This design comes from an exercise in tuning for small area, a short achievable clock period and few clock cycles on the open sky130 flow, not from production work.
RTL that was checked went through simulation tests only; none was proved equivalent to the original.
Some runs may be left out. An edit can pass the tests and still lose a function that they never use.
No functional check of the RTL was part of runs 2 to 6.

$ cat constraint.sdc
create_clock -name core_clock -period 10.0 [get_ports {i_clk}]
set_input_delay 2.0000 -clock core_clock [delete_from_list [all_inputs] [get_ports {i_clk}]]
set_output_delay 2.0000 -clock core_clock [all_outputs]
set_load 0.01 [all_outputs]
$ cat design.v
module fxp_smul
#( parameter QINT=8,
    parameter QFRAC=16)
(out, a, b);
    localparam BIT_WIDTH = QINT + QFRAC; 
    output signed [BIT_WIDTH-1:0] out;
    input signed [BIT_WIDTH-1:0] a;
    input signed [BIT_WIDTH-1:0] b;
    wire [BIT_WIDTH*2-1:0] mul_out;
    assign mul_out = a * b;
    assign out = {mul_out[BIT_WIDTH*2-1],mul_out[BIT_WIDTH*2-QINT-2:QFRAC]};
endmodule
module cordic(i_clk, i_rst, i_en, o_vld, o_cosine, o_sine, i_theta);
    input i_clk;
    input i_rst;
    input i_en;
    input signed [23:0] i_theta;
    output signed [23:0] o_cosine;
    output signed [23:0] o_sine;
    output o_vld;
    localparam W = 19;
    reg signed [W-1:0] x, y, q;
    reg signed [23:0]  p;
    reg [5:0]          cnt;      
    reg                busy;
    reg                rot;      
    reg [3:0]          sh;       
    reg                zb;       
    reg                minv;     
    reg                vld;
    assign o_vld = vld;
    assign o_cosine = {{6{q[W-1]}}, q[W-1:1]};
    assign o_sine   = {{6{p[W-1]}}, p[W-1:1]};
    reg [15:0] ang;
    always @* begin
        case (sh)
            4'd0:  ang = 16'hc90f;  4'd1:  ang = 16'h76b1;
            4'd2:  ang = 16'h3eb6;  4'd3:  ang = 16'h1fd5;
            4'd4:  ang = 16'h0ffa;  4'd5:  ang = 16'h07ff;
            4'd6:  ang = 16'h03ff;  4'd7:  ang = 16'h01ff;
            4'd8:  ang = 16'h00ff;  4'd9:  ang = 16'h007f;
            4'd10: ang = 16'h003f;  4'd11: ang = 16'h001f;
            4'd12: ang = 16'h0010;  4'd13: ang = 16'h0008;
            default: ang = 16'h0004;
        endcase
    end
    wire pneg = p[23];
    wire signed [W-1:0] bx = zb ? {W{1'b0}} : (rot ? y : q);
    wire signed [W-1:0] by = zb ? {W{1'b0}} : (rot ? x : p[W-1:0]);
    wire signed [W-1:0] sx = bx >>> sh;
    wire signed [W-1:0] sy = by >>> sh;
    wire ix = rot ? ~pneg : minv;      
    wire iy = rot ?  pneg : minv;
    wire cx = rot & ~pneg;             
    wire cy = rot &  pneg;
    wire signed [W-1:0] xa = x + (ix ? ~sx : sx) + cx;
    wire signed [W-1:0] ya = y + (iy ? ~sy : sy) + cy;
    wire signed [23:0]  pa = pneg ? p + {8'd0, ang} : p - {8'd0, ang};
    wire [5:0] cn = cnt + 6'd1;
    always @(posedge i_clk) begin
        if (i_rst) begin
            busy <= 1'b0;
            vld  <= 1'b0;
        end else if (i_en) begin
            busy <= 1'b1;
            vld  <= 1'b0;
        end else begin
            vld <= busy && cnt == 6'd36;
            if (busy && cnt == 6'd36) busy <= 1'b0;
        end
        q <= xa;
        if (i_en) begin
            x    <= 19'sh10000;
            y    <= 0;
            p    <= i_theta;
            cnt  <= 0;
            rot  <= 1'b1;
            sh   <= 4'd0;
            zb   <= 1'b0;
            minv <= 1'b1;
        end else begin
            cnt <= cn;
            if (rot) begin
                x <= xa;
                y <= ya;
                p <= pa;
            end else begin
                p[W-1:0] <= ya;
            end
            rot  <= cn < 6'd30;
            sh   <= cn < 6'd30 ? cn[4:1] : (cn == 6'd35 ? 4'd4 : 4'd2);
            zb   <= cn == 6'd30;
            minv <= cn != 6'd35;
        end
    end
endmodule
$ cat run.sh
#!/bin/bash
# synth_recipe.tcl (not shown) runs the flow's synth.tcl, then flattens the netlist and writes it again
# the make line also repeats each setting of config.mk as NAME=value (left out here)
make -C /OpenROAD-flow-scripts/flow DESIGN_CONFIG=/design/flow/config.mk WORK_HOME=/design/flow/orfs CLKGATE_MAP_FILE= SYNTH_SCRIPT=/design/flow/synth_recipe.tcl finish
$ cat config.mk
export PLATFORM = sky130hd
export DESIGN_NAME = cordic
export DESIGN_NICKNAME = cordic
export VERILOG_FILES = /design/flow/design.v
export SDC_FILE = /design/flow/constraint.sdc
export NUM_CORES = 4
export LEC_CHECK = 0
export CAP_MARGIN = 20
export CORE_MARGIN = 2
export CORE_UTILIZATION = 40
export SLEW_MARGIN = 20
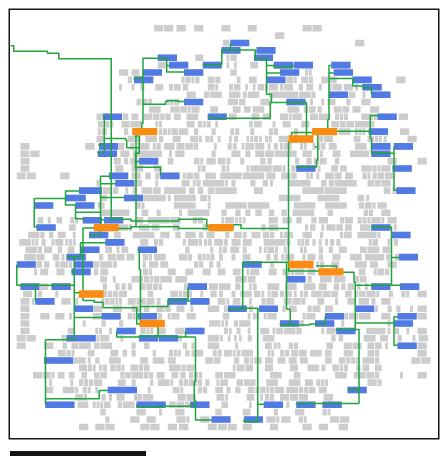
run_1/clk_routes.png
The bar under the picture is 50 microns long.
- clock wires: green (length 1540 microns)
- clock drivers: orange (count 9)
- flip-flops: blue (count 96)
- routed clock nets: 10
- flops lie: widely spread
Fin Clk Skew: 0.0116 ns
Skew-Pair Late Insertion Delay: 0.36 ns

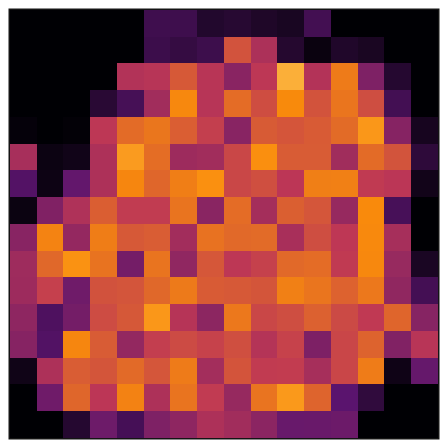
run_1/cell_density.png
16 x 16 tiles, from black (low) to pale yellow (high), 0 to 100% covered.
- mean over tiles: 40%
- emptiest ninth of the die: top left
- densest ninth of the die: middle
- nearly empty tiles: 15%
- tiles over 75% full: 3.1%
- fullest tile: 83%
core area: 23300 sq um
Initial Util: 40.5%
post-layout util: 44.7%

==> impl_metrics.tcl, run 1 <==
set metrics [dict create \
    syn_area_sq_um 9450 \
    synth_cells 1174 \
    globalRouteMet3Util_pct 3.48 \
    htreeDepth 3 \
    layout-drive-gt1-share_pct 6.67 \
    die_w_microns 158 \
    grtUsageMet1_pct 30.2 \
    first_pass_iters 6 \
    slew_violations 0 \
    gp_congestion 0.886 \
    fmax_ghz 0.175 \
    max_stage_delay_ns 0.78 \
    path_cells "buf_4 > inv_2 > ha_1 > o32ai_1 > a21oi_2 > xor2_1 > ha_1 > a21o_1 > a2111oi_0 > o211ai_1 > nand2_1 > nor4b_1 > a211o_1 > xnor2_1 > mux2_2" \
    slew_headroom_pct 42.3 \
    cts_setup_buffers 0 \
    setup_viol 0 \
    cp_top_family "compound AO/OA/AOI/OAI gates" \
    grt.overflow.total 0 \
    ys_types 70 \
    grt_use_total_pct 21.9 \
    synth_nets 1275 \
    holdWs_ns 0.484 \
    buf_share_pct 8.15 \
    synth_top_family_by_area "compound AO/OA/AOI/OAI gates" \
    cts_buffers 9 \
    r2r-end "p[23]" \
    multi_input_area_sq_um 6750 \
    period_share_pct 57.3 \
    taps 319 \
    cts_root_buf "clkbuf_16" \
    fill_cells 2361 \
    cts_resized 0 \
    hpwlAfterDp_microns 20300 \
    endpoint_kind "flop" \
    clkTransAtPathRegs_ns 0.07 \
    inverters 34 \
    nets 1265 \
    n_sequential_cell 96 \
    clockBufferDepth 2 \
    port_buffers 75 \
    async_flop_share_pct 0 \
    worstHoldEndpoint "cnt[0]" \
    num-nonclk-buffers 89 \
    grt_pass1_vias 7764 \
    sh_seq_area_pct 18.9 \
    postCtsHoldBufs 0 \
    worstRegToRegCells 15 \
    worstPathArrival_ns 5.84 \
    worst_slew_pin_slew_ns 0.862 \
    worstHoldStart "cnt[0]" \
    hold_path.class "reg -> reg" \
    final_cell_mix "nor2_1, dfxtp_1, nand2_1" \
    r2r_start "sh[0]" \
    busiest_layer "met2" \
    io_pins 76 \
    diodes 0 \
    syn_area_per_cell_sq_um 8.05 \
    antenna_found_initial 1 \
    status "complete, no violations" \
    grt_max_degree 80 \
    cts_tree "built" \
    cpMostUsedCell "ha_1" \
    row_count 56 \
    maxCapViolations 0 \
    rsz0062_at_grt "no" \
    crit_type "reg -> reg" \
    worstPathMaxFanout 42 \
    layout_commonest_cell "nor2_1" \
    clk_share_pct 3.22 \
    multi_input_gates 934 \
    vias 8439 \
    fp.dieArea_sq_um 24900 \
    min_path_cells 1 \
    nClkBuffers 10 \
    wire_per_inst_microns 18.2 \
    ys_ff_latch 96 \
    synth_edf_count 5 \
    synth_warnings 1 \
    synth_compound_area_share_pct 20.5 \
    worstPathRequired_ns 10.11 \
    ant_nets 0 \
    synthMuxAreaShare_pct 14.8 \
    start_kind "flop" \
    biggestCellCategory "multi-input combinational cells" \
    regArea_sq_um 1980 \
    multi_input_area_share_pct 64.6 \
    dpl_cell_area_sq_um 10100 \
    drt_iter0_markers 637 \
]
Testbench counts for the RTL of run 1, summed over its fixed seeds: cycles 77,832.
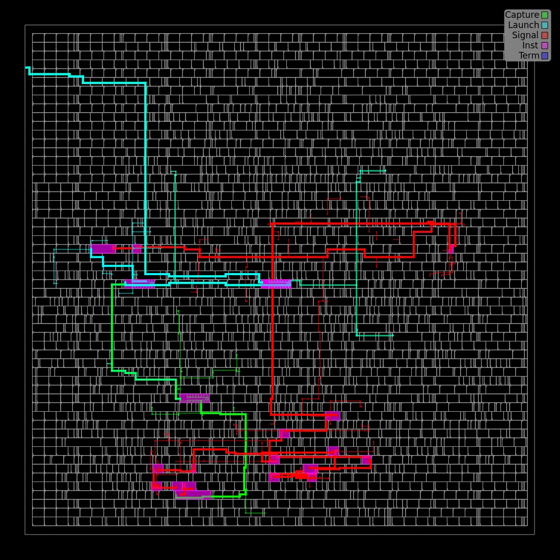
run_1/worst_path.png
Tmin final: 5.73 ns
final worst setup slack: 4.27 ns

run 1: worst max path at each step:
| stage | slack (ns) | startpoint | end | cells past startpoint |
|---|---|---|---|---|
| after global placement | 4.43 | sh[0] | p[23] | 18 |
| after global routing | 3.94 | sh[0] | p[23] | 18 |
| after detailed placement | 4.43 | sh[0] | p[23] | 15 |
| after floorplan | 5.47 | sh[1] | p[23] | 20 |
| final | 4.27 | sh[0] | p[23] | 15 |
| after CTS | 4.40 | sh[0] | p[23] | 15 |
run 1: Yosys cell counts, types with 29 or more instances:
cell type  instances  area share (%)
nor2_1           135             5.4
buf_4             48             3.8
a21oi_1           80             4.2
dfxtp_1           91              19
mux2i_1           71             7.5
clkbuf_1          41             1.6
nand2_1           88             3.5
inv_1             30             1.2
xnor2_1           58             5.4
ha_1              69             9.1
xor2_1            39             3.6
nand2b_1          29             1.9
o21ai_0           86             4.6
run 1: through the flow:
stage	util, %	setup slack (ns)	std cells
after floorplan	-	5.47	1174
after global placement	43.3	4.43	1472
after detailed placement	43.3	4.43	1472
after CTS	44.7	4.40	1488
after global routing	44.7	3.94	1488
final	44.7	4.27	1488
run 1: metal layers:
| layer | share of wire (%) | wire [microns] |
|---|---|---|
| met5 | 0 | 0 |
| met4 | 1.7 | 464 |
| met3 | 5.0 | 1360 |
| met2 | 46 | 12600 |
| met1 | 47 | 12600 |
run 1: worst reg2reg max path, stage by stage (launching register included):
cell	delay, ns
dfxtp_2	0.31
buf_4	0.51
inv_2	0.30
ha_1	0.46
o32ai_1	0.78
a21oi_2	0.30
xor2_1	0.24
ha_1	0.38
a21o_1	0.21
a2111oi_0	0.67
o211ai_1	0.35
nand2_1	0.24
nor4b_1	0.08
a211o_1	0.28
xnor2_1	0.12
mux2_2	0.25
run 1: sequential cells by signal, indices dropped and copies added (netlist names):
signal / cells
zb: 1
minv: 1
rot: 1
busy: 1
q: 19
p: 24
vld: 1
x: 19
sh: 4
cnt: 6
y: 19
--- run 2 (diff from run 1) ---
==> design.v (replaced) <==
module fxp_smul
#( parameter QINT=8,
    parameter QFRAC=16)
(out, a, b);
    localparam BIT_WIDTH = QINT + QFRAC; 
    output signed [BIT_WIDTH-1:0] out;
    input signed [BIT_WIDTH-1:0] a;
    input signed [BIT_WIDTH-1:0] b;
    wire [BIT_WIDTH*2-1:0] mul_out;
    assign mul_out = a * b;
    assign out = {mul_out[BIT_WIDTH*2-1],mul_out[BIT_WIDTH*2-QINT-2:QFRAC]};
endmodule
module cordic(i_clk, i_rst, i_en, o_vld, o_cosine, o_sine, i_theta);
    input i_clk;
    input i_rst;
    input i_en;
    input signed [23:0] i_theta;
    output signed [23:0] o_cosine;
    output signed [23:0] o_sine;
    output o_vld;
    localparam W = 19;
    reg signed [W-1:0] x, y, q;
    reg signed [23:0]  p;
    reg [5:0]          cnt;      
    reg                busy;
    reg                rot;      
    reg                wy;       
    reg [3:0]          sh;       
    reg                m1;       
    reg                minv;     
    reg                vld;
    assign o_vld = vld;
    assign o_cosine = {{6{q[W-1]}}, q[W-1:1]};
    assign o_sine   = {{6{p[W-1]}}, p[W-1:1]};
    wire [3:0] ai = cnt[4:1];
    wire [15:0] ang =
        ai == 4'd0 ? 16'hc90f :
        ai == 4'd1 ? 16'h76b1 :
        ai == 4'd2 ? 16'h3eb6 :
        ai == 4'd3 ? 16'h1fd5 :
        ai == 4'd4 ? 16'h0ffa :
        ai == 4'd5 ? 16'h07ff :
        ai == 4'd6 ? 16'h03ff :
        ai == 4'd7 ? 16'h01ff :
        ai == 4'd8 ? 16'h00ff :
        ai == 4'd9 ? 16'h007f :
        ai == 4'd10 ? 16'h003f :
        ai == 4'd11 ? 16'h001f :
        ai == 4'd12 ? 16'h0010 :
        ai == 4'd13 ? 16'h0008 :
        16'h0004;
    wire pneg = p[23];
    wire signed [W-1:0] bx = rot ? y : q;
    wire signed [W-1:0] by = rot ? x : p[W-1:0];
    wire signed [W-1:0] sx = bx >>> sh;
    wire signed [W-1:0] sy = by >>> sh;
    wire ix = rot ? ~pneg : minv;
    wire iy = rot ?  pneg : minv;
    wire cx = rot ? ~pneg : (m1 & ~|q[1:0]);
    wire cy = rot ?  pneg : (m1 & ~|p[1:0]);
    wire [W:0]  xs1 = {x, cx} + {ix ? ~sx : sx, cx};
    wire [W:0]  ys1 = {y, cy} + {iy ? ~sy : sy, cy};
    wire [24:0] ps1 = {p, ~pneg} + {pneg ? {8'd0, ang} : ~{8'd0, ang}, ~pneg};
    wire signed [W-1:0] xa = xs1[W:1];
    wire signed [W-1:0] ya = ys1[W:1];
    wire signed [23:0]  pa = ps1[24:1];
    wire [5:0] cn = cnt + 6'd1;
    always @(posedge i_clk) begin
        if (i_rst) begin
            busy <= 1'b0;
            vld  <= 1'b0;
        end else if (i_en) begin
            busy <= 1'b1;
            vld  <= 1'b0;
        end else begin
            vld <= busy && cnt == 6'd35;
            if (busy && cnt == 6'd35) busy <= 1'b0;
        end
        q <= xa;
        if (i_en) begin
            x    <= 19'sh10000;
            y    <= 0;
            p    <= i_theta;
            cnt  <= 0;
            rot  <= 1'b1;
            wy   <= 1'b0;
            sh   <= 4'd0;
            m1   <= 1'b0;
            minv <= 1'b1;
        end else begin
            cnt <= cn;
            if (rot) begin
                x <= xa;
                y <= ya;
            end
            if (wy) p[W-1:0] <= ya;
            else    p <= pa;
            rot  <= cn < 6'd30;
            wy   <= cn >= 6'd29;
            sh   <= cn < 6'd30 ? cn[4:1] : (cn == 6'd34 ? 4'd4 : 4'd2);
            m1   <= cn == 6'd30;
            minv <= cn != 6'd34;
        end
    end
endmodule
--- a/config.mk
+++ b/config.mk
@@ -9,3 +9,4 @@
 export CORE_MARGIN = 2
 export CORE_UTILIZATION = 40
+export SETUP_SLACK_MARGIN = 5
 export SLEW_MARGIN = 20
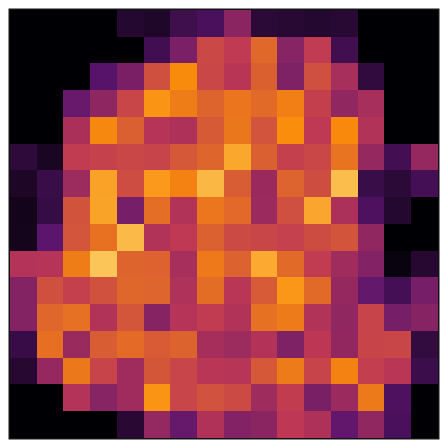
run_2/cell_density.png
16 x 16 tiles, from black (low) to pale yellow (high), 0 to 100% covered.
- mean over tiles: 40%
- densest ninth of the die: middle
- fullest tile: 87%
core area: 23500 sq um
post-layout util: 45.2%

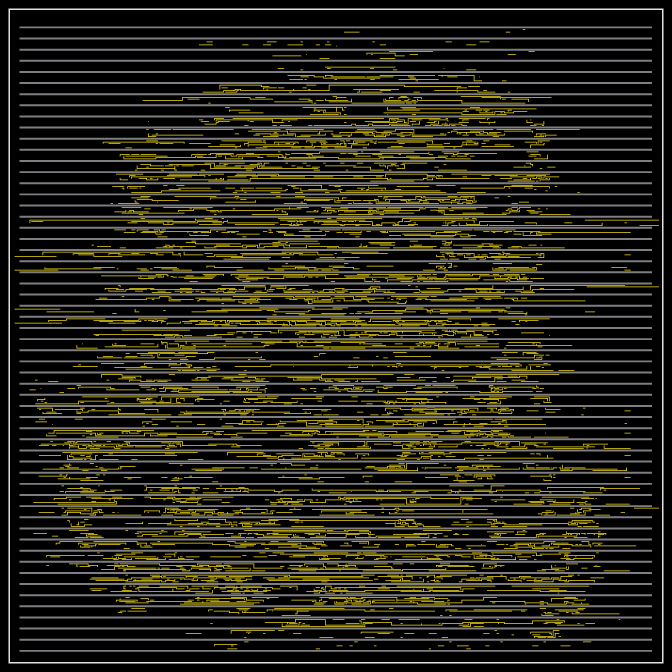
run_2/layer_met1.png
Supply wires on this layer in grey.
- nets with wire on the layer: 1154
- main direction: horizontal
- share of all routed wire: 47%
- wire length on this layer: 12600 microns
- longest straight run: 50.6 microns
M1 GR Usage: 28.7%
Routed WL: 27000 microns
DR vias: 8451

==> impl_metrics.tcl, run 2 <==
set metrics [dict create \
    synth_compound_area_share_pct 21.1 \
    hpwlAfterDp_microns 20200 \
    setup_viol 0 \
    endpoint_kind "flop" \
    synth.largest_area_cell "dfxtp_1" \
    gp_congestion 0.955 \
    clockBufferDepth 2 \
    fmax_ghz 0.212 \
    row_count 56 \
    layout.cells.non_filler 1467 \
    critPathLaunch "sh[3]" \
    multi_input_area_sq_um 6930 \
    grt_pass1_vias 7743 \
    r2r-end "p[16]" \
    dpl_cell_area_sq_um 10300 \
    worstRegToRegCells 14 \
    drt_iter0_markers 623 \
    period_needed_ns 4.72 \
    layout-drive-gt1-share_pct 9.84 \
    grt_use_total_pct 20.9 \
    ys_top_cells_by_area "dfxtp_1, ha_1, mux4_2, xnor2_1, mux2i_1" \
    slew_headroom_pct 32.0 \
    r2r_start "sh[3]" \
    netlist_top_cells_count "nor2_1, dfxtp_1, o21ai_0, a21oi_1, nand2_1" \
    regArea_sq_um 2000 \
    synthMuxAreaShare_pct 15.9 \
    start_util_pct 41.0 \
    place_ws_ns 4.95 \
    worstPathArrival_ns 4.96 \
    async_flop_share_pct 0 \
    ys_ff_latch 97 \
    postCtsHoldBufs 0 \
    synth_top_area_share_pct 19.1 \
    start_kind "flop" \
    synth_top_family_by_area "compound AO/OA/AOI/OAI gates" \
    holdWs_ns 0.486 \
    clkTransAtPathRegs_ns 0.07 \
    cp-endpoint "p[16]" \
    min_path_cells 1 \
    wire_per_inst_microns 18.4 \
    syn_area_per_cell_sq_um 8.35 \
    status "complete, no violations" \
    grt.overflow.total 0 \
    worst_slew_pin_slew_ns 1.02 \
    cts_buffers 9 \
    synth_warnings 1 \
    max_stage_delay_ns 0.99 \
    dp_cells 1449 \
    nets 1239 \
    worstPathRequired_ns 10.24 \
    slew_violations 0 \
    ys_types 84 \
    cts_root_buf "clkbuf_16" \
    largest_reg_flops 24 \
    largest_register "p" \
    cts_tree "built" \
    synth_edf_count 5 \
    period_share_pct 47.2 \
    die_w_microns 159 \
    layout_commonest_cell "nor2_1" \
    synth.most_common_cell "nor2_1" \
    synth_cells 1155 \
    antenna_found_initial 0 \
    diodes 0 \
    first_pass_iters 5 \
    fill_cells 2373 \
    htreeDepth 3 \
    crit_type "reg -> reg" \
    grt_max_degree 75 \
]
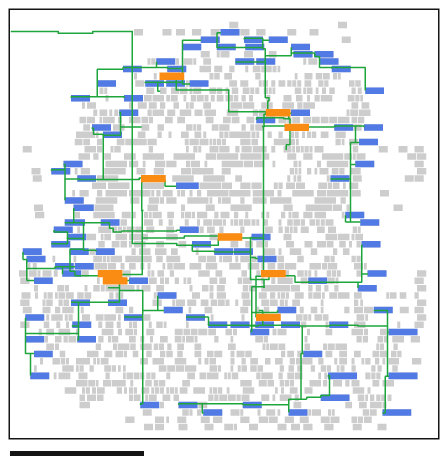
run_2/clk_routes.png
The bar under the picture is 50 microns long.
- flip-flops: blue (count 97)
- clock drivers: orange (count 9)
- clock wires: green (length 1590 microns)
- flops lie: widely spread
Fin Clk Skew: 0.0200 ns
Skew-Pair Late Insertion Delay: 0.37 ns

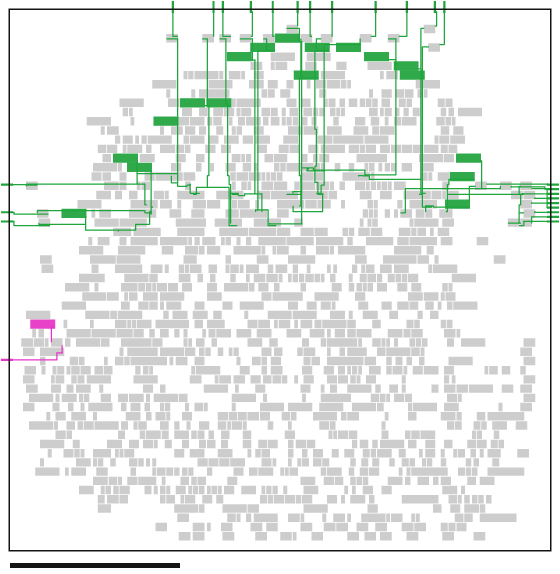
run_2/io_fan.png
The bar under the picture is 50 microns long.
- `o_cosine`: green (direction output; edge 12 top, 9 right, 3 left; end cells 18; buffers 24; wire 1280 microns)
- `o_vld`: magenta (direction output; edge left; end cells 1; buffers 1; wire 24.5 microns)
I/O Buffers: 75
io pins: 76

## run 2: cell count changes after synthesis, sizes merged, moves of 8 or more
cell,delta
nor2,-22
nand2b,-19
nand2,-17
a21o,+14
mux2i,-13
a211oi,-10
mux2,+10
o211ai,+10
xnor2,+9
nor3,-8
## run 2: how the worst min path moves through the flow
| stage | endpoint | start |
|---|---|---|
| after floorplan | cnt[0] | cnt[0] |
| after global placement | busy | busy |
| after detailed placement | vld | busy |
| after CTS | vld | busy |
| after global routing | vld | busy |
| final | vld | busy |
## run 2: area by class of cell
class / instances / share of cell area [%]
multi-input cells: 916 / 65.2
flip-flops and latches: 97 / 18.8
repair buffers: 85 / 8.06
well taps: 319 / 3.75
clock buffers: 10 / 2.15
inverters: 33 / 1.20
clock inverters: 6 / 0.847
repair inverters: 1 / 0.0470
## run 2: routing by layer
metal	track usage [%]	wire length, microns
met1	28.7	12600
met2	34.2	12700
met3	3.02	1170
met4	5.95	620
met5	0	0
## run 2: cell families after synthesis
group / Yosys count
AND/OR/NAND/NOR: 318
AO/OA/AOI/OAI: 312
buffers and inverters: 142
multiplexers: 111
XOR/XNOR: 106
flip-flops: 97
adder cells (fa/ha/maj): 69
## run 2: critical path, delay by kind of cell, from the launching register on
family	cells	cell delay, ns
AO/OA/AOI/OAI	8	1.58
flip-flops	1	0.99
buffers and inverters	1	0.82
AND/OR/NAND/NOR	2	0.43
adder cells (fa/ha/maj)	1	0.37
multiplexers	1	0.25
XOR/XNOR	1	0.16
## run 2: timing repair
action,4_1_cts,5_1_grt
setup endpoints to repair,1,21
gates resized for setup,1,11
endpoints found under the hold margin,0,0
buffers inserted,0,1
cloned,0,1
--- run 3 (diff from run 2) ---
--- a/config.mk
+++ b/config.mk
@@ -9,4 +9,3 @@
 export CORE_MARGIN = 2
 export CORE_UTILIZATION = 40
-export SETUP_SLACK_MARGIN = 5
 export SLEW_MARGIN = 20
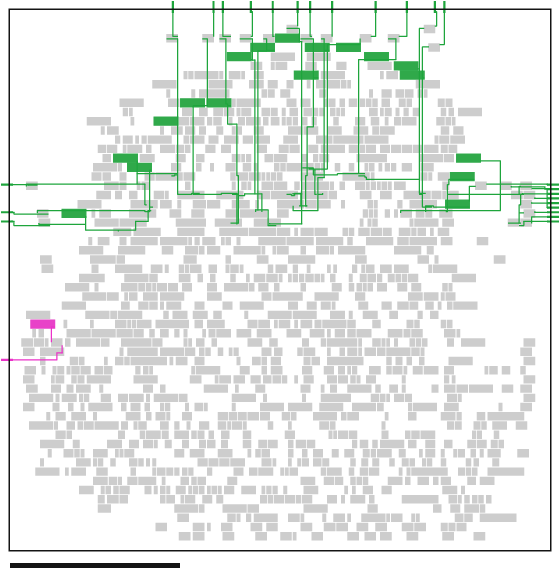
run_3/io_fan.png
The bar under the picture is 50 microns long.
- `o_cosine`: green (direction output; edge 12 top, 9 right, 3 left; end cells 18; buffers 24; wire 1290 microns)
- `o_vld`: magenta (direction output; edge left; end cells 1; buffers 1; wire 24.5 microns)

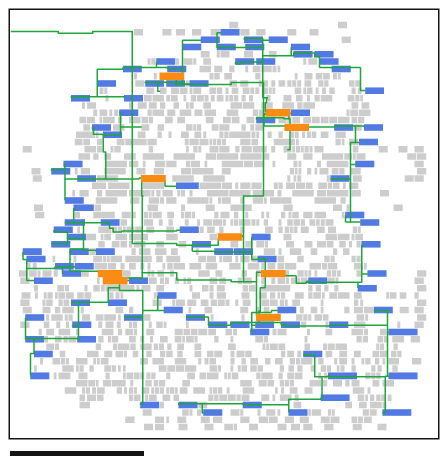
run_3/clk_routes.png
The bar under the picture is 50 microns long.
- clock drivers: orange (count 9)
- clock wires: green (length 1600 microns)
- flip-flops: blue (count 97)
- routed clock nets: 10
Fin Clk Skew: 0.0250 ns

==> impl_metrics.tcl, run 3 <==
set metrics [dict create \
    dpl_cell_area_sq_um 10300 \
    core-area_sq_um 23500 \
    netlist_top_cells_count "nor2_1, dfxtp_1, o21ai_0, a21oi_1, nand2_1" \
    async_flop_share_pct 0 \
    largest_register "p" \
    busiest_layer "met2" \
    synth.most_common_cell "nor2_1" \
    synth_warnings 1 \
    worstPathArrival_ns 5.38 \
    synth_cells 1155 \
    worstPathMaxFanout 55 \
    area_delta_synth_final_pct 9.66 \
    port_buffers 75 \
    slew_headroom_pct 33.1 \
    endpoint_kind "flop" \
    r2r_start "rot" \
    layout-drive-gt1-share_pct 9.42 \
    io_pins 76 \
    fp.dieArea_sq_um 25400 \
    period_share_pct 51.3 \
    period_needed_ns 5.13 \
    final_cell_mix "nor2_1, dfxtp_1, o21ai_0" \
    ys_ff_latch 97 \
    row_count 56 \
    synth_nets 1251 \
    hold_path.class "reg -> reg" \
    fmax_ghz 0.195 \
    die_w_microns 159 \
    r2r_slack_ns 4.87 \
    wire_per_inst_microns 18.4 \
    via_per_inst 5.79 \
    maxCapViolations 0 \
    die_h_microns 159 \
    drt_iter0_markers 553 \
    groute.layer.met2.usage_pct 34.2 \
    ant_nets 0 \
    worstHoldStart "busy" \
    cts_root_buf "clkbuf_16" \
    diodes 0 \
    htreeDepth 3 \
    synth_top_area_share_pct 19.1 \
    syn_area_sq_um 9650 \
    first_pass_iters 5 \
    ys_types 84 \
    nets 1237 \
    worstRegToRegCells 15 \
    cts_resized 0 \
    synth_edf_count 5 \
    r2r-end "x[18]" \
    grt_use_total_pct 20.9 \
    clk_latency_ns 0.37 \
    crit_type "reg -> reg" \
    grt_max_degree 75 \
    worst_slew_pin_slew_ns 1.00 \
    setup_viol 0 \
    min_path_cells 1 \
    cts_buffers 9 \
    largest_reg_flops 24 \
    status "complete, no violations" \
    final_area_sq_um 10600 \
    hold_violations 0 \
    drc 0 \
    clockBufferDepth 2 \
    fin_setup_tns_ns 0 \
    grt_pass1_wl_microns 42800 \
    globalRouteMet3Util_pct 3.00 \
    postCtsHoldBufs 0 \
    grt_pass1_vias 7733 \
    syn_area_per_cell_sq_um 8.35 \
    gp_congestion 0.955 \
    rsz0062_at_grt "no" \
    clkTransAtPathRegs_ns 0.07 \
    cts_tree "built" \
    fill_cells 2378 \
    cts_sinks 97 \
    cts_setup_buffers 0 \
    synth_top_flop_cell "dfxtp_1" \
    synth.largest_area_cell "dfxtp_1" \
    grt.overflow.total 0 \
    start_kind "flop" \
    antenna_found_initial 0 \
    worstHoldEndpoint "vld" \
    hpwlAfterDp_microns 20200 \
    worstPathRequired_ns 10.25 \
    layout_commonest_cell "nor2_1" \
    synth.yosys.seq_area_share_pct 20.7 \
    slew_violations 0 \
    ys_top_cells_by_area "dfxtp_1, ha_1, mux4_2, xnor2_1, mux2i_1" \
]
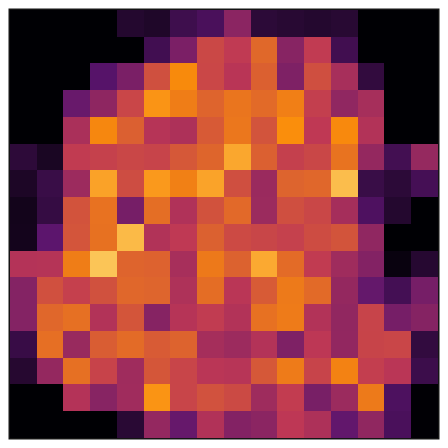
run_3/cell_density.png
16 x 16 tiles, from black (low) to pale yellow (high), 0 to 100% covered.
- tiles over 75% full: 4.3%
- mean over tiles: 40%
- fullest tile: 87%
- emptiest ninth of the die: top left
Initial Util: 41.0%
post-layout util: 44.9%

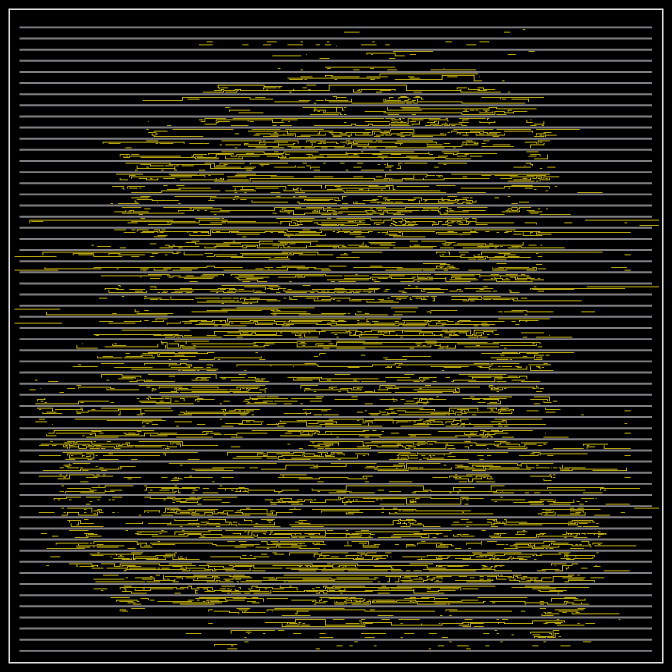
run_3/layer_met1.png
Supply wires on this layer in grey.
- longest straight run: 52.4 microns
- nets with wire on the layer: 1151
- main direction: horizontal
- share of all routed wire: 46%
- wire length on this layer: 12500 microns
DR vias: 8478
Routed WL: 26900 microns
M1 GR Usage: 28.7%

-- run 3: cell counts after synthesis --
No cell type changed its count.
-- run 3: cell families after synthesis --
group,after synthesis,share of synthesized area (%)
and+or+nand+nor,318,15.9
AOI/OAI and AO/OA,312,21.1
buffers and inverters,142,7.60
muxes,111,15.9
xor gates and xnor gates,106,9.63
DFF,97,20.7
adders and majority gates,69,9.11
-- run 3: layout make-up --
class,instances,area (sq um),area share [%]
Inverter,33,124,1.17
Tap cell,319,399,3.77
Clock inverter,6,90.1,0.852
Multi-Input combinational cell,916,6920,65.5
Timing Repair Buffer,84,813,7.69
Clock buffer,10,229,2.16
Sequential cell,97,2000,18.9
-- run 3: critical path, cell delays in order (launching register included) --
cell and delay [ns]:
dfxtp_4 0.55, buf_4 0.73, mux4_2 0.43, mux2_2 0.29, o21ai_0 0.25, o21ai_0 0.14, xor2_1 0.19, ha_1 0.40
a21oi_1 0.23, nor3b_1 0.19, o21ai_0 0.14, a221oi_1 0.37, a31oi_1 0.20, a31oi_1 0.31, mux2i_1 0.24, mux2_2 0.34
-- run 3: stage by stage --
step	instances	hold slack, ns	util [%]	setup WS [ns]
2_1_floorplan	1155	0.441	-	5.63
3_3_place_gp	1449	0.464	43.6	5.06
3_5_place_dp	1449	0.479	43.6	4.95
4_1_cts	1465	0.490	44.9	4.94
5_1_grt	1465	0.508	44.9	4.44
6_report	1465	0.486	44.9	4.87
-- run 3: per-layer routing --
layer	vias to the layer above	share of wire (%)
li1	4150	-
met1	4012	46
met2	279	47
met3	37	4.7
met4	0	2.3
met5	-	0
-- run 3: how the worst max path moves through the flow --
stage | from | to | slack (ns)
finish | rot | x[18] | 4.87
global route | rot | x[18] | 4.44
CTS | rot | x[18] | 4.94
detailed placement | rot | x[18] | 4.95
global placement | rot | x[12] | 5.06
floorplan | rot | p[16] | 5.63
--- run 4 (diff from run 3) ---
==> design.v (replaced) <==
module fxp_smul
#( parameter QINT=8,
    parameter QFRAC=16)
(out, a, b);
    localparam BIT_WIDTH = QINT + QFRAC; 
    output signed [BIT_WIDTH-1:0] out;
    input signed [BIT_WIDTH-1:0] a;
    input signed [BIT_WIDTH-1:0] b;
    wire [BIT_WIDTH*2-1:0] mul_out;
    assign mul_out = a * b;
    assign out = {mul_out[BIT_WIDTH*2-1],mul_out[BIT_WIDTH*2-QINT-2:QFRAC]};
endmodule
module cordic(i_clk, i_rst, i_en, o_vld, o_cosine, o_sine, i_theta);
    input i_clk;
    input i_rst;
    input i_en;
    input signed [23:0] i_theta;
    output signed [23:0] o_cosine;
    output signed [23:0] o_sine;
    output o_vld;
    localparam W = 19;
    reg signed [W-1:0] x, y, q;
    reg signed [23:0]  p;
    reg [5:0]          cnt;      
    reg                busy;
    reg                rot;      
    reg                lst;      
    reg [3:0]          shx;      
    reg [3:0]          shyn;     
    reg                ix, iy;   
    reg                cxr, cyr; 
    reg                ip;       
    reg                m1;       
    reg                vld;
    assign o_vld = vld;
    assign o_cosine = {{6{y[W-1]}}, y[W-1:1]};
    assign o_sine   = {{6{x[W-1]}}, x[W-1:1]};
    wire [4:0] ai = cnt[5:1];
    wire [15:0] ang =
        ai == 5'd0  ? 16'hc90f :
        ai == 5'd1  ? 16'h76b1 :
        ai == 5'd2  ? 16'h3eb6 :
        ai == 5'd3  ? 16'h1fd5 :
        ai == 5'd4  ? 16'h0ffa :
        ai == 5'd5  ? 16'h07ff :
        ai == 5'd6  ? 16'h03ff :
        ai == 5'd7  ? 16'h01ff :
        ai == 5'd8  ? 16'h00ff :
        ai == 5'd9  ? 16'h007f :
        ai == 5'd10 ? 16'h003f :
        ai == 5'd11 ? 16'h001f :
        ai == 5'd12 ? 16'h0010 :
        ai == 5'd13 ? 16'h0008 :
        ai == 5'd14 ? 16'h0004 : 16'h0000;
    wire rw = rot | lst;
    wire signed [W-1:0] ax = rw ? x : q;
    wire signed [W-1:0] ay = rw ? y : p[W-1:0];
    wire signed [W-1:0] sx = y >>> shx;
    wire signed [W-1:0] sy = x >>> (~shyn);
    wire cx = cxr | (m1 & ~|y[1:0]);
    wire cy = cyr | (m1 & ~|x[1:0]);
    wire [W:0]  xs1 = {ax, cx} + {ix ? ~sx : sx, cx};
    wire [W:0]  ys1 = {ay, cy} + {iy ? ~sy : sy, cy};
    wire [24:0] ps1 = {p, ip} + {ip ? ~{8'd0, ang} : {8'd0, ang}, ip};
    wire signed [W-1:0] xa = xs1[W:1];
    wire signed [W-1:0] ya = ys1[W:1];
    wire signed [23:0]  pa = ps1[24:1];
    wire [5:0] cn = cnt + 6'd1;
    wire [3:0] shn = cn < 6'd30 ? cn[4:1] : (cn == 6'd34 ? 4'd4 : 4'd2);
    wire       minv = cn != 6'd34;
    always @(posedge i_clk) begin
        if (i_rst) begin
            busy <= 1'b0;
            vld  <= 1'b0;
        end else if (i_en) begin
            busy <= 1'b1;
            vld  <= 1'b0;
        end else begin
            vld <= busy && cnt == 6'd35;
            if (busy && cnt == 6'd35) busy <= 1'b0;
        end
        if (lst) q <= xa;
        if (i_en) begin
            x    <= 19'sh10000;
            y    <= 0;
            p    <= i_theta;
            cnt  <= 0;
            rot  <= 1'b1;
            lst  <= 1'b0;
            shx  <= 4'd0;
            shyn <= 4'd15;
            ix   <= ~i_theta[23];
            iy   <=  i_theta[23];
            cxr  <= ~i_theta[23];
            cyr  <=  i_theta[23];
            ip   <= ~i_theta[23];
            m1   <= 1'b0;
        end else begin
            cnt <= cn;
            if (rot) begin
                x <= xa;
                y <= ya;
            end else begin
                x <= ya;
                y <= xa;
            end
            if (lst) p[W-1:0] <= ya;
            else     p <= pa;
            rot  <= cn < 6'd29;
            lst  <= cn == 6'd29;
            shx  <= shn;
            shyn <= ~shn;
            ix   <= cn < 6'd30 ? ~pa[23] : minv;
            iy   <= cn < 6'd30 ?  pa[23] : minv;
            cxr  <= cn < 6'd30 & ~pa[23];
            cyr  <= cn < 6'd30 &  pa[23];
            ip   <= cn < 6'd30 & ~pa[23];
            m1   <= cn == 6'd30;
        end
    end
endmodule
--- a/config.mk
+++ b/config.mk
@@ -9,3 +9,4 @@
 export CORE_MARGIN = 2
 export CORE_UTILIZATION = 40
+export SETUP_SLACK_MARGIN = 5
 export SLEW_MARGIN = 20
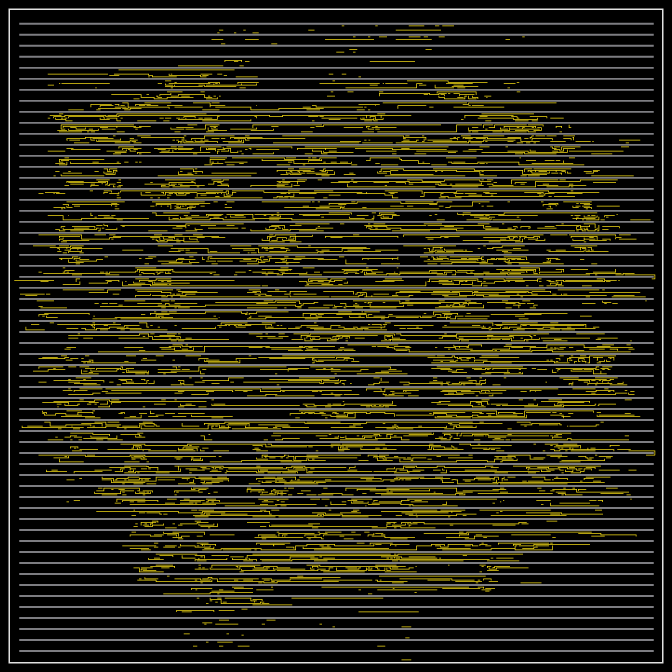
run_4/layer_met1.png
Supply wires on this layer in grey.
- longest straight run: 48.8 microns
- wire length on this layer: 13200 microns
- main direction: horizontal
- share of all routed wire: 46%
Routed WL: 28500 microns
M1 GR Usage: 29.7%
DR vias: 8577

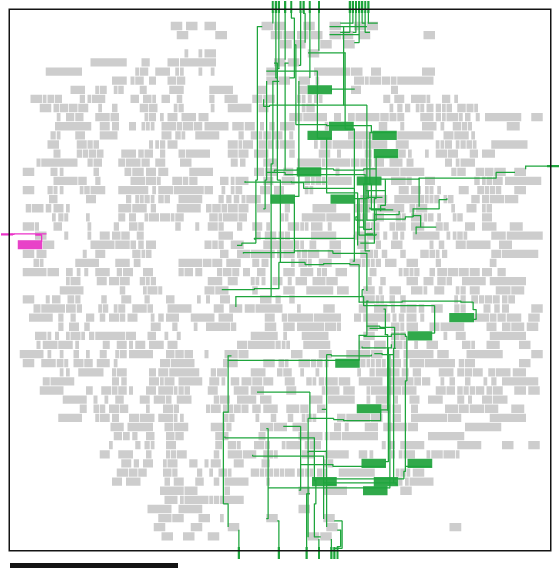
run_4/io_fan.png
The bar under the picture is 50 microns long.
- `o_cosine`: green (direction output; edge 16 top, 7 bottom, 1 right; end cells 18; buffers 24; wire 2340 microns)
- `o_vld`: magenta (direction output; edge left; end cells 1; buffers 1; wire 14.4 microns)

==> impl_metrics.tcl, run 4 <==
set metrics [dict create \
    fmax_ghz 0.218 \
    hold_violations 0 \
    worstPathMaxFanout 22 \
    cts_sinks 104 \
    postCtsHoldBufs 0 \
    path_depth 12 \
    cp_top_family "compound AO/OA/AOI/OAI gates" \
    fill_cells 2460 \
    hpwlAfterDp_microns 21900 \
    endpoint_kind "flop" \
    crit_type "reg -> reg" \
    grt_use_total_pct 21.9 \
    ant_nets 0 \
    r2r_start "shyn[1]" \
    row_count 57 \
    syn_area_sq_um 9880 \
    ys_top_cells_by_area "dfxtp_1, ha_1, edfxtp_1, mux2i_1, mux2_2" \
    clockBufferDepth 2 \
    cts_tree "built" \
    wire_per_inst_microns 18.8 \
    slew_headroom_pct 30.8 \
    largest_register "p" \
    worst_slew_pin_slew_ns 1.03 \
    async_flop_share_pct 0 \
    synth_top_area_share_pct 16.2 \
    gp_congestion 0.891 \
    die_w_microns 161 \
    final_cell_mix "nand2_1, nor2_1, a21oi_1" \
    drt_iter0_markers 639 \
    clkTransAtPathRegs_ns 0.08 \
    period_needed_ns 4.58 \
    min_path_cells 2 \
    start_kind "flop" \
    layout-drive-gt1-share_pct 9.24 \
    synth.yosys.seq_area_share_pct 23.5 \
    grt_max_degree 55 \
    syn_area_per_cell_sq_um 8.21 \
    largest_reg_flops 24 \
    synth.most_common_cell "nand2_1" \
    nets 1277 \
    layout_commonest_cell "nand2_1" \
    htreeDepth 3 \
    drc 0 \
    synth_edf_count 24 \
    ys_ff_latch 104 \
    grt_pass1_vias 7966 \
    die_h_microns 161 \
    hold_path.class "reg -> reg" \
    clk_latency_ns 0.37 \
    via_per_inst 5.66 \
    diodes 0 \
    synth_nets 1295 \
    synth_top_flop_cell "dfxtp_1" \
    max_stage_delay_ns 0.64 \
    holdWs_ns 0.488 \
    worstHoldStart "busy" \
    grt.overflow.total 0 \
    synth.largest_area_cell "dfxtp_1" \
    worstPathArrival_ns 4.79 \
    ys_types 74 \
    rsz0062_at_grt "no" \
    status "complete, no violations" \
    io_pins 76 \
    crit_path_top_delay_cell "dfxtp_2" \
    netlist_top_cells_count "nand2_1, nor2_1, a21oi_1, dfxtp_1, o21ai_0" \
    period_share_pct 45.8 \
    antenna_found_initial 0 \
    first_pass_iters 5 \
    worstRegToRegCells 12 \
    area_delta_synth_final_pct 9.33 \
    setup_viol 0 \
    slew_violations 0 \
    maxCapViolations 0 \
    cts_root_buf "clkbuf_16" \
    crit_buf_inv 0 \
    critPathLaunch "shyn[1]" \
    core-area_sq_um 24300 \
    synth_warnings 1 \
    fp.dieArea_sq_um 26000 \
    synth_cells 1204 \
    cts_buffers 9 \
    grt_pass1_wl_microns 44500 \
    port_buffers 75 \
    path_cells "mux2_2 > mux2_2 > mux4_2 > xor2_1 > ha_1 > a2111oi_0 > a211o_1 > a211oi_1 > or3_1 > a21oi_1 > xor2_1 > a222oi_1" \
    worstPathRequired_ns 10.21 \
    start_util_pct 40.6 \
]
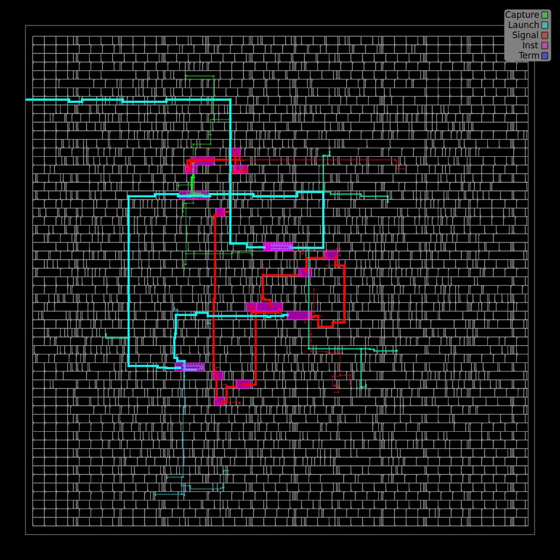
run_4/worst_path.png
post-layout util: 44.4%
final worst setup slack: 5.42 ns
Post-Route Setup TNS: 0 ns

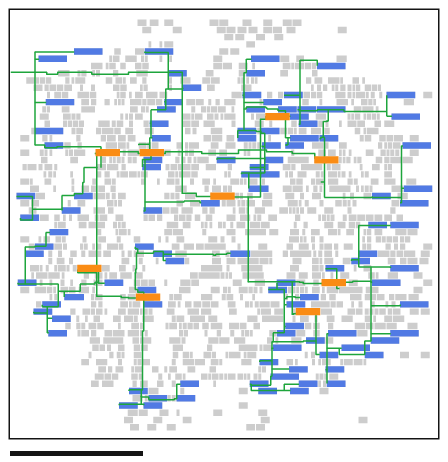
run_4/clk_routes.png
The bar under the picture is 50 microns long.
- clock drivers: orange (count 9)
- clock wires: green (length 1560 microns)
- flip-flops: blue (count 104)
- flops lie: widely spread
Fin Clk Skew: 0.00955 ns

==> run 4: cell count changes after synthesis, sizes merged, moves of 9 or more <==
cell,previous run,this run
dfxtp,92,80
o21ai,88,69
mux2,21,50
xor2,39,54
nor2,113,103
edfxtp,5,24
inv,29,41
nand2,71,117
xnor2,67,57
mux4,32,13
a211oi,18,27
a21oi,74,83
==> run 4: per-stage QoR <==
stage               utilization (%)  setup WS (ns)  area, sq um  instances
floorplan                         -           5.90         9880       1204
detailed placement             43.1           5.04        10500       1497
global placement               43.1           5.10        10500       1497
global route                   44.4           5.06        10800       1515
finish                         44.4           5.42        10800       1515
CTS                            44.3           5.01        10800       1513
==> run 4: routing by layer <==
layer | part of all wire, % | GRT usage, % | vias up | wire (microns)
met3 | 4.9 | 3.34 | 32 | 1390
met2 | 47 | 36.9 | 219 | 13400
met4 | 1.7 | 4.42 | 0 | 476
met1 | 46 | 29.7 | 4064 | 13200
li1 | - | - | 4262 | -
met5 | 0 | 0 | - | 0
==> run 4: worst paths after layout <==
path                            slack [ns]    end
worst max-delay path                  5.42  p[15]
worst min-delay path                  0.49   busy
worst max register to register        5.42  p[15]
worst min register to register        0.49   busy
==> run 4: tightest hold or removal path, stage by stage (launching register included) <==
cell and delay [ns]:
dfxtp_1 0.31, nor2_1 0.09, nor3_1 0.04
==> run 4: kinds of logic (layout without fill, tap and decap cells) <==
group	after synthesis	after routing	synth area share, %
simple gates	348	348	16.3
buf+inv	156	143	7.95
compound gates	296	296	19.2
flops	104	104	23.5
fa+ha+maj	64	64	8.26
mux	125	125	14.9
xor+xnor	111	111	9.84
==> run 4: cell type report <==
cell class / count / area, sq um / area share [%]
clock buffer: 10 / 250 / 2.32
clock inverter: 6 / 53.8 / 0.498
inverter: 42 / 158 / 1.46
multi-input combinational: 944 / 6790 / 62.8
sequential: 104 / 2330 / 21.5
tap: 324 / 405 / 3.75
timing repair buffer: 85 / 821 / 7.60
==> run 4: repair_timing <==
item	in CTS	in global routing
gates resized for setup	0	4
buffers inserted	0	2
endpoints found under the setup margin	0	19
--- run 5 (diff from run 4) ---
==> flow/run.sh (new file) <==
#!/bin/bash
set -euo pipefail
export BUFFER_PORTS_ARGS="-buffer_cell sky130_fd_sc_hd__buf_1"
bash standard.sh finish > standard_flow.log 2>&1
==> standard.sh (new file) <==
#!/bin/bash
# synth_recipe.tcl (not shown) runs the flow's synth.tcl, then flattens the netlist and writes it again
# the make line also repeats each setting of config.mk as NAME=value (left out here)
make -C /OpenROAD-flow-scripts/flow DESIGN_CONFIG=/design/flow/config.mk WORK_HOME=/design/flow/orfs CLKGATE_MAP_FILE= SYNTH_SCRIPT=/design/flow/synth_recipe.tcl "${@:-finish}"
removed: run.sh
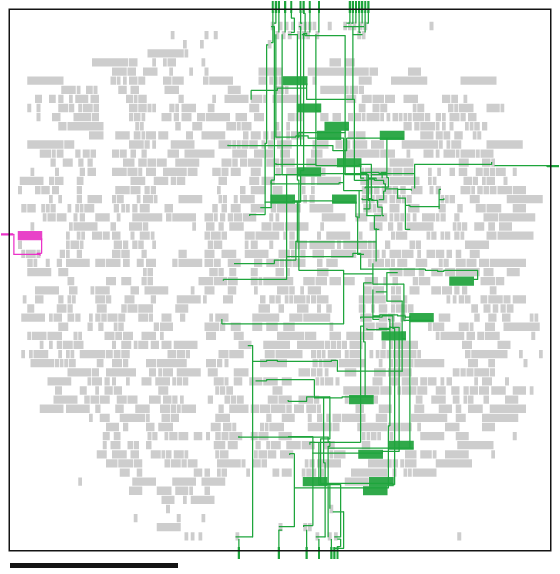
run_5/io_fan.png
The bar under the picture is 50 microns long.
- `o_vld`: magenta (direction output; edge left; end cells 1; buffers 1; wire 20.6 microns)
- `o_cosine`: green (direction output; edge 16 top, 7 bottom, 1 right; end cells 18; buffers 24; wire 2320 microns)

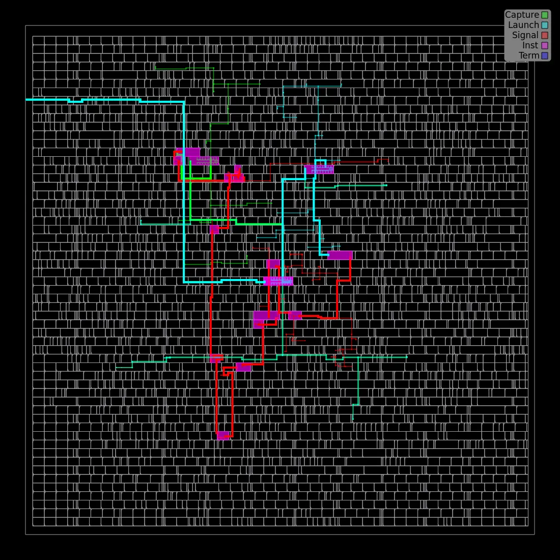
run_5/worst_path.png
post-layout util: 42.4%
Cell Count, Final, Fillers Out: 1512
Tmin final: 4.71 ns
final worst setup slack: 5.29 ns

==> impl_metrics.tcl, run 5 <==
set metrics [dict create \
    yosys.area_share.simple_pct 16.3 \
    first_pass_iters 5 \
    grt.overflow.total 0 \
    status "complete, no violations" \
    clk_latency_ns 0.37 \
    async_flop_share_pct 0 \
    ant_nets 0 \
    grt_pass1_vias 7936 \
    netlist_top_cells_count "nand2_1, nor2_1, a21oi_1, dfxtp_1, o21ai_0" \
    hpwlAfterDp_microns 21800 \
    worst_slew_pin_slew_ns 1.06 \
    worstPathRequired_ns 10.21 \
    die_h_microns 161 \
    min_path_cells 2 \
    nets 1274 \
    synth_cells 1204 \
    crit_type "reg -> reg" \
    largest_register "p" \
    fin_setup_tns_ns 0 \
    area_delta_synth_final_pct 4.24 \
    fp.dieArea_sq_um 26000 \
    worstPathMaxFanout 22 \
    rsz0062_at_grt "no" \
    grt_max_degree 74 \
    final_area_sq_um 10300 \
    wire_per_inst_microns 19.0 \
    clockBufferDepth 2 \
    die_w_microns 161 \
    worstPathArrival_ns 4.91 \
    layout-drive-gt1-share_pct 8.92 \
    hold_path.class "reg -> reg" \
    synth_top_family_by_area "compound AO/OA/AOI/OAI gates" \
    drt_iter0_markers 578 \
    worstHoldStart "busy" \
    fill_cells 2474 \
    synthMuxAreaShare_pct 14.9 \
    period_share_pct 47.1 \
    row_count 57 \
    io_pins 76 \
    synth.most_common_cell "nand2_1" \
    dpl_cell_area_sq_um 10000 \
    slew_violations 0 \
    skew_ns 0.0125 \
    syn_area_sq_um 9880 \
    drc 0 \
    gp_congestion 0.932 \
    cts_root_buf "clkbuf_16" \
    synth_compound_area_share_pct 19.2 \
    synth_top_area_share_pct 16.2 \
    antenna_found_initial 0 \
    ys_ff_latch 104 \
    synth-xor-area-share_pct 9.84 \
    maxCapViolations 0 \
    ys_types 74 \
    cts_sinks 104 \
    via_per_inst 5.66 \
    port_buffers 75 \
    synth_top_flop_cell "dfxtp_1" \
    diodes 0 \
    setup_viol 0 \
    slew_headroom_pct 29.1 \
    final_cell_mix "nand2_1, nor2_1, a21oi_1" \
    synth.largest_area_cell "dfxtp_1" \
    critPathLaunch "shyn[1]" \
    cts_tree "built" \
    ys_top_cells_by_area "dfxtp_1, ha_1, edfxtp_1, mux2i_1, mux2_2" \
    synth_warnings 1 \
    start_kind "flop" \
    synth_nets 1295 \
    synth.yosys.seq_area_share_pct 23.5 \
]
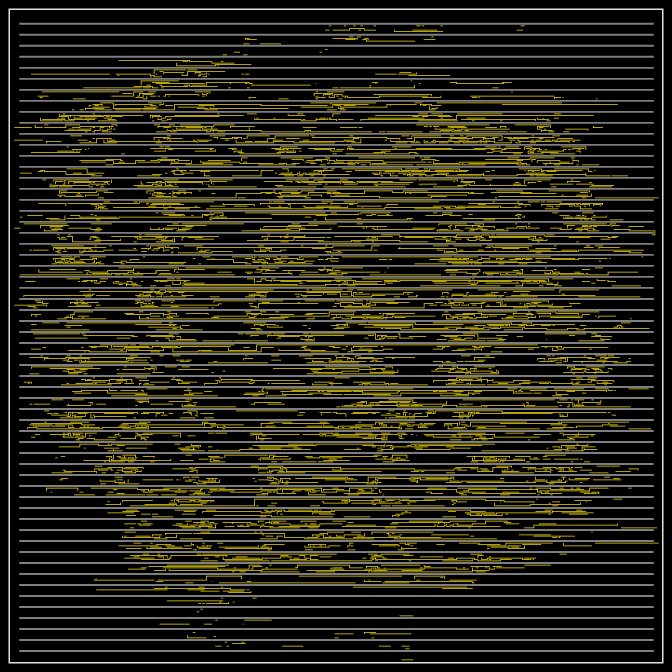
run_5/layer_met1.png
Supply wires on this layer in grey.
- wire length on this layer: 13600 microns
- share of all routed wire: 47%
- longest straight run: 69.5 microns
M1 GR Usage: 31.3%
Routed WL: 28700 microns
DR vias: 8556

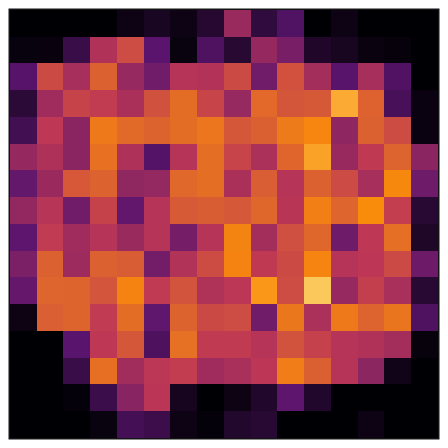
run_5/cell_density.png
16 x 16 tiles, from black (low) to pale yellow (high), 0 to 100% covered.
- mean over tiles: 38%
- fullest tile: 88%
- nearly empty tiles: 13%
core area: 24300 sq um
Initial Util: 40.6%

[run 5: timing repair]
item / CTS / global route
hold buffers: 0 / 0
gates resized for setup: 2 / 2
buffers inserted: 0 / 0
setup endpoints to repair: 3 / 2
[run 5: path summary, 6_finish.rpt]
kind / to
setup / recovery: p[15]
hold / removal: busy
setup reg to reg: p[15]
hold reg to reg: busy
[run 5: layout make-up]
cell class | count | area (sq um) | share of cell area (%)
Tap cell | 324 | 405 | 3.94
Clock buffer | 10 | 229 | 2.22
Sequential cell | 104 | 2330 | 22.6
Multi-Input combinational cell | 944 | 6790 | 65.9
Timing Repair Buffer | 82 | 335 | 3.26
Clock inverter | 6 | 57.6 | 0.559
Inverter | 42 | 158 | 1.53
[run 5: critical path: stages, from the launching register on]
cell and delay (ns):
dfxtp_2 0.65, mux2_2 0.41, mux2_2 0.30, mux4_2 0.47
xor2_1 0.17, ha_1 0.41, a2111oi_1 0.59, a211o_1 0.29
a211oi_1 0.13, or3_1 0.37, a21oi_1 0.18, xor2_1 0.42
a222oi_1 0.16
[run 5: stage by stage]
step	worst slack (ns)	instances	hold slack (ns)
after floorplan	5.90	1204	0.442
after global placement	5.08	1496	0.469
after detailed placement	5.00	1496	0.476
after CTS	5.26	1512	0.495
after global routing	5.03	1512	0.552
final	5.29	1512	0.492
[run 5: cells by family (layout without fill, tap and decap cells)]
logic type / after synthesis / after routing
xor+xnor: 111 / 111
buf+inv: 156 / 140
mux: 125 / 125
fa+ha+maj: 64 / 64
simple gates: 348 / 348
flops: 104 / 104
compound gates: 296 / 296
[run 5: layer usage]
layer	GRT usage (%)	vias up	share of wire, %
met5	0	-	0
li1	-	4250	-
met3	2.93	24	5.0
met1	31.3	4048	47
met4	4.79	0	1.5
met2	35.8	234	46
--- run 6 (diff from run 5) ---
--- a/design.v
+++ b/design.v
@@ -26,4 +26,6 @@
     reg                rot;      
     reg                lst;      
+    reg                rwx;      
+    reg                rwyn;     
     reg [3:0]          shx;      
     reg [3:0]          shyn;     
@@ -53,7 +55,6 @@
         ai == 5'd13 ? 16'h0008 :
         ai == 5'd14 ? 16'h0004 : 16'h0000;
-    wire rw = rot | lst;
-    wire signed [W-1:0] ax = rw ? x : q;
-    wire signed [W-1:0] ay = rw ? y : p[W-1:0];
+    wire signed [W-1:0] ax = rwx ? x : q;
+    wire signed [W-1:0] ay = rwyn ? p[W-1:0] : y;
     wire signed [W-1:0] sx = y >>> shx;
     wire signed [W-1:0] sy = x >>> (~shyn);
@@ -88,4 +89,6 @@
             rot  <= 1'b1;
             lst  <= 1'b0;
+            rwx  <= 1'b1;
+            rwyn <= 1'b0;
             shx  <= 4'd0;
             shyn <= 4'd15;
@@ -109,4 +112,6 @@
             rot  <= cn < 6'd29;
             lst  <= cn == 6'd29;
+            rwx  <= cn < 6'd30;
+            rwyn <= ~(cn < 6'd30);
             shx  <= shn;
             shyn <= ~shn;
==> run.sh (new file) <==
#!/bin/bash
# synth_recipe.tcl (not shown) runs the flow's synth.tcl, then flattens the netlist and writes it again
# the make line also repeats each setting of config.mk as NAME=value (left out here)
make -C /OpenROAD-flow-scripts/flow DESIGN_CONFIG=/design/flow/config.mk WORK_HOME=/design/flow/orfs CLKGATE_MAP_FILE= SYNTH_SCRIPT=/design/flow/synth_recipe.tcl finish
removed: flow/run.sh
removed: standard.sh
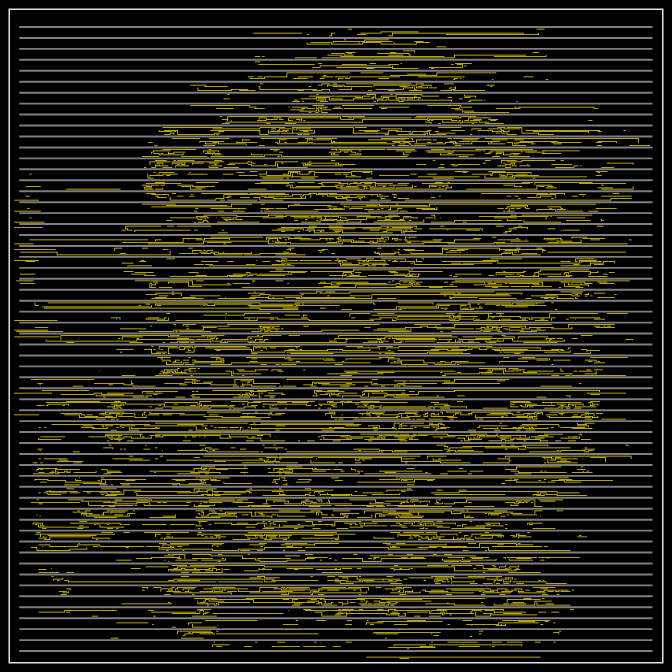
run_6/layer_met1.png
Supply wires on this layer in grey.
- longest straight run: 53.6 microns
- main direction: horizontal
DR vias: 8615
Routed WL: 29700 microns
M1 GR Usage: 31.5%

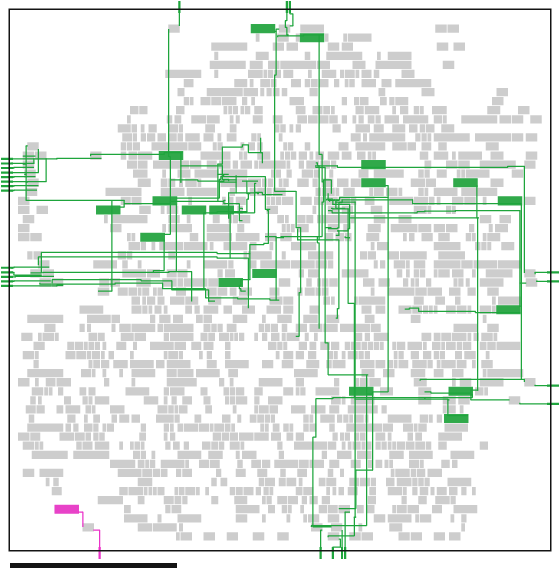
run_6/io_fan.png
The bar under the picture is 50 microns long.
- `o_vld`: magenta (direction output; edge bottom; end cells 1; buffers 1; wire 13.2 microns)
- `o_cosine`: green (direction output; edge 13 left, 4 right, 4 bottom, 3 top; end cells 18; buffers 24; wire 2560 microns)

==> impl_metrics.tcl, run 6 <==
set metrics [dict create \
    worstPathArrival_ns 4.71 \
    netlist_top_cells_count "nor2_1, nand2_1, a21oi_1, dfxtp_1, mux2i_1" \
    area_delta_synth_final_pct 9.15 \
    io_pins 76 \
    ant_nets 0 \
    skew_ns 0.0144 \
    period_share_pct 46.2 \
    drt_iter0_markers 722 \
    clockBufferDepth 2 \
    crit_type "reg -> reg" \
    fin_setup_tns_ns 0 \
    maxCapViolations 0 \
    ys_ff_latch 106 \
    die_h_microns 162 \
    status "complete, no violations" \
    start_kind "flop" \
    rsz0062_at_grt "no" \
    synth.largest_area_cell "dfxtp_1" \
    worstPathRequired_ns 10.10 \
    grt_max_degree 44 \
    grt.overflow.total 0 \
    clkTransAtPathRegs_ns 0.08 \
    grt_pass1_wl_microns 45300 \
    cts_setup_buffers 0 \
    row_count 57 \
    synth_top_flop_cell "dfxtp_1" \
    endpoint_kind "flop" \
    fp.dieArea_sq_um 26200 \
    slew_violations 0 \
    antenna_found_initial 0 \
    die_w_microns 162 \
    synth.yosys.seq_area_share_pct 23.7 \
    synth_compound_area_share_pct 19.4 \
    synth_cells 1207 \
    ys_top_cells_by_area "dfxtp_1, ha_1, mux2i_1, edfxtp_1, mux2_2" \
    regArea_sq_um 2370 \
    synth_warnings 1 \
    drc 0 \
    htreeDepth 3 \
    yosys.area_share.simple_pct 15.2 \
]
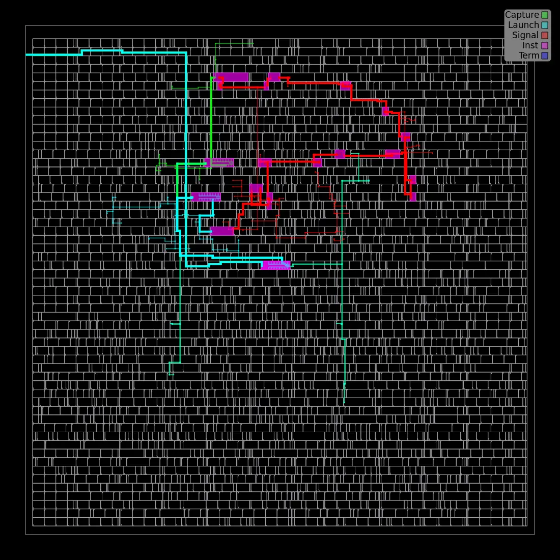
run_6/worst_path.png
final worst setup slack: 5.38 ns
Cell Count, Final, Fillers Out: 1518
Tmin final: 4.62 ns
post-layout util: 44.7%

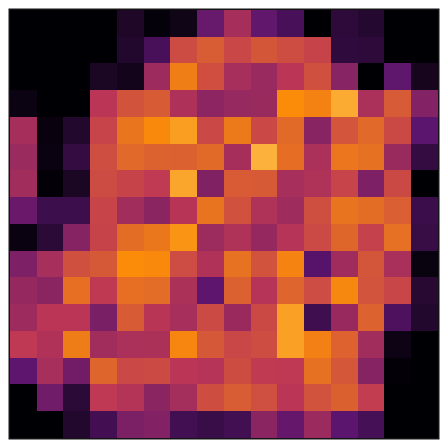
run_6/cell_density.png
16 x 16 tiles, from black (low) to pale yellow (high), 0 to 100% covered.
- fullest tile: 83%
- tiles over 75% full: 3.1%
- nearly empty tiles: 13%
- mean over tiles: 40%
- emptiest ninth of the die: top left
core area: 24400 sq um
Initial Util: 40.9%

-- run 6: cell types whose count changed after synthesis, sizes merged, moves of 4 or more --
cell / delta
a21oi: +4
buf: +5
clkbuf: -5
inv: +6
mux2i: +14
nand2: -21
nand3: +5
nor2b: -4
nor3: +7
o211ai: -7
o21a: +5
o221ai: -4
-- run 6: path summary, 6_finish.rpt --
path | startpoint | end | slack, ns | cells past startpoint
hold / removal | busy | busy | 0.49 | 2
hold reg to reg | busy | busy | 0.49 | 2
setup reg to reg | shx[1] | q[12] | 5.38 | 15
setup / recovery | shx[1] | q[12] | 5.38 | 15
-- run 6: layer usage --
layer  routed length [microns]  global-route usage, %  vias to the layer above
met4                       872                   7.76                        0
met2                     13300                   35.9                      300
li1                          -                      -                     4271
met1                     13800                   31.5                     4000
met5                         0                      0                        -
met3                      1760                   2.63                       44
-- run 6: what timing repair did --
action	in CTS	in global routing
hold buffers	0	0
resized for setup	0	3
setup endpoints to repair	0	7
endpoints found under the hold margin	0	0
-- run 6: cell type report --
cell class	instances	area share, %
Clock buffer	12	2.26
Clock inverter	4	0.517
Inverter	48	1.65
Multi-Input combinational cell	939	62.6
Sequential cell	106	21.7
Tap cell	324	3.72
Timing Repair Buffer	85	7.53
-- run 6: per-stage QoR --
step / instances / instance area (sq um) / setup WS [ns] / utilization [%]
floorplan: 1207 / 9980 / 5.93 / -
global route: 1518 / 10900 / 5.01 / 44.7
detailed placement: 1502 / 10600 / 5.23 / 43.4
CTS: 1518 / 10900 / 5.23 / 44.7
finish: 1518 / 10900 / 5.38 / 44.7
global placement: 1502 / 10600 / 5.35 / 43.4
-- run 6: critical path, stage by stage (launching register included) --
cell      delay, ns
dfxtp_1        1.00
mux2_2         0.43
nor2_1         0.09
a21oi_1        0.06
mux2_2         0.30
o21a_1         0.18
xor2_1         0.15
ha_1           0.36
nand3_1        0.09
a21oi_1        0.26
o21a_1         0.22
o21ai_0        0.14
a311oi_1       0.56
mux2i_1        0.15
nor2_1         0.31
inv_1          0.07
--- run 7 (diff from run 6) ---
--- a/design.v
+++ b/design.v
@@ -20,6 +20,8 @@
     output o_vld;
     localparam W = 19;
+    localparam R = 21;
     reg signed [W-1:0] x, y, q;
-    reg signed [23:0]  p;
+    reg signed [R-1:0] p;        
+    reg [1:0]          mode;     
     reg [5:0]          cnt;      
     reg                busy;
@@ -28,4 +30,5 @@
     reg                rwx;      
     reg                rwyn;     
+    reg                dbl;      
     reg [3:0]          shx;      
     reg [3:0]          shyn;     
@@ -39,20 +42,20 @@
     assign o_sine   = {{6{x[W-1]}}, x[W-1:1]};
     wire [4:0] ai = cnt[5:1];
-    wire [15:0] ang =
-        ai == 5'd0  ? 16'hc90f :
-        ai == 5'd1  ? 16'h76b1 :
-        ai == 5'd2  ? 16'h3eb6 :
-        ai == 5'd3  ? 16'h1fd5 :
-        ai == 5'd4  ? 16'h0ffa :
-        ai == 5'd5  ? 16'h07ff :
-        ai == 5'd6  ? 16'h03ff :
-        ai == 5'd7  ? 16'h01ff :
-        ai == 5'd8  ? 16'h00ff :
-        ai == 5'd9  ? 16'h007f :
-        ai == 5'd10 ? 16'h003f :
-        ai == 5'd11 ? 16'h001f :
-        ai == 5'd12 ? 16'h0010 :
-        ai == 5'd13 ? 16'h0008 :
-        ai == 5'd14 ? 16'h0004 : 16'h0000;
+    wire [16:0] ang =
+        ai == 5'd0  ? (dbl ? 17'h1921e : 17'h0) :
+        ai == 5'd1  ? 17'h76b1 :
+        ai == 5'd2  ? 17'h3eb6 :
+        ai == 5'd3  ? 17'h1fd5 :
+        ai == 5'd4  ? 17'h0ffa :
+        ai == 5'd5  ? 17'h07ff :
+        ai == 5'd6  ? 17'h03ff :
+        ai == 5'd7  ? 17'h01ff :
+        ai == 5'd8  ? 17'h00ff :
+        ai == 5'd9  ? 17'h007f :
+        ai == 5'd10 ? 17'h003f :
+        ai == 5'd11 ? 17'h001f :
+        ai == 5'd12 ? 17'h0010 :
+        ai == 5'd13 ? 17'h0008 :
+        ai == 5'd14 ? 17'h0004 : 17'h0000;
     wire signed [W-1:0] ax = rwx ? x : q;
     wire signed [W-1:0] ay = rwyn ? p[W-1:0] : y;
@@ -63,8 +66,13 @@
     wire [W:0]  xs1 = {ax, cx} + {ix ? ~sx : sx, cx};
     wire [W:0]  ys1 = {ay, cy} + {iy ? ~sy : sy, cy};
-    wire [24:0] ps1 = {p, ip} + {ip ? ~{8'd0, ang} : {8'd0, ang}, ip};
+    wire [R:0]  ps1 = {p, ip} + {ip ? ~{4'd0, ang} : {4'd0, ang}, ip};
     wire signed [W-1:0] xa = xs1[W:1];
     wire signed [W-1:0] ya = ys1[W:1];
-    wire signed [23:0]  pa = ps1[24:1];
+    wire signed [R-1:0] pa = ps1[R:1];
+    wire pn = mode[1] ? (pa[R-1] | (mode[0] & ~pa[R-2])) : mode[0];
+    wire [4:0] th = i_theta[23:19];
+    wire [1:0] mode0 = th == 5'd0 ? 2'b10 : th == 5'h1f ? 2'b11 : {1'b0, i_theta[23]};
+    wire d0n = i_theta[23];
+    wire d1n = d0n ? (i_theta < -24'sd51471) : (i_theta < 24'sd51471);
     wire [5:0] cn = cnt + 6'd1;
     wire [3:0] shn = cn < 6'd30 ? cn[4:1] : (cn == 6'd34 ? 4'd4 : 4'd2);
@@ -84,7 +92,9 @@
         if (i_en) begin
             x    <= 19'sh10000;
-            y    <= 0;
-            p    <= i_theta;
-            cnt  <= 0;
+            y    <= d0n ? -19'sh10000 : 19'sh10000;
+            p    <= {2'b00, i_theta[18:0]};
+            mode <= mode0;
+            dbl  <= d0n == d1n;
+            cnt  <= 6'd1;
             rot  <= 1'b1;
             lst  <= 1'b0;
@@ -93,9 +103,9 @@
             shx  <= 4'd0;
             shyn <= 4'd15;
-            ix   <= ~i_theta[23];
-            iy   <=  i_theta[23];
-            cxr  <= ~i_theta[23];
-            cyr  <=  i_theta[23];
-            ip   <= ~i_theta[23];
+            ix   <= ~d1n;
+            iy   <=  d1n;
+            cxr  <= ~d1n;
+            cyr  <=  d1n;
+            ip   <= ~d0n;
             m1   <= 1'b0;
         end else begin
@@ -116,9 +126,9 @@
             shx  <= shn;
             shyn <= ~shn;
-            ix   <= cn < 6'd30 ? ~pa[23] : minv;
-            iy   <= cn < 6'd30 ?  pa[23] : minv;
-            cxr  <= cn < 6'd30 & ~pa[23];
-            cyr  <= cn < 6'd30 &  pa[23];
-            ip   <= cn < 6'd30 & ~pa[23];
+            ix   <= cn < 6'd30 & ~pn | ~(cn < 6'd30) & minv;
+            iy   <= cn < 6'd30 &  pn | ~(cn < 6'd30) & minv;
+            cxr  <= cn < 6'd30 & ~pn;
+            cyr  <= cn < 6'd30 &  pn;
+            ip   <= cn < 6'd30 & ~pn;
             m1   <= cn == 6'd30;
         end
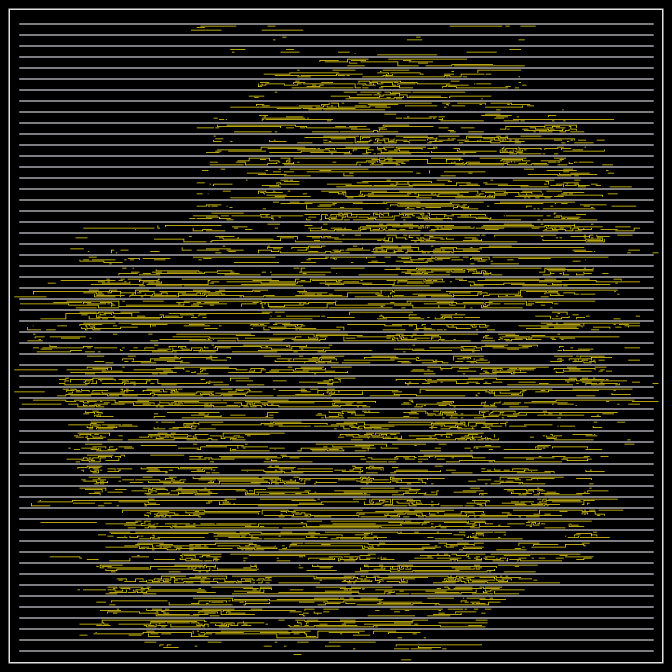
run_7/layer_met1.png
Supply wires on this layer in grey.
- nets with wire on the layer: 1177
- longest straight run: 38.2 microns
DR vias: 8489
Routed WL: 29500 microns
M1 GR Usage: 30.8%

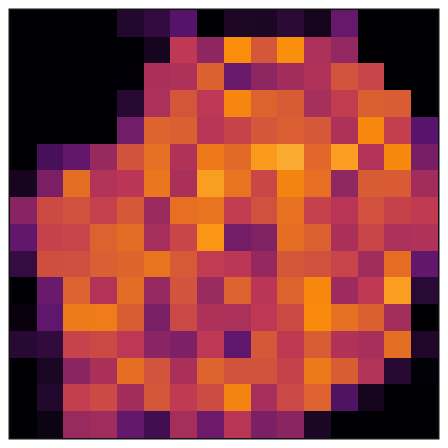
run_7/cell_density.png
16 x 16 tiles, from black (low) to pale yellow (high), 0 to 100% covered.
- emptiest ninth of the die: top left
- mean over tiles: 40%
- tiles over 75% full: 3.1%
- fullest tile: 82%
- nearly empty tiles: 18%
Initial Util: 40.7%
core area: 24300 sq um
post-layout util: 44.2%

==> impl_metrics.tcl, run 7 <==
set metrics [dict create \
    status "complete, no violations" \
    grt_pass1_wl_microns 45800 \
    rsz0062_at_grt "no" \
    clk_share_pct 2.84 \
    antenna_found_initial 0 \
    area_delta_synth_final_pct 8.66 \
    via_per_inst 5.70 \
    multi_input_area_sq_um 6740 \
    synth.most_common_cell "nor2_1" \
    setup_viol 0 \
    worstHoldStart "p[19]" \
    slew_violations 0 \
    r2r_start "shx[0]" \
    inverters 39 \
    fill_cells 2414 \
    hold_violations 0 \
    synth_warnings 1 \
    synth.yosys.seq_area_share_pct 23.9 \
    worstPathMaxFanout 18 \
    row_count 57 \
    cts_tree "built" \
    clkTransAtPathRegs_ns 0.08 \
    wl_met2_microns 13800 \
    regArea_sq_um 2370 \
    synth_edf_count 22 \
    sh_seq_area_pct 22.0 \
    syn_area_per_cell_sq_um 8.36 \
    cts_buffers 9 \
    cts_root_buf "clkbuf_16" \
    largest_reg_flops 21 \
    wl_met3_microns 1290 \
    r2r_slack_ns 5.33 \
    htreeDepth 3 \
    worst_slew_pin_slew_ns 1.05 \
    hpwlAfterDp_microns 23400 \
    fin_ws_ns 5.33 \
    cts_sinks 107 \
    ys_ff_latch 107 \
    r2r-end "q[12]" \
    postCtsHoldBufs 0 \
    synth_top_flop_cell "dfxtp_1" \
    biggestCellCategory "multi-input combinational cells" \
    clockBufferDepth 2 \
    num-nonclk-buffers 80 \
    netlist_top_cells_count "nor2_1, a21oi_1, nand2_1, dfxtp_1, mux2i_1" \
]
Testbench counts for the RTL of run 7, summed over its fixed seeds: cycles 73,736.
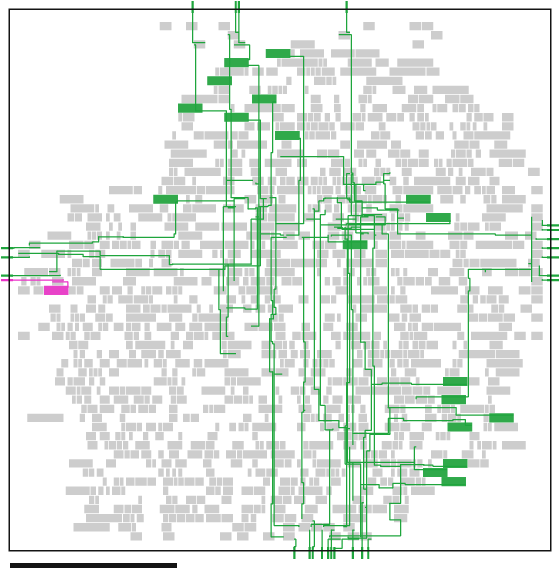
run_7/io_fan.png
The bar under the picture is 50 microns long.
- `o_vld`: magenta (direction output; edge left; end cells 1; buffers 1; wire 21.9 microns)
- `o_cosine`: green (direction output; edge 10 bottom, 7 right, 4 top, 3 left; end cells 18; buffers 24; wire 2790 microns)

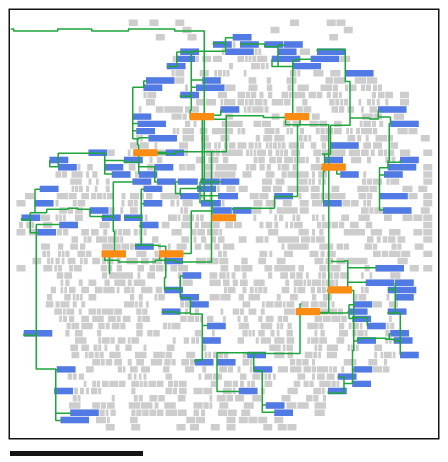
run_7/clk_routes.png
The bar under the picture is 50 microns long.
- clock wires: green (length 1660 microns)
- flip-flops: blue (count 107)
- clock drivers: orange (count 9)
- routed clock nets: 10

==> run 7: cell count changes in the layout (fill, tap and decap cells not counted), sizes merged, moves of 8 or more <==
cell	before	now
o21ai	72	60
nand2	96	88
inv	49	41
a21oi	87	95
o21a	15	4
xor2	51	43
o22ai	9	1
xnor2	57	73
nand3	33	19
==> run 7: stage by stage <==
step           area, sq um  cells
2_1_floorplan         9890   1182
3_3_place_gp         10400   1473
3_5_place_dp         10400   1473
4_1_cts              10700   1489
5_1_grt              10700   1489
6_report             10700   1489
==> run 7: kinds of logic (layout without fill, tap and decap cells) <==
family | after synthesis | after routing | synth area share [%]
mux | 139 | 139 | 16.5
xor+xnor | 116 | 116 | 10.3
simple gates | 335 | 335 | 16.2
flops | 107 | 107 | 23.9
fa+ha+maj | 61 | 61 | 7.87
compound gates | 272 | 272 | 17.3
buf+inv | 152 | 135 | 7.97
==> run 7: worst max-delay path by stage <==
stage / depth (start not counted) / from / slack (ns) / end
after CTS: 14 / shx[1] / 5.30 / q[12]
final: 14 / shx[0] / 5.33 / q[12]
after detailed placement: 14 / shx[1] / 5.33 / q[12]
after floorplan: 14 / shyn[1] / 6.21 / p[16]
after global placement: 8 / i_theta[6] / 5.32 / ix
after global routing: 16 / shx[0] / 5.00 / q[17]
==> run 7: per-layer routing <==
metal  up-vias  GRT usage (%)
met5         -              0
met4         0           7.47
met3        38           3.36
met2       243           37.3
met1      4030           30.8
li1       4178              -
==> run 7: critical path, stage by stage, from the launching register on <==
cell	delay [ns]
dfxtp_1	0.80
inv_1	0.37
a211oi_1	0.26
a21oi_1	0.11
mux4_2	0.51
xor2_1	0.16
ha_1	0.24
or3_1	0.31
o2bb2ai_1	0.38
o211ai_1	0.24
o21ai_0	0.35
a211oi_1	0.13
o21ai_1	0.27
nor2b_1	0.20
xnor2_1	0.08
==> run 7: timing repair <==
item | CTS | global route
endpoints found under the setup margin | 0 | 11
gates resized for setup | 0 | 3
buffers inserted | 0 | 0
--- run 8 (diff from run 7) ---
==> flow/run.sh (new file) <==
#!/bin/bash
# The standard layout (standard.sh), except that the port buffers
# buffer_ports inserts are buf_1 cells instead of the larger delay buffers it
# picks by default (every port still gets one), and repair_timing aims at a
# setup slack margin of 5.7 ns.
set -euo pipefail
export BUFFER_PORTS_ARGS="-buffer_cell sky130_fd_sc_hd__buf_1"
bash standard.sh SETUP_SLACK_MARGIN=5.7 finish > standard_flow.log 2>&1
==> standard.sh (new file) <==
#!/bin/bash
# synth_recipe.tcl (not shown) runs the flow's synth.tcl, then flattens the netlist and writes it again
# the make line also repeats each setting of config.mk as NAME=value (left out here)
make -C /OpenROAD-flow-scripts/flow DESIGN_CONFIG=/design/flow/config.mk WORK_HOME=/design/flow/orfs CLKGATE_MAP_FILE= SYNTH_SCRIPT=/design/flow/synth_recipe.tcl "${@:-finish}"
removed: run.sh
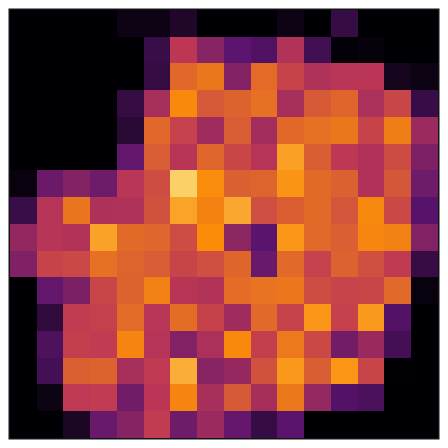
run_8/cell_density.png
16 x 16 tiles, from black (low) to pale yellow (high), 0 to 100% covered.
- fullest tile: 90%
- tiles over 75% full: 5.1%
- emptiest ninth of the die: top left
- nearly empty tiles: 22%
- mean over tiles: 38%
- densest ninth of the die: middle
post-layout util: 42.7%

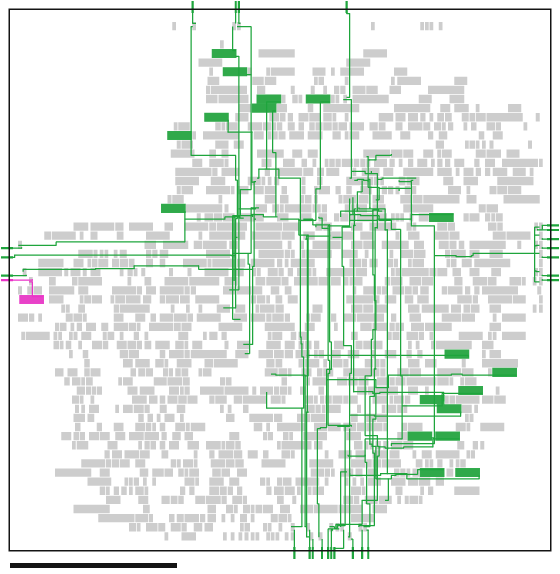
run_8/io_fan.png
The bar under the picture is 50 microns long.
- `o_cosine`: green (direction output; edge 10 bottom, 7 right, 4 top, 3 left; end cells 18; buffers 24; wire 2760 microns)
- `o_vld`: magenta (direction output; edge left; end cells 1; buffers 1; wire 14.9 microns)

==> impl_metrics.tcl, run 8 <==
set metrics [dict create \
    io_pins 76 \
    dp_cells 1473 \
    crit_type "reg -> reg" \
    cts_tree "built" \
    gp_congestion 0.921 \
    drc 0 \
    holdWs_ns 0.462 \
    fmax_ghz 0.240 \
    clk_latency_ns 0.36 \
    fp.dieArea_sq_um 26000 \
    r2r_slack_ns 5.83 \
    hold_violations 0 \
    synth.largest_area_cell "dfxtp_1" \
    maxCapViolations 0 \
    clkTransAtPathRegs_ns 0.08 \
    worstPathArrival_ns 4.39 \
    ant_nets 0 \
    wire_per_inst_microns 19.6 \
    ys_ff_latch 107 \
    hpwlAfterDp_microns 23200 \
    cp-endpoint "iy" \
    rsz0062_at_grt "yes" \
    r2r-end "iy" \
    synth_warnings 1 \
    crit_buf_inv 0 \
    synth_edf_count 22 \
    slew_violations 0 \
    status "complete, no violations" \
    worstPathRequired_ns 10.22 \
    worstPathMaxFanout 18 \
    area_delta_synth_final_pct 4.99 \
    cts_root_buf "clkbuf_16" \
    endpoint_kind "flop" \
    start_util_pct 40.7 \
    postCtsHoldBufs 0 \
    skew_ns 0.0162 \
    layout-drive-gt1-share_pct 10.6 \
    diodes 0 \
    largest_reg_flops 21 \
]
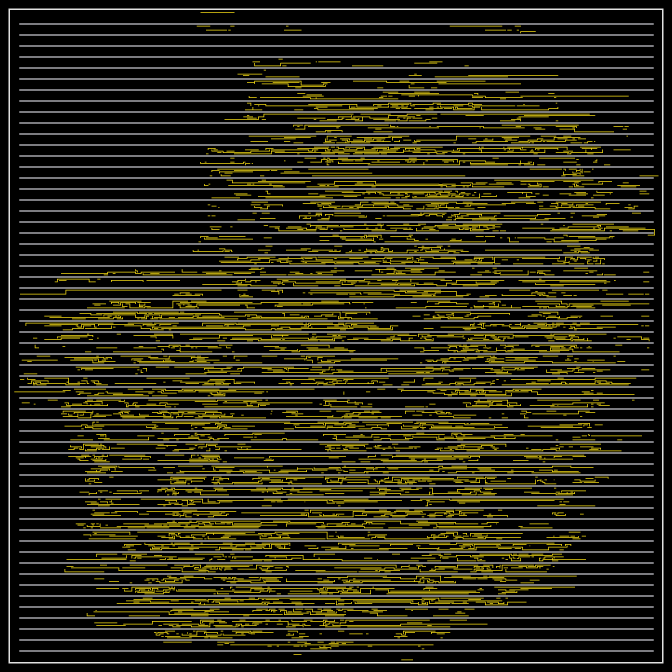
run_8/layer_met1.png
Supply wires on this layer in grey.
- main direction: horizontal
- nets with wire on the layer: 1171
- longest straight run: 50.1 microns
- share of all routed wire: 46%
- wire length on this layer: 13400 microns
Routed WL: 29300 microns
DR vias: 8488
M1 GR Usage: 30.0%

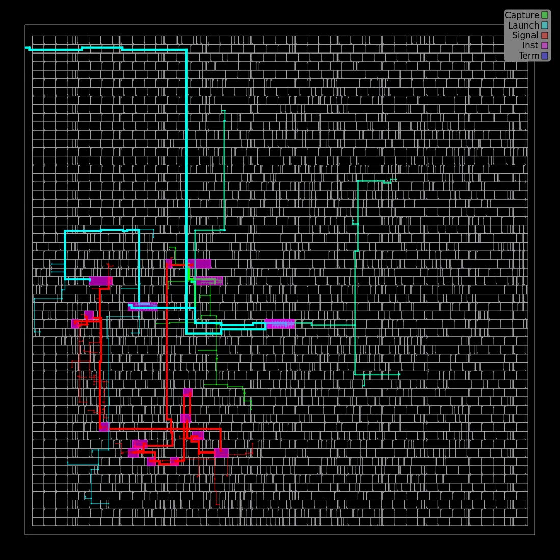
run_8/worst_path.png
Cell Count, Final, Fillers Out: 1492
Tmin final: 4.17 ns
final worst setup slack: 5.83 ns

==> run 8: cell types whose count changed in the layout (fill, tap and decap cells not counted), moves of 2 or more <==
cell	delta
dfxtp_4	+4
clkbuf_8	+2
dfxtp_1	-7
clkdlybuf4s50_1	-74
xor2_1	-2
xor2_2	+2
o311ai_0	-2
dfxtp_2	+3
buf_1	+74
clkinvlp_4	+2
==> run 8: metal layers <==
metal | GRT usage [%] | up-vias | part of all wire (%)
li1 | - | 4166 | -
met1 | 30.0 | 4042 | 46
met2 | 36.8 | 249 | 47
met3 | 3.60 | 31 | 5.3
met4 | 6.78 | 0 | 2.4
met5 | 0 | - | 0
==> run 8: through the flow <==
step	util, %
finish	42.7
global route	42.7
CTS	42.3
detailed placement	41.0
global placement	41.0
floorplan	-
==> run 8: kinds of logic (layout without fill, tap and decap cells) <==
group / count (synthesis) / in the layout / share of synthesized area [%]
compound gates: 272 / 272 / 17.3
buf+inv: 152 / 138 / 7.97
fa+ha+maj: 61 / 61 / 7.87
xor+xnor: 116 / 116 / 10.3
flops: 107 / 107 / 23.9
mux: 139 / 139 / 16.5
simple gates: 335 / 335 / 16.2
==> run 8: worst reg2reg max path: stages (launching register included) <==
cell and delay (ns):
dfxtp_1 0.50, or2_2 0.44, or4_1 0.48, xnor2_1 0.29, ha_1 0.38, and4_2 0.27, and4_1 0.20, o211ai_1 0.13
nand3b_1 0.22, a211oi_1 0.42, xnor2_1 0.18, a211oi_2 0.40, o21ai_1 0.13
==> run 8: worst min path at each step <==
stage | slack, ns | cells after the start | start | end
after detailed placement | 0.45 | 2 | p[19] | p[19]
after global placement | 0.45 | 2 | p[19] | p[19]
final | 0.46 | 2 | p[19] | p[19]
after floorplan | 0.43 | 1 | cnt[0] | cnt[0]
after global routing | 0.48 | 2 | p[19] | p[19]
after CTS | 0.46 | 2 | p[19] | p[19]
==> run 8: timing repair <==
| action | in CTS | in global routing |
|---|---|---|
| setup buffers | 0 | 3 |
| endpoints found under the setup margin | 39 | 34 |
| pin swaps | 0 | 2 |
| gates resized for setup | 9 | 14 |
==> run 8: final cells by class <==
type	instances	area [sq um]	share of cell area, %
Clock buffer	11	254	2.45
Clock inverter	5	58.8	0.567
Inverter	39	146	1.41
Multi-Input combinational cell	923	6780	65.3
Sequential cell	107	2380	23.0
Tap cell	324	405	3.91
Timing Repair Buffer	83	355	3.42
--- run 9 (diff from run 8) ---
==> flow/run.sh (replaced) <==
#!/bin/bash
# The standard layout (standard.sh), except that the port buffers
# buffer_ports inserts are buf_1 cells instead of the larger delay buffers it
# picks by default (every port still gets one), and repair_timing aims at a
# setup slack margin of 6.4 ns.
set -euo pipefail
export BUFFER_PORTS_ARGS="-buffer_cell sky130_fd_sc_hd__buf_1"
bash standard.sh SETUP_SLACK_MARGIN=6.4 finish > standard_flow.log 2>&1
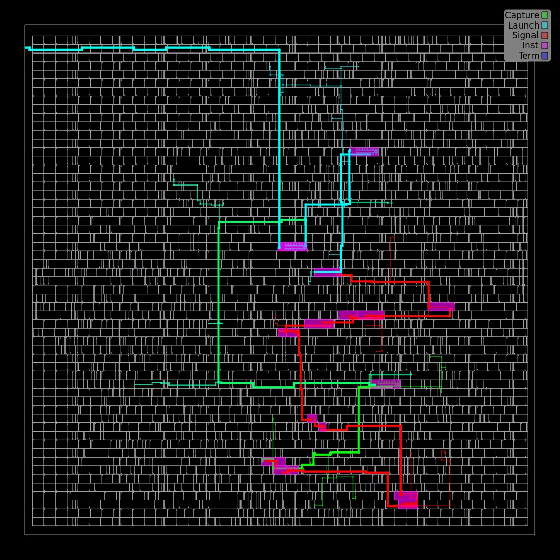
run_9/worst_path.png
Cell Count, Final, Fillers Out: 1549
final worst setup slack: 6.23 ns
Tmin final: 3.77 ns
post-layout util: 48.5%

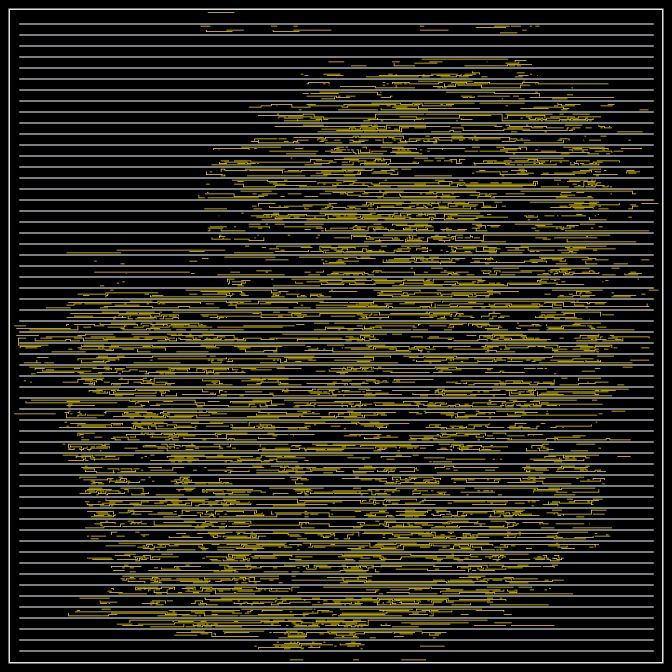
run_9/layer_met1.png
Supply wires on this layer in grey.
- main direction: horizontal
- share of all routed wire: 45%
- nets with wire on the layer: 1222
DR vias: 8900
Routed WL: 31800 microns

==> impl_metrics.tcl, run 9 <==
set metrics [dict create \
    setup_viol 0 \
    status "complete, no violations" \
    ys_ff_latch 107 \
    period_share_pct 37.7 \
    clk_latency_ns 0.37 \
    grt.overflow.total 0 \
    grt_use_total_pct 23.9 \
    via_per_inst 5.75 \
    slew_headroom_pct 28.3 \
    synth_top_area_share_pct 17.2 \
    diodes 0 \
    clockBufferDepth 2 \
    port_buffers 75 \
    syn_area_sq_um 9890 \
    hpwlAfterDp_microns 23400 \
    postCtsHoldBufs 0 \
    cts_sinks 107 \
    gp_congestion 0.982 \
    antenna_found_initial 0 \
    crit_type "reg -> reg" \
    synth.yosys.seq_area_share_pct 23.9 \
    worst_slew_pin_slew_ns 1.07 \
    nets 1308 \
    clkTransAtPathRegs_ns 0.08 \
    largest_reg_flops 21 \
    final_area_sq_um 11800 \
    first_pass_iters 5 \
    io_pins 76 \
    final_cell_mix "nor2_1, nand2_1, buf_1" \
    htreeDepth 3 \
    synth_top_flop_cell "dfxtp_1" \
    slew_violations 0 \
    min_path_cells 1 \
    layout-drive-gt1-share_pct 26.3 \
    ys_types 75 \
    synth_cells 1182 \
    worstRegToRegCells 12 \
    synth.most_common_cell "nor2_1" \
    fp.dieArea_sq_um 26000 \
    ys_top_cells_by_area "dfxtp_1, mux2i_1, ha_1, edfxtp_1, xnor2_1" \
    rsz0062_at_grt "yes" \
    cts_tree "built" \
]
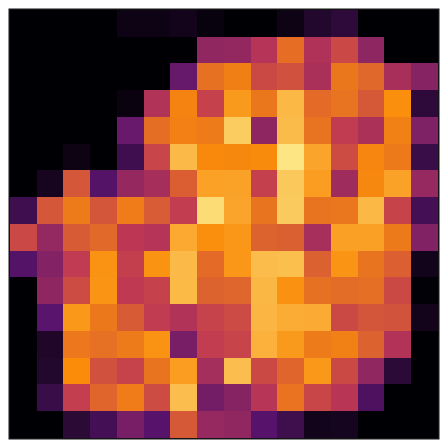
run_9/cell_density.png
16 x 16 tiles, from black (low) to pale yellow (high), 0 to 100% covered.
- fullest tile: 94%
- nearly empty tiles: 20%
- emptiest ninth of the die: top left
- tiles over 75% full: 17%
- densest ninth of the die: middle

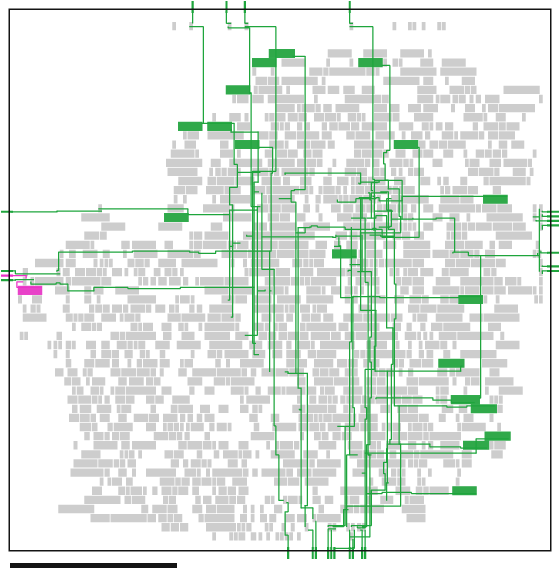
run_9/io_fan.png
The bar under the picture is 50 microns long.
- `o_cosine`: green (direction output; edge 10 bottom, 7 right, 4 top, 3 left; end cells 18; buffers 24; wire 2830 microns)
- `o_vld`: magenta (direction output; edge left; end cells 1; buffers 1; wire 16.1 microns)

[run 9: worst paths after layout]
path,startpoint,endpoint,slack [ns]
worst min-delay path,cnt[0],cnt[0],0.48
worst max register to register,shyn[0],p[16],6.23
worst min register to register,cnt[0],cnt[0],0.48
worst max-delay path,shyn[0],p[16],6.23
[run 9: timing repair]
| action | in CTS | in global routing |
|---|---|---|
| cloned | 1 | 0 |
| setup buffers | 47 | 13 |
| endpoints found under the setup margin | 73 | 57 |
| pin swaps | 56 | 55 |
| gates resized for setup | 150 | 103 |
[run 9: cells by family after synthesis]
family	after synthesis	synth area share (%)
AND/OR/NAND/NOR	335	16.2
AO/OA/AOI/OAI	272	17.3
buffers and inverters	152	7.97
multiplexers	139	16.5
XOR/XNOR	116	10.3
flip-flops	107	23.9
adder cells (fa/ha/maj)	61	7.87
[run 9: area by class of cell]
type | instances | area (sq um)
clock buffers | 13 | 272
clock inverters | 3 | 18.8
fillers | 2278 | 12500
inverters | 39 | 154
multi-input cells | 923 | 7700
flip-flops and latches | 107 | 2420
well taps | 324 | 405
repair buffers | 139 | 838
repair inverters | 1 | 5.00
[run 9: worst max-delay path: stages (launching register included)]
cell and delay (ns):
dfxtp_4 0.39, mux4_2 0.56, mux4_2 0.53, xor2_2 0.18, ha_4 0.22, a21o_1 0.18
a221o_1 0.41, o21ai_2 0.15, nand2_2 0.11, a211oi_4 0.29, xor2_2 0.29, mux2i_1 0.11
mux2_2 0.27
[run 9: metrics by stage]
stage | setup slack, ns | std cells | util (%) | hold slack, ns
global placement | 5.36 | 1472 | 41.0 | 0.450
finish | 6.23 | 1549 | 48.5 | 0.477
global route | 6.07 | 1549 | 48.5 | 0.505
detailed placement | 5.31 | 1472 | 41.0 | 0.458
floorplan | 6.38 | 1182 | - | 0.429
CTS | 6.23 | 1536 | 46.1 | 0.470
[run 9: metal layers]
metal	vias to the layer above	GRT usage [%]	routed length (microns)	part of all wire [%]
met5	-	0	0	0
met1	4300	32.7	14300	45
met2	287	39.6	15000	47
met4	0	6.53	805	2.5
li1	4273	-	-	-
met3	40	3.31	1650	5.2
--- run 10 (diff from run 9) ---
==> flow/run.sh (replaced) <==
#!/bin/bash
# The standard layout (standard.sh), except that the port buffers
# buffer_ports inserts are buf_1 cells instead of the larger delay buffers it
# picks by default (every port still gets one), and repair_timing aims at a
# setup slack margin of 5 ns.
set -euo pipefail
export BUFFER_PORTS_ARGS="-buffer_cell sky130_fd_sc_hd__buf_1"
bash standard.sh SETUP_SLACK_MARGIN=5 finish > standard_flow.log 2>&1
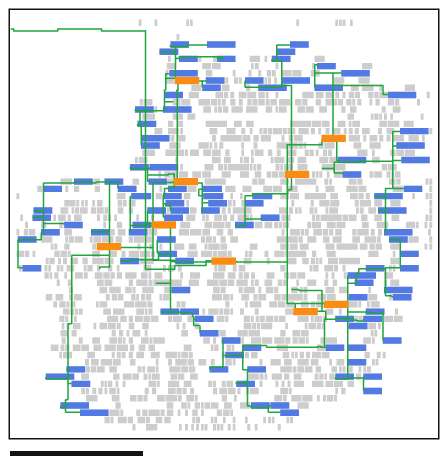
run_10/clk_routes.png
The bar under the picture is 50 microns long.
- flip-flops: blue (count 107)
- clock drivers: orange (count 9)
- clock wires: green (length 1560 microns)
- flops lie: widely spread
Fin Clk Skew: 0.0167 ns

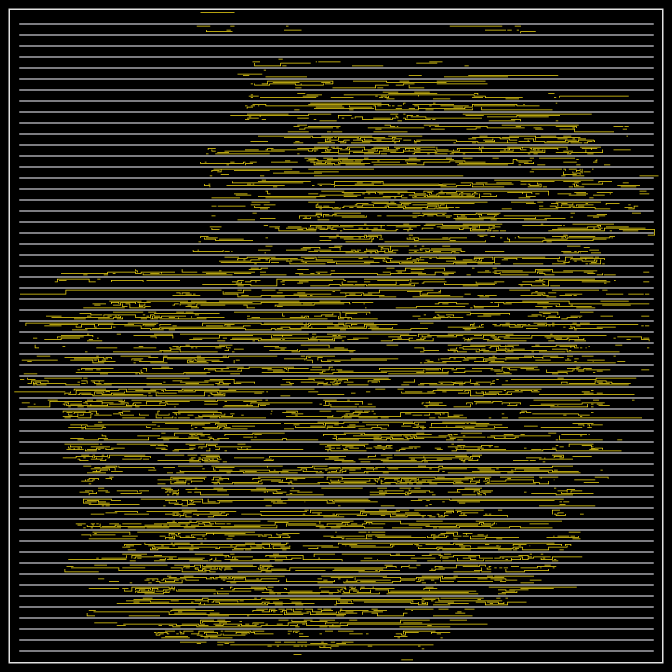
run_10/layer_met1.png
Supply wires on this layer in grey.
- longest straight run: 50.1 microns
- share of all routed wire: 45%
DR vias: 8412
Routed WL: 29100 microns

==> impl_metrics.tcl, run 10 <==
set metrics [dict create \
    status "complete, no violations" \
    path_depth 12 \
    area_delta_synth_final_pct 4.06 \
    hold_path.class "reg -> reg" \
    core-area_sq_um 24300 \
    worstRegToRegCells 12 \
    path_cells "mux4_2 > mux4_2 > xor2_1 > ha_1 > a21oi_1 > o21ai_0 > or3_1 > o211ai_1 > nand2_1 > o311ai_0 > nand2_1 > a2bb2oi_1" \
    cts_buffers 9 \
    largest_register "p" \
    start_util_pct 40.7 \
    setup_viol 0 \
    wire_per_inst_microns 19.5 \
    ys_ff_latch 107 \
    nets 1248 \
    synth.most_common_cell "nor2_1" \
    synth_edf_count 22 \
    cp_top_family "compound AO/OA/AOI/OAI gates" \
    via_per_inst 5.65 \
    cts_resized 0 \
    worstPathArrival_ns 5.02 \
    synth_cells 1182 \
    grt_use_total_pct 22.3 \
    worstPathMaxFanout 19 \
    worst_slew_pin_slew_ns 1.10 \
    fmax_ghz 0.211 \
    postCtsHoldBufs 0 \
    slew_headroom_pct 26.8 \
    clockBufferDepth 2 \
    crit_buf_inv 0 \
    ant_nets 0 \
    endpoint_kind "flop" \
    final_area_sq_um 10300 \
    grt_pass1_wl_microns 44900 \
    ys_top_cells_by_area "dfxtp_1, mux2i_1, ha_1, edfxtp_1, xnor2_1" \
    synth_top_flop_cell "dfxtp_1" \
    slew_violations 0 \
    fin_setup_tns_ns 0 \
    min_path_cells 2 \
    wl_met2_microns 13600 \
    top_layer "met4" \
    worstPathRequired_ns 10.29 \
    rsz0062_at_grt "no" \
    antenna_found_initial 0 \
    synth.yosys.seq_area_share_pct 23.9 \
    clk_latency_ns 0.37 \
    cts_setup_buffers 0 \
    largest_reg_flops 21 \
    row_count 57 \
    drc 0 \
    die_h_microns 161 \
    final_cell_mix "nor2_1, a21oi_1, nand2_1" \
    synth_warnings 1 \
    diodes 0 \
    port_buffers 75 \
    crit_type "reg -> reg" \
    synth_nets 1270 \
    synth.largest_area_cell "dfxtp_1" \
    wl_met1_microns 13200 \
    cts_tree "built" \
    synth_top_area_share_pct 17.2 \
    max_stage_delay_ns 0.79 \
    first_pass_iters 5 \
    grt.overflow.total 0 \
    start_kind "flop" \
    clkTransAtPathRegs_ns 0.08 \
    syn_area_per_cell_sq_um 8.36 \
    grt_pass1_vias 7756 \
    maxCapViolations 0 \
    crit_path_top_delay_cell "dfxtp_1" \
    htreeDepth 3 \
]
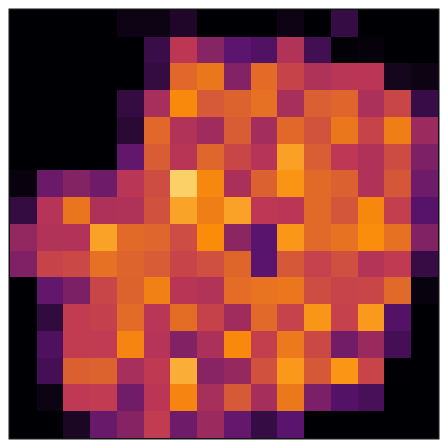
run_10/cell_density.png
16 x 16 tiles, from black (low) to pale yellow (high), 0 to 100% covered.
- densest ninth of the die: middle
- tiles over 75% full: 5.1%
- emptiest ninth of the die: top left
- fullest tile: 90%
- mean over tiles: 38%
- nearly empty tiles: 22%
post-layout util: 42.3%

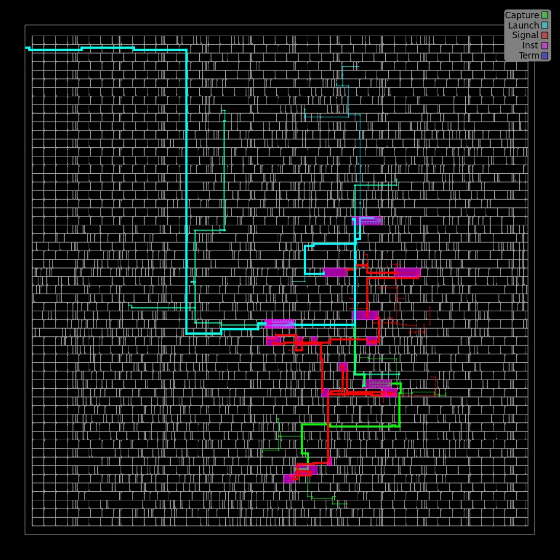
run_10/worst_path.png
Tmin final: 4.74 ns
final worst setup slack: 5.26 ns

-- run 10: kinds of logic after synthesis --
logic type	synth area share, %
xor+xnor	10.3
simple gates	16.2
fa+ha+maj	7.87
mux	16.5
flops	23.9
compound gates	17.3
buf+inv	7.97
-- run 10: path summary, 6_finish.rpt --
path            from     to  slack, ns
min reg2reg    p[19]  p[19]       0.46
min            p[19]  p[19]       0.46
max          shyn[0]  p[13]       5.26
max reg2reg  shyn[0]  p[13]       5.26
-- run 10: area by class of cell --
class	instances	area, sq um
Clock buffer	11	254
Multi-Input combinational cell	923	6740
Timing Repair Buffer	80	320
Sequential cell	107	2370
Fill cell	2486	14000
Clock inverter	5	58.8
Tap cell	324	405
Inverter	39	146
-- run 10: metrics by stage --
stage	utilization [%]	setup slack, ns	hold WS (ns)
CTS	42.3	5.15	0.465
floorplan	-	6.21	0.429
finish	42.3	5.26	0.462
detailed placement	41.0	5.15	0.451
global placement	41.0	5.27	0.447
global route	42.3	5.06	0.477
-- run 10: worst register-to-register path: cells and delay by family (launching register included) --
family | cells | cell delay [ns]
compound gates | 5 | 1.55
xor+xnor | 1 | 0.18
fa+ha+maj | 1 | 0.41
flops | 1 | 0.79
mux | 2 | 1.12
simple gates | 3 | 0.61
-- run 10: per-layer routing --
| metal | GRT usage, % | up-vias |
|---|---|---|
| met4 | 6.78 | 0 |
| met2 | 36.8 | 242 |
| met3 | 3.60 | 29 |
| met5 | 0 | - |
| li1 | - | 4172 |
| met1 | 30.0 | 3969 |
--- run 11 (diff from run 10) ---
==> flow/run.sh (replaced) <==
#!/bin/bash
# The standard layout (standard.sh), except that the port buffers
# buffer_ports inserts are buf_1 cells instead of the larger delay buffers it
# picks by default (every port still gets one), and repair_timing aims at a
# setup slack margin of 6.0 ns.
set -euo pipefail
export BUFFER_PORTS_ARGS="-buffer_cell sky130_fd_sc_hd__buf_1"
bash standard.sh SETUP_SLACK_MARGIN=6.0 finish > standard_flow.log 2>&1
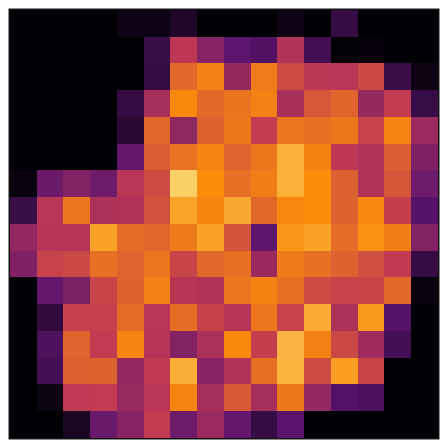
run_11/cell_density.png
16 x 16 tiles, from black (low) to pale yellow (high), 0 to 100% covered.
- nearly empty tiles: 22%
- mean over tiles: 40%
- fullest tile: 90%
- emptiest ninth of the die: top left
post-layout util: 44.5%

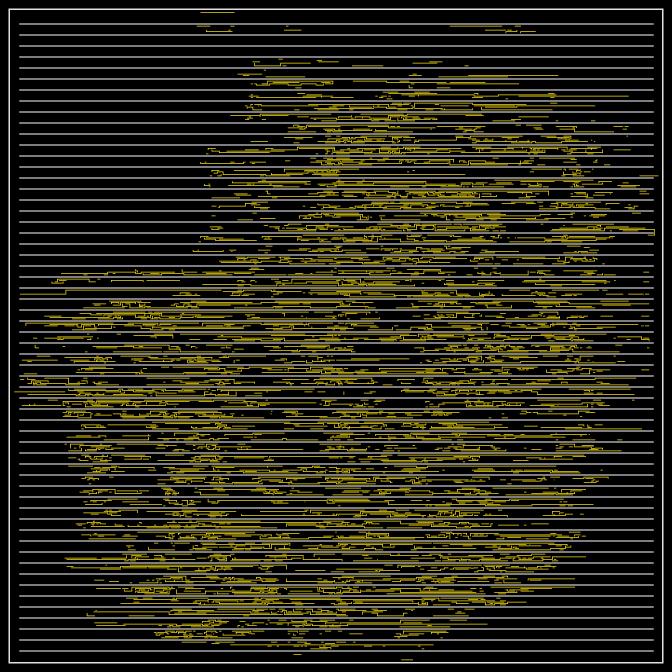
run_11/layer_met1.png
Supply wires on this layer in grey.
- wire length on this layer: 13500 microns
- share of all routed wire: 45%
- longest straight run: 50.1 microns
M1 GR Usage: 30.4%
DR vias: 8598

==> impl_metrics.tcl, run 11 <==
set metrics [dict create \
    synth_warnings 1 \
    ys_ff_latch 107 \
    diodes 0 \
    cts_tree "built" \
    hold_path.class "reg -> reg" \
    worstHoldStart "p[19]" \
    holdWs_ns 0.461 \
    synth.yosys.seq_area_share_pct 23.9 \
    antenna_found_initial 0 \
    groute.layer.met2.usage_pct 37.2 \
    synth.most_common_cell "nor2_1" \
    routed_wl_microns 30100 \
    r2r_slack_ns 5.99 \
    clockBufferDepth 2 \
    status "complete, no violations" \
    io_pins 76 \
    clk_latency_ns 0.37 \
    row_count 57 \
    worst_slew_pin_slew_ns 1.14 \
    synth_top_area_share_pct 17.2 \
    cts_sinks 107 \
    largest_reg_flops 21 \
    start_util_pct 40.7 \
    synth_top_flop_cell "dfxtp_1" \
    clkTransAtPathRegs_ns 0.08 \
    cts_root_buf "clkbuf_16" \
    worstPathMaxFanout 5 \
    grt_pass1_vias 7886 \
    layout_commonest_cell "nor2_1" \
    ant_nets 0 \
    multi_input_area_sq_um 6960 \
    syn_area_per_cell_sq_um 8.36 \
    setup_viol 0 \
    netlist_top_cells_count "nor2_1, a21oi_1, nand2_1, dfxtp_1, mux2i_1" \
    die_w_microns 161 \
    grt_max_degree 48 \
    worstHoldEndpoint "p[19]" \
    ys_types 75 \
    synth.largest_area_cell "dfxtp_1" \
    area_delta_synth_final_pct 9.34 \
    worstRegToRegCells 15 \
    async_flop_share_pct 0 \
    hpwlAfterDp_microns 23200 \
    grt_use_total_pct 22.6 \
    min_path_cells 2 \
    grt_pass1_wl_microns 45500 \
    core-area_sq_um 24300 \
    syn_area_sq_um 9890 \
    synth_edf_count 22 \
    drt_iter0_markers 600 \
    grt.overflow.total 0 \
    fill_cells 2435 \
    htreeDepth 3 \
    rsz0062_at_grt "yes" \
    drc 0 \
    via_per_inst 5.65 \
    maxCapViolations 0 \
    start_kind "flop" \
    r2r_start "shyn[1]" \
    synth_nets 1270 \
    fmax_ghz 0.250 \
    crit_type "reg -> reg" \
    wire_per_inst_microns 19.8 \
    ys_top_cells_by_area "dfxtp_1, mux2i_1, ha_1, edfxtp_1, xnor2_1" \
    fp.dieArea_sq_um 26000 \
    r2r-end "y[12]" \
    slew_violations 0 \
    dp_cells 1473 \
    first_pass_iters 7 \
    worstPathRequired_ns 10.31 \
    port_buffers 75 \
    die_h_microns 161 \
    slew_headroom_pct 23.8 \
    cts_buffers 9 \
    final_cell_mix "nor2_1, nand2_1, a21oi_1" \
    nets 1281 \
    busiest_layer "met2" \
    largest_register "p" \
    globalRouteMet3Util_pct 3.54 \
    gp_congestion 0.921 \
    layout-drive-gt1-share_pct 16.0 \
    regArea_sq_um 2390 \
    fin_setup_tns_ns 0 \
    endpoint_kind "flop" \
    worstPathArrival_ns 4.31 \
    period_share_pct 40.1 \
    synth_cells 1182 \
    hold_violations 0 \
]
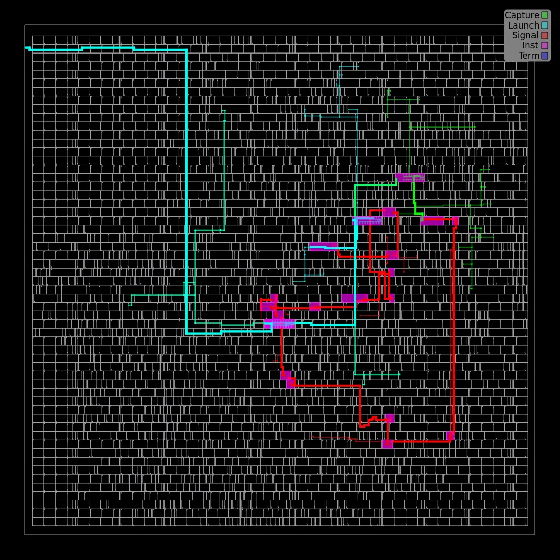
run_11/worst_path.png
Cell Count, Final, Fillers Out: 1522
final worst setup slack: 5.99 ns
Tmin final: 4.01 ns

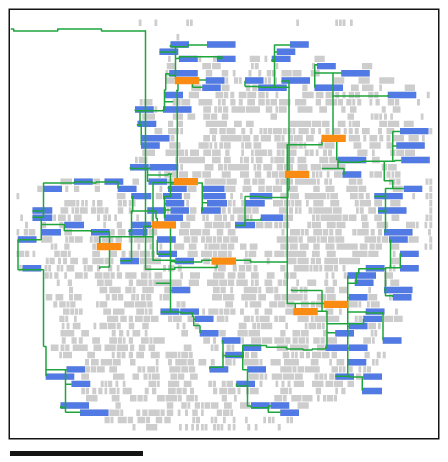
run_11/clk_routes.png
The bar under the picture is 50 microns long.
- clock wires: green (length 1560 microns)
- clock drivers: orange (count 9)
- flip-flops: blue (count 107)
- flops lie: widely spread
Fin Clk Skew: 0.0166 ns

run 11: final cells by class:
type,instances,share of cell area (%)
multi-input cells,923,64.3
flip-flops and latches,107,22.2
repair buffers,113,5.47
well taps,324,3.75
clock buffers,11,2.35
inverters,39,1.39
clock inverters,5,0.544
run 11: per-stage QoR:
stage	cell area (sq um)	util, %	setup WS [ns]
global placement	9970	41.0	5.27
floorplan	9890	-	6.21
detailed placement	9970	41.0	5.15
finish	10800	44.5	5.99
CTS	10500	43.0	6.00
global route	10800	44.5	5.92
run 11: worst max-delay path by stage:
stage / from / to / slack, ns / cells past startpoint
CTS: shyn[1] / p[16] / 6.00 / 14
global route: shyn[1] / p[16] / 5.92 / 15
floorplan: shyn[1] / p[16] / 6.21 / 14
global placement: shyn[1] / p[13] / 5.27 / 14
finish: shyn[1] / y[12] / 5.99 / 15
detailed placement: shyn[1] / p[13] / 5.15 / 14
run 11: logic make-up after synthesis:
family / after synthesis / synth area share [%]
muxes: 139 / 16.5
buffers and inverters: 152 / 7.97
xor gates and xnor gates: 116 / 10.3
DFF: 107 / 23.9
adders and majority gates: 61 / 7.87
and+or+nand+nor: 335 / 16.2
AOI/OAI and AO/OA: 272 / 17.3
run 11: repair_timing:
action / 4_1_cts / 5_1_grt
pin swaps: 6 / 23
gates resized for setup: 27 / 48
setup buffers: 12 / 21
hold buffers: 0 / 0
endpoints found under the setup margin: 58 / 44
gates cloned: 0 / 0
run 11: per-layer routing:
| metal | vias up | share of wire, % |
|---|---|---|
| met1 | 4074 | 45 |
| met3 | 40 | 5.6 |
| met4 | 0 | 2.7 |
| li1 | 4223 | - |
| met2 | 261 | 47 |
| met5 | - | 0 |
run 11: worst max-delay path, cell delays in order, from the launching register on:
cell and delay, ns:
dfxtp_4 0.39, buf_6 0.12, mux2_2 0.36, nor2_1 0.11, a21oi_1 0.07, mux4_2 0.49, xor2_1 0.17, ha_1 0.39
and3_1 0.18, a221o_1 0.36, o21ai_2 0.14, nand2_2 0.11, buf_4 0.15, xnor2_1 0.53, nand2b_1 0.24, nand3_1 0.14

-- static timing again, ports no longer ideal --
How much do the figures lean on ideal ports? The routed layouts below were timed once more, with nothing changed but the port constraints.
Step 1: set_driving_cell puts a clkbuf_16 on i_clk and a buf_2 on each other input, an assumption about the parent block.
Step 2 times the ports against the registers' clock, not the clock port: input delays grow and output delays shrink by t, the midpoint of the rising clock arrivals with the driver on.
Three values: ideal ports, drivers, drivers and shift; two values: the first two.
run	t (ns)	setup WS [ns]	worst data-port slew with drivers (ns)
run 1	0.395	4.272 / 4.272 / 4.272	0.04
run 2	0.405	5.284 / 5.284 / 5.284	0.03
run 3	0.410	4.868 / 4.868 / 4.868	0.03
run 4	0.411	5.419 / 5.419 / 5.419	0.03
run 5	0.413	5.294 / 5.294 / 5.294	0.03
run 6	0.401	5.383 / 5.383 / 5.383	0.05
run 7	0.411	5.334 / 5.334 / 5.334	0.04
run 8	0.407	5.829 / 5.829 / 5.628	0.04
run 9	0.404	6.228 / 6.228 / 5.889	0.06
run 10	0.408	5.265 / 5.265 / 5.265	0.04
run 11	0.409	5.995 / 5.995 / 5.693	0.04
After both steps setup and hold are still met in every run listed. The setup slack of run 9, which loses most, moves by 0.000 ns with the drivers and by -0.339 ns with both steps.
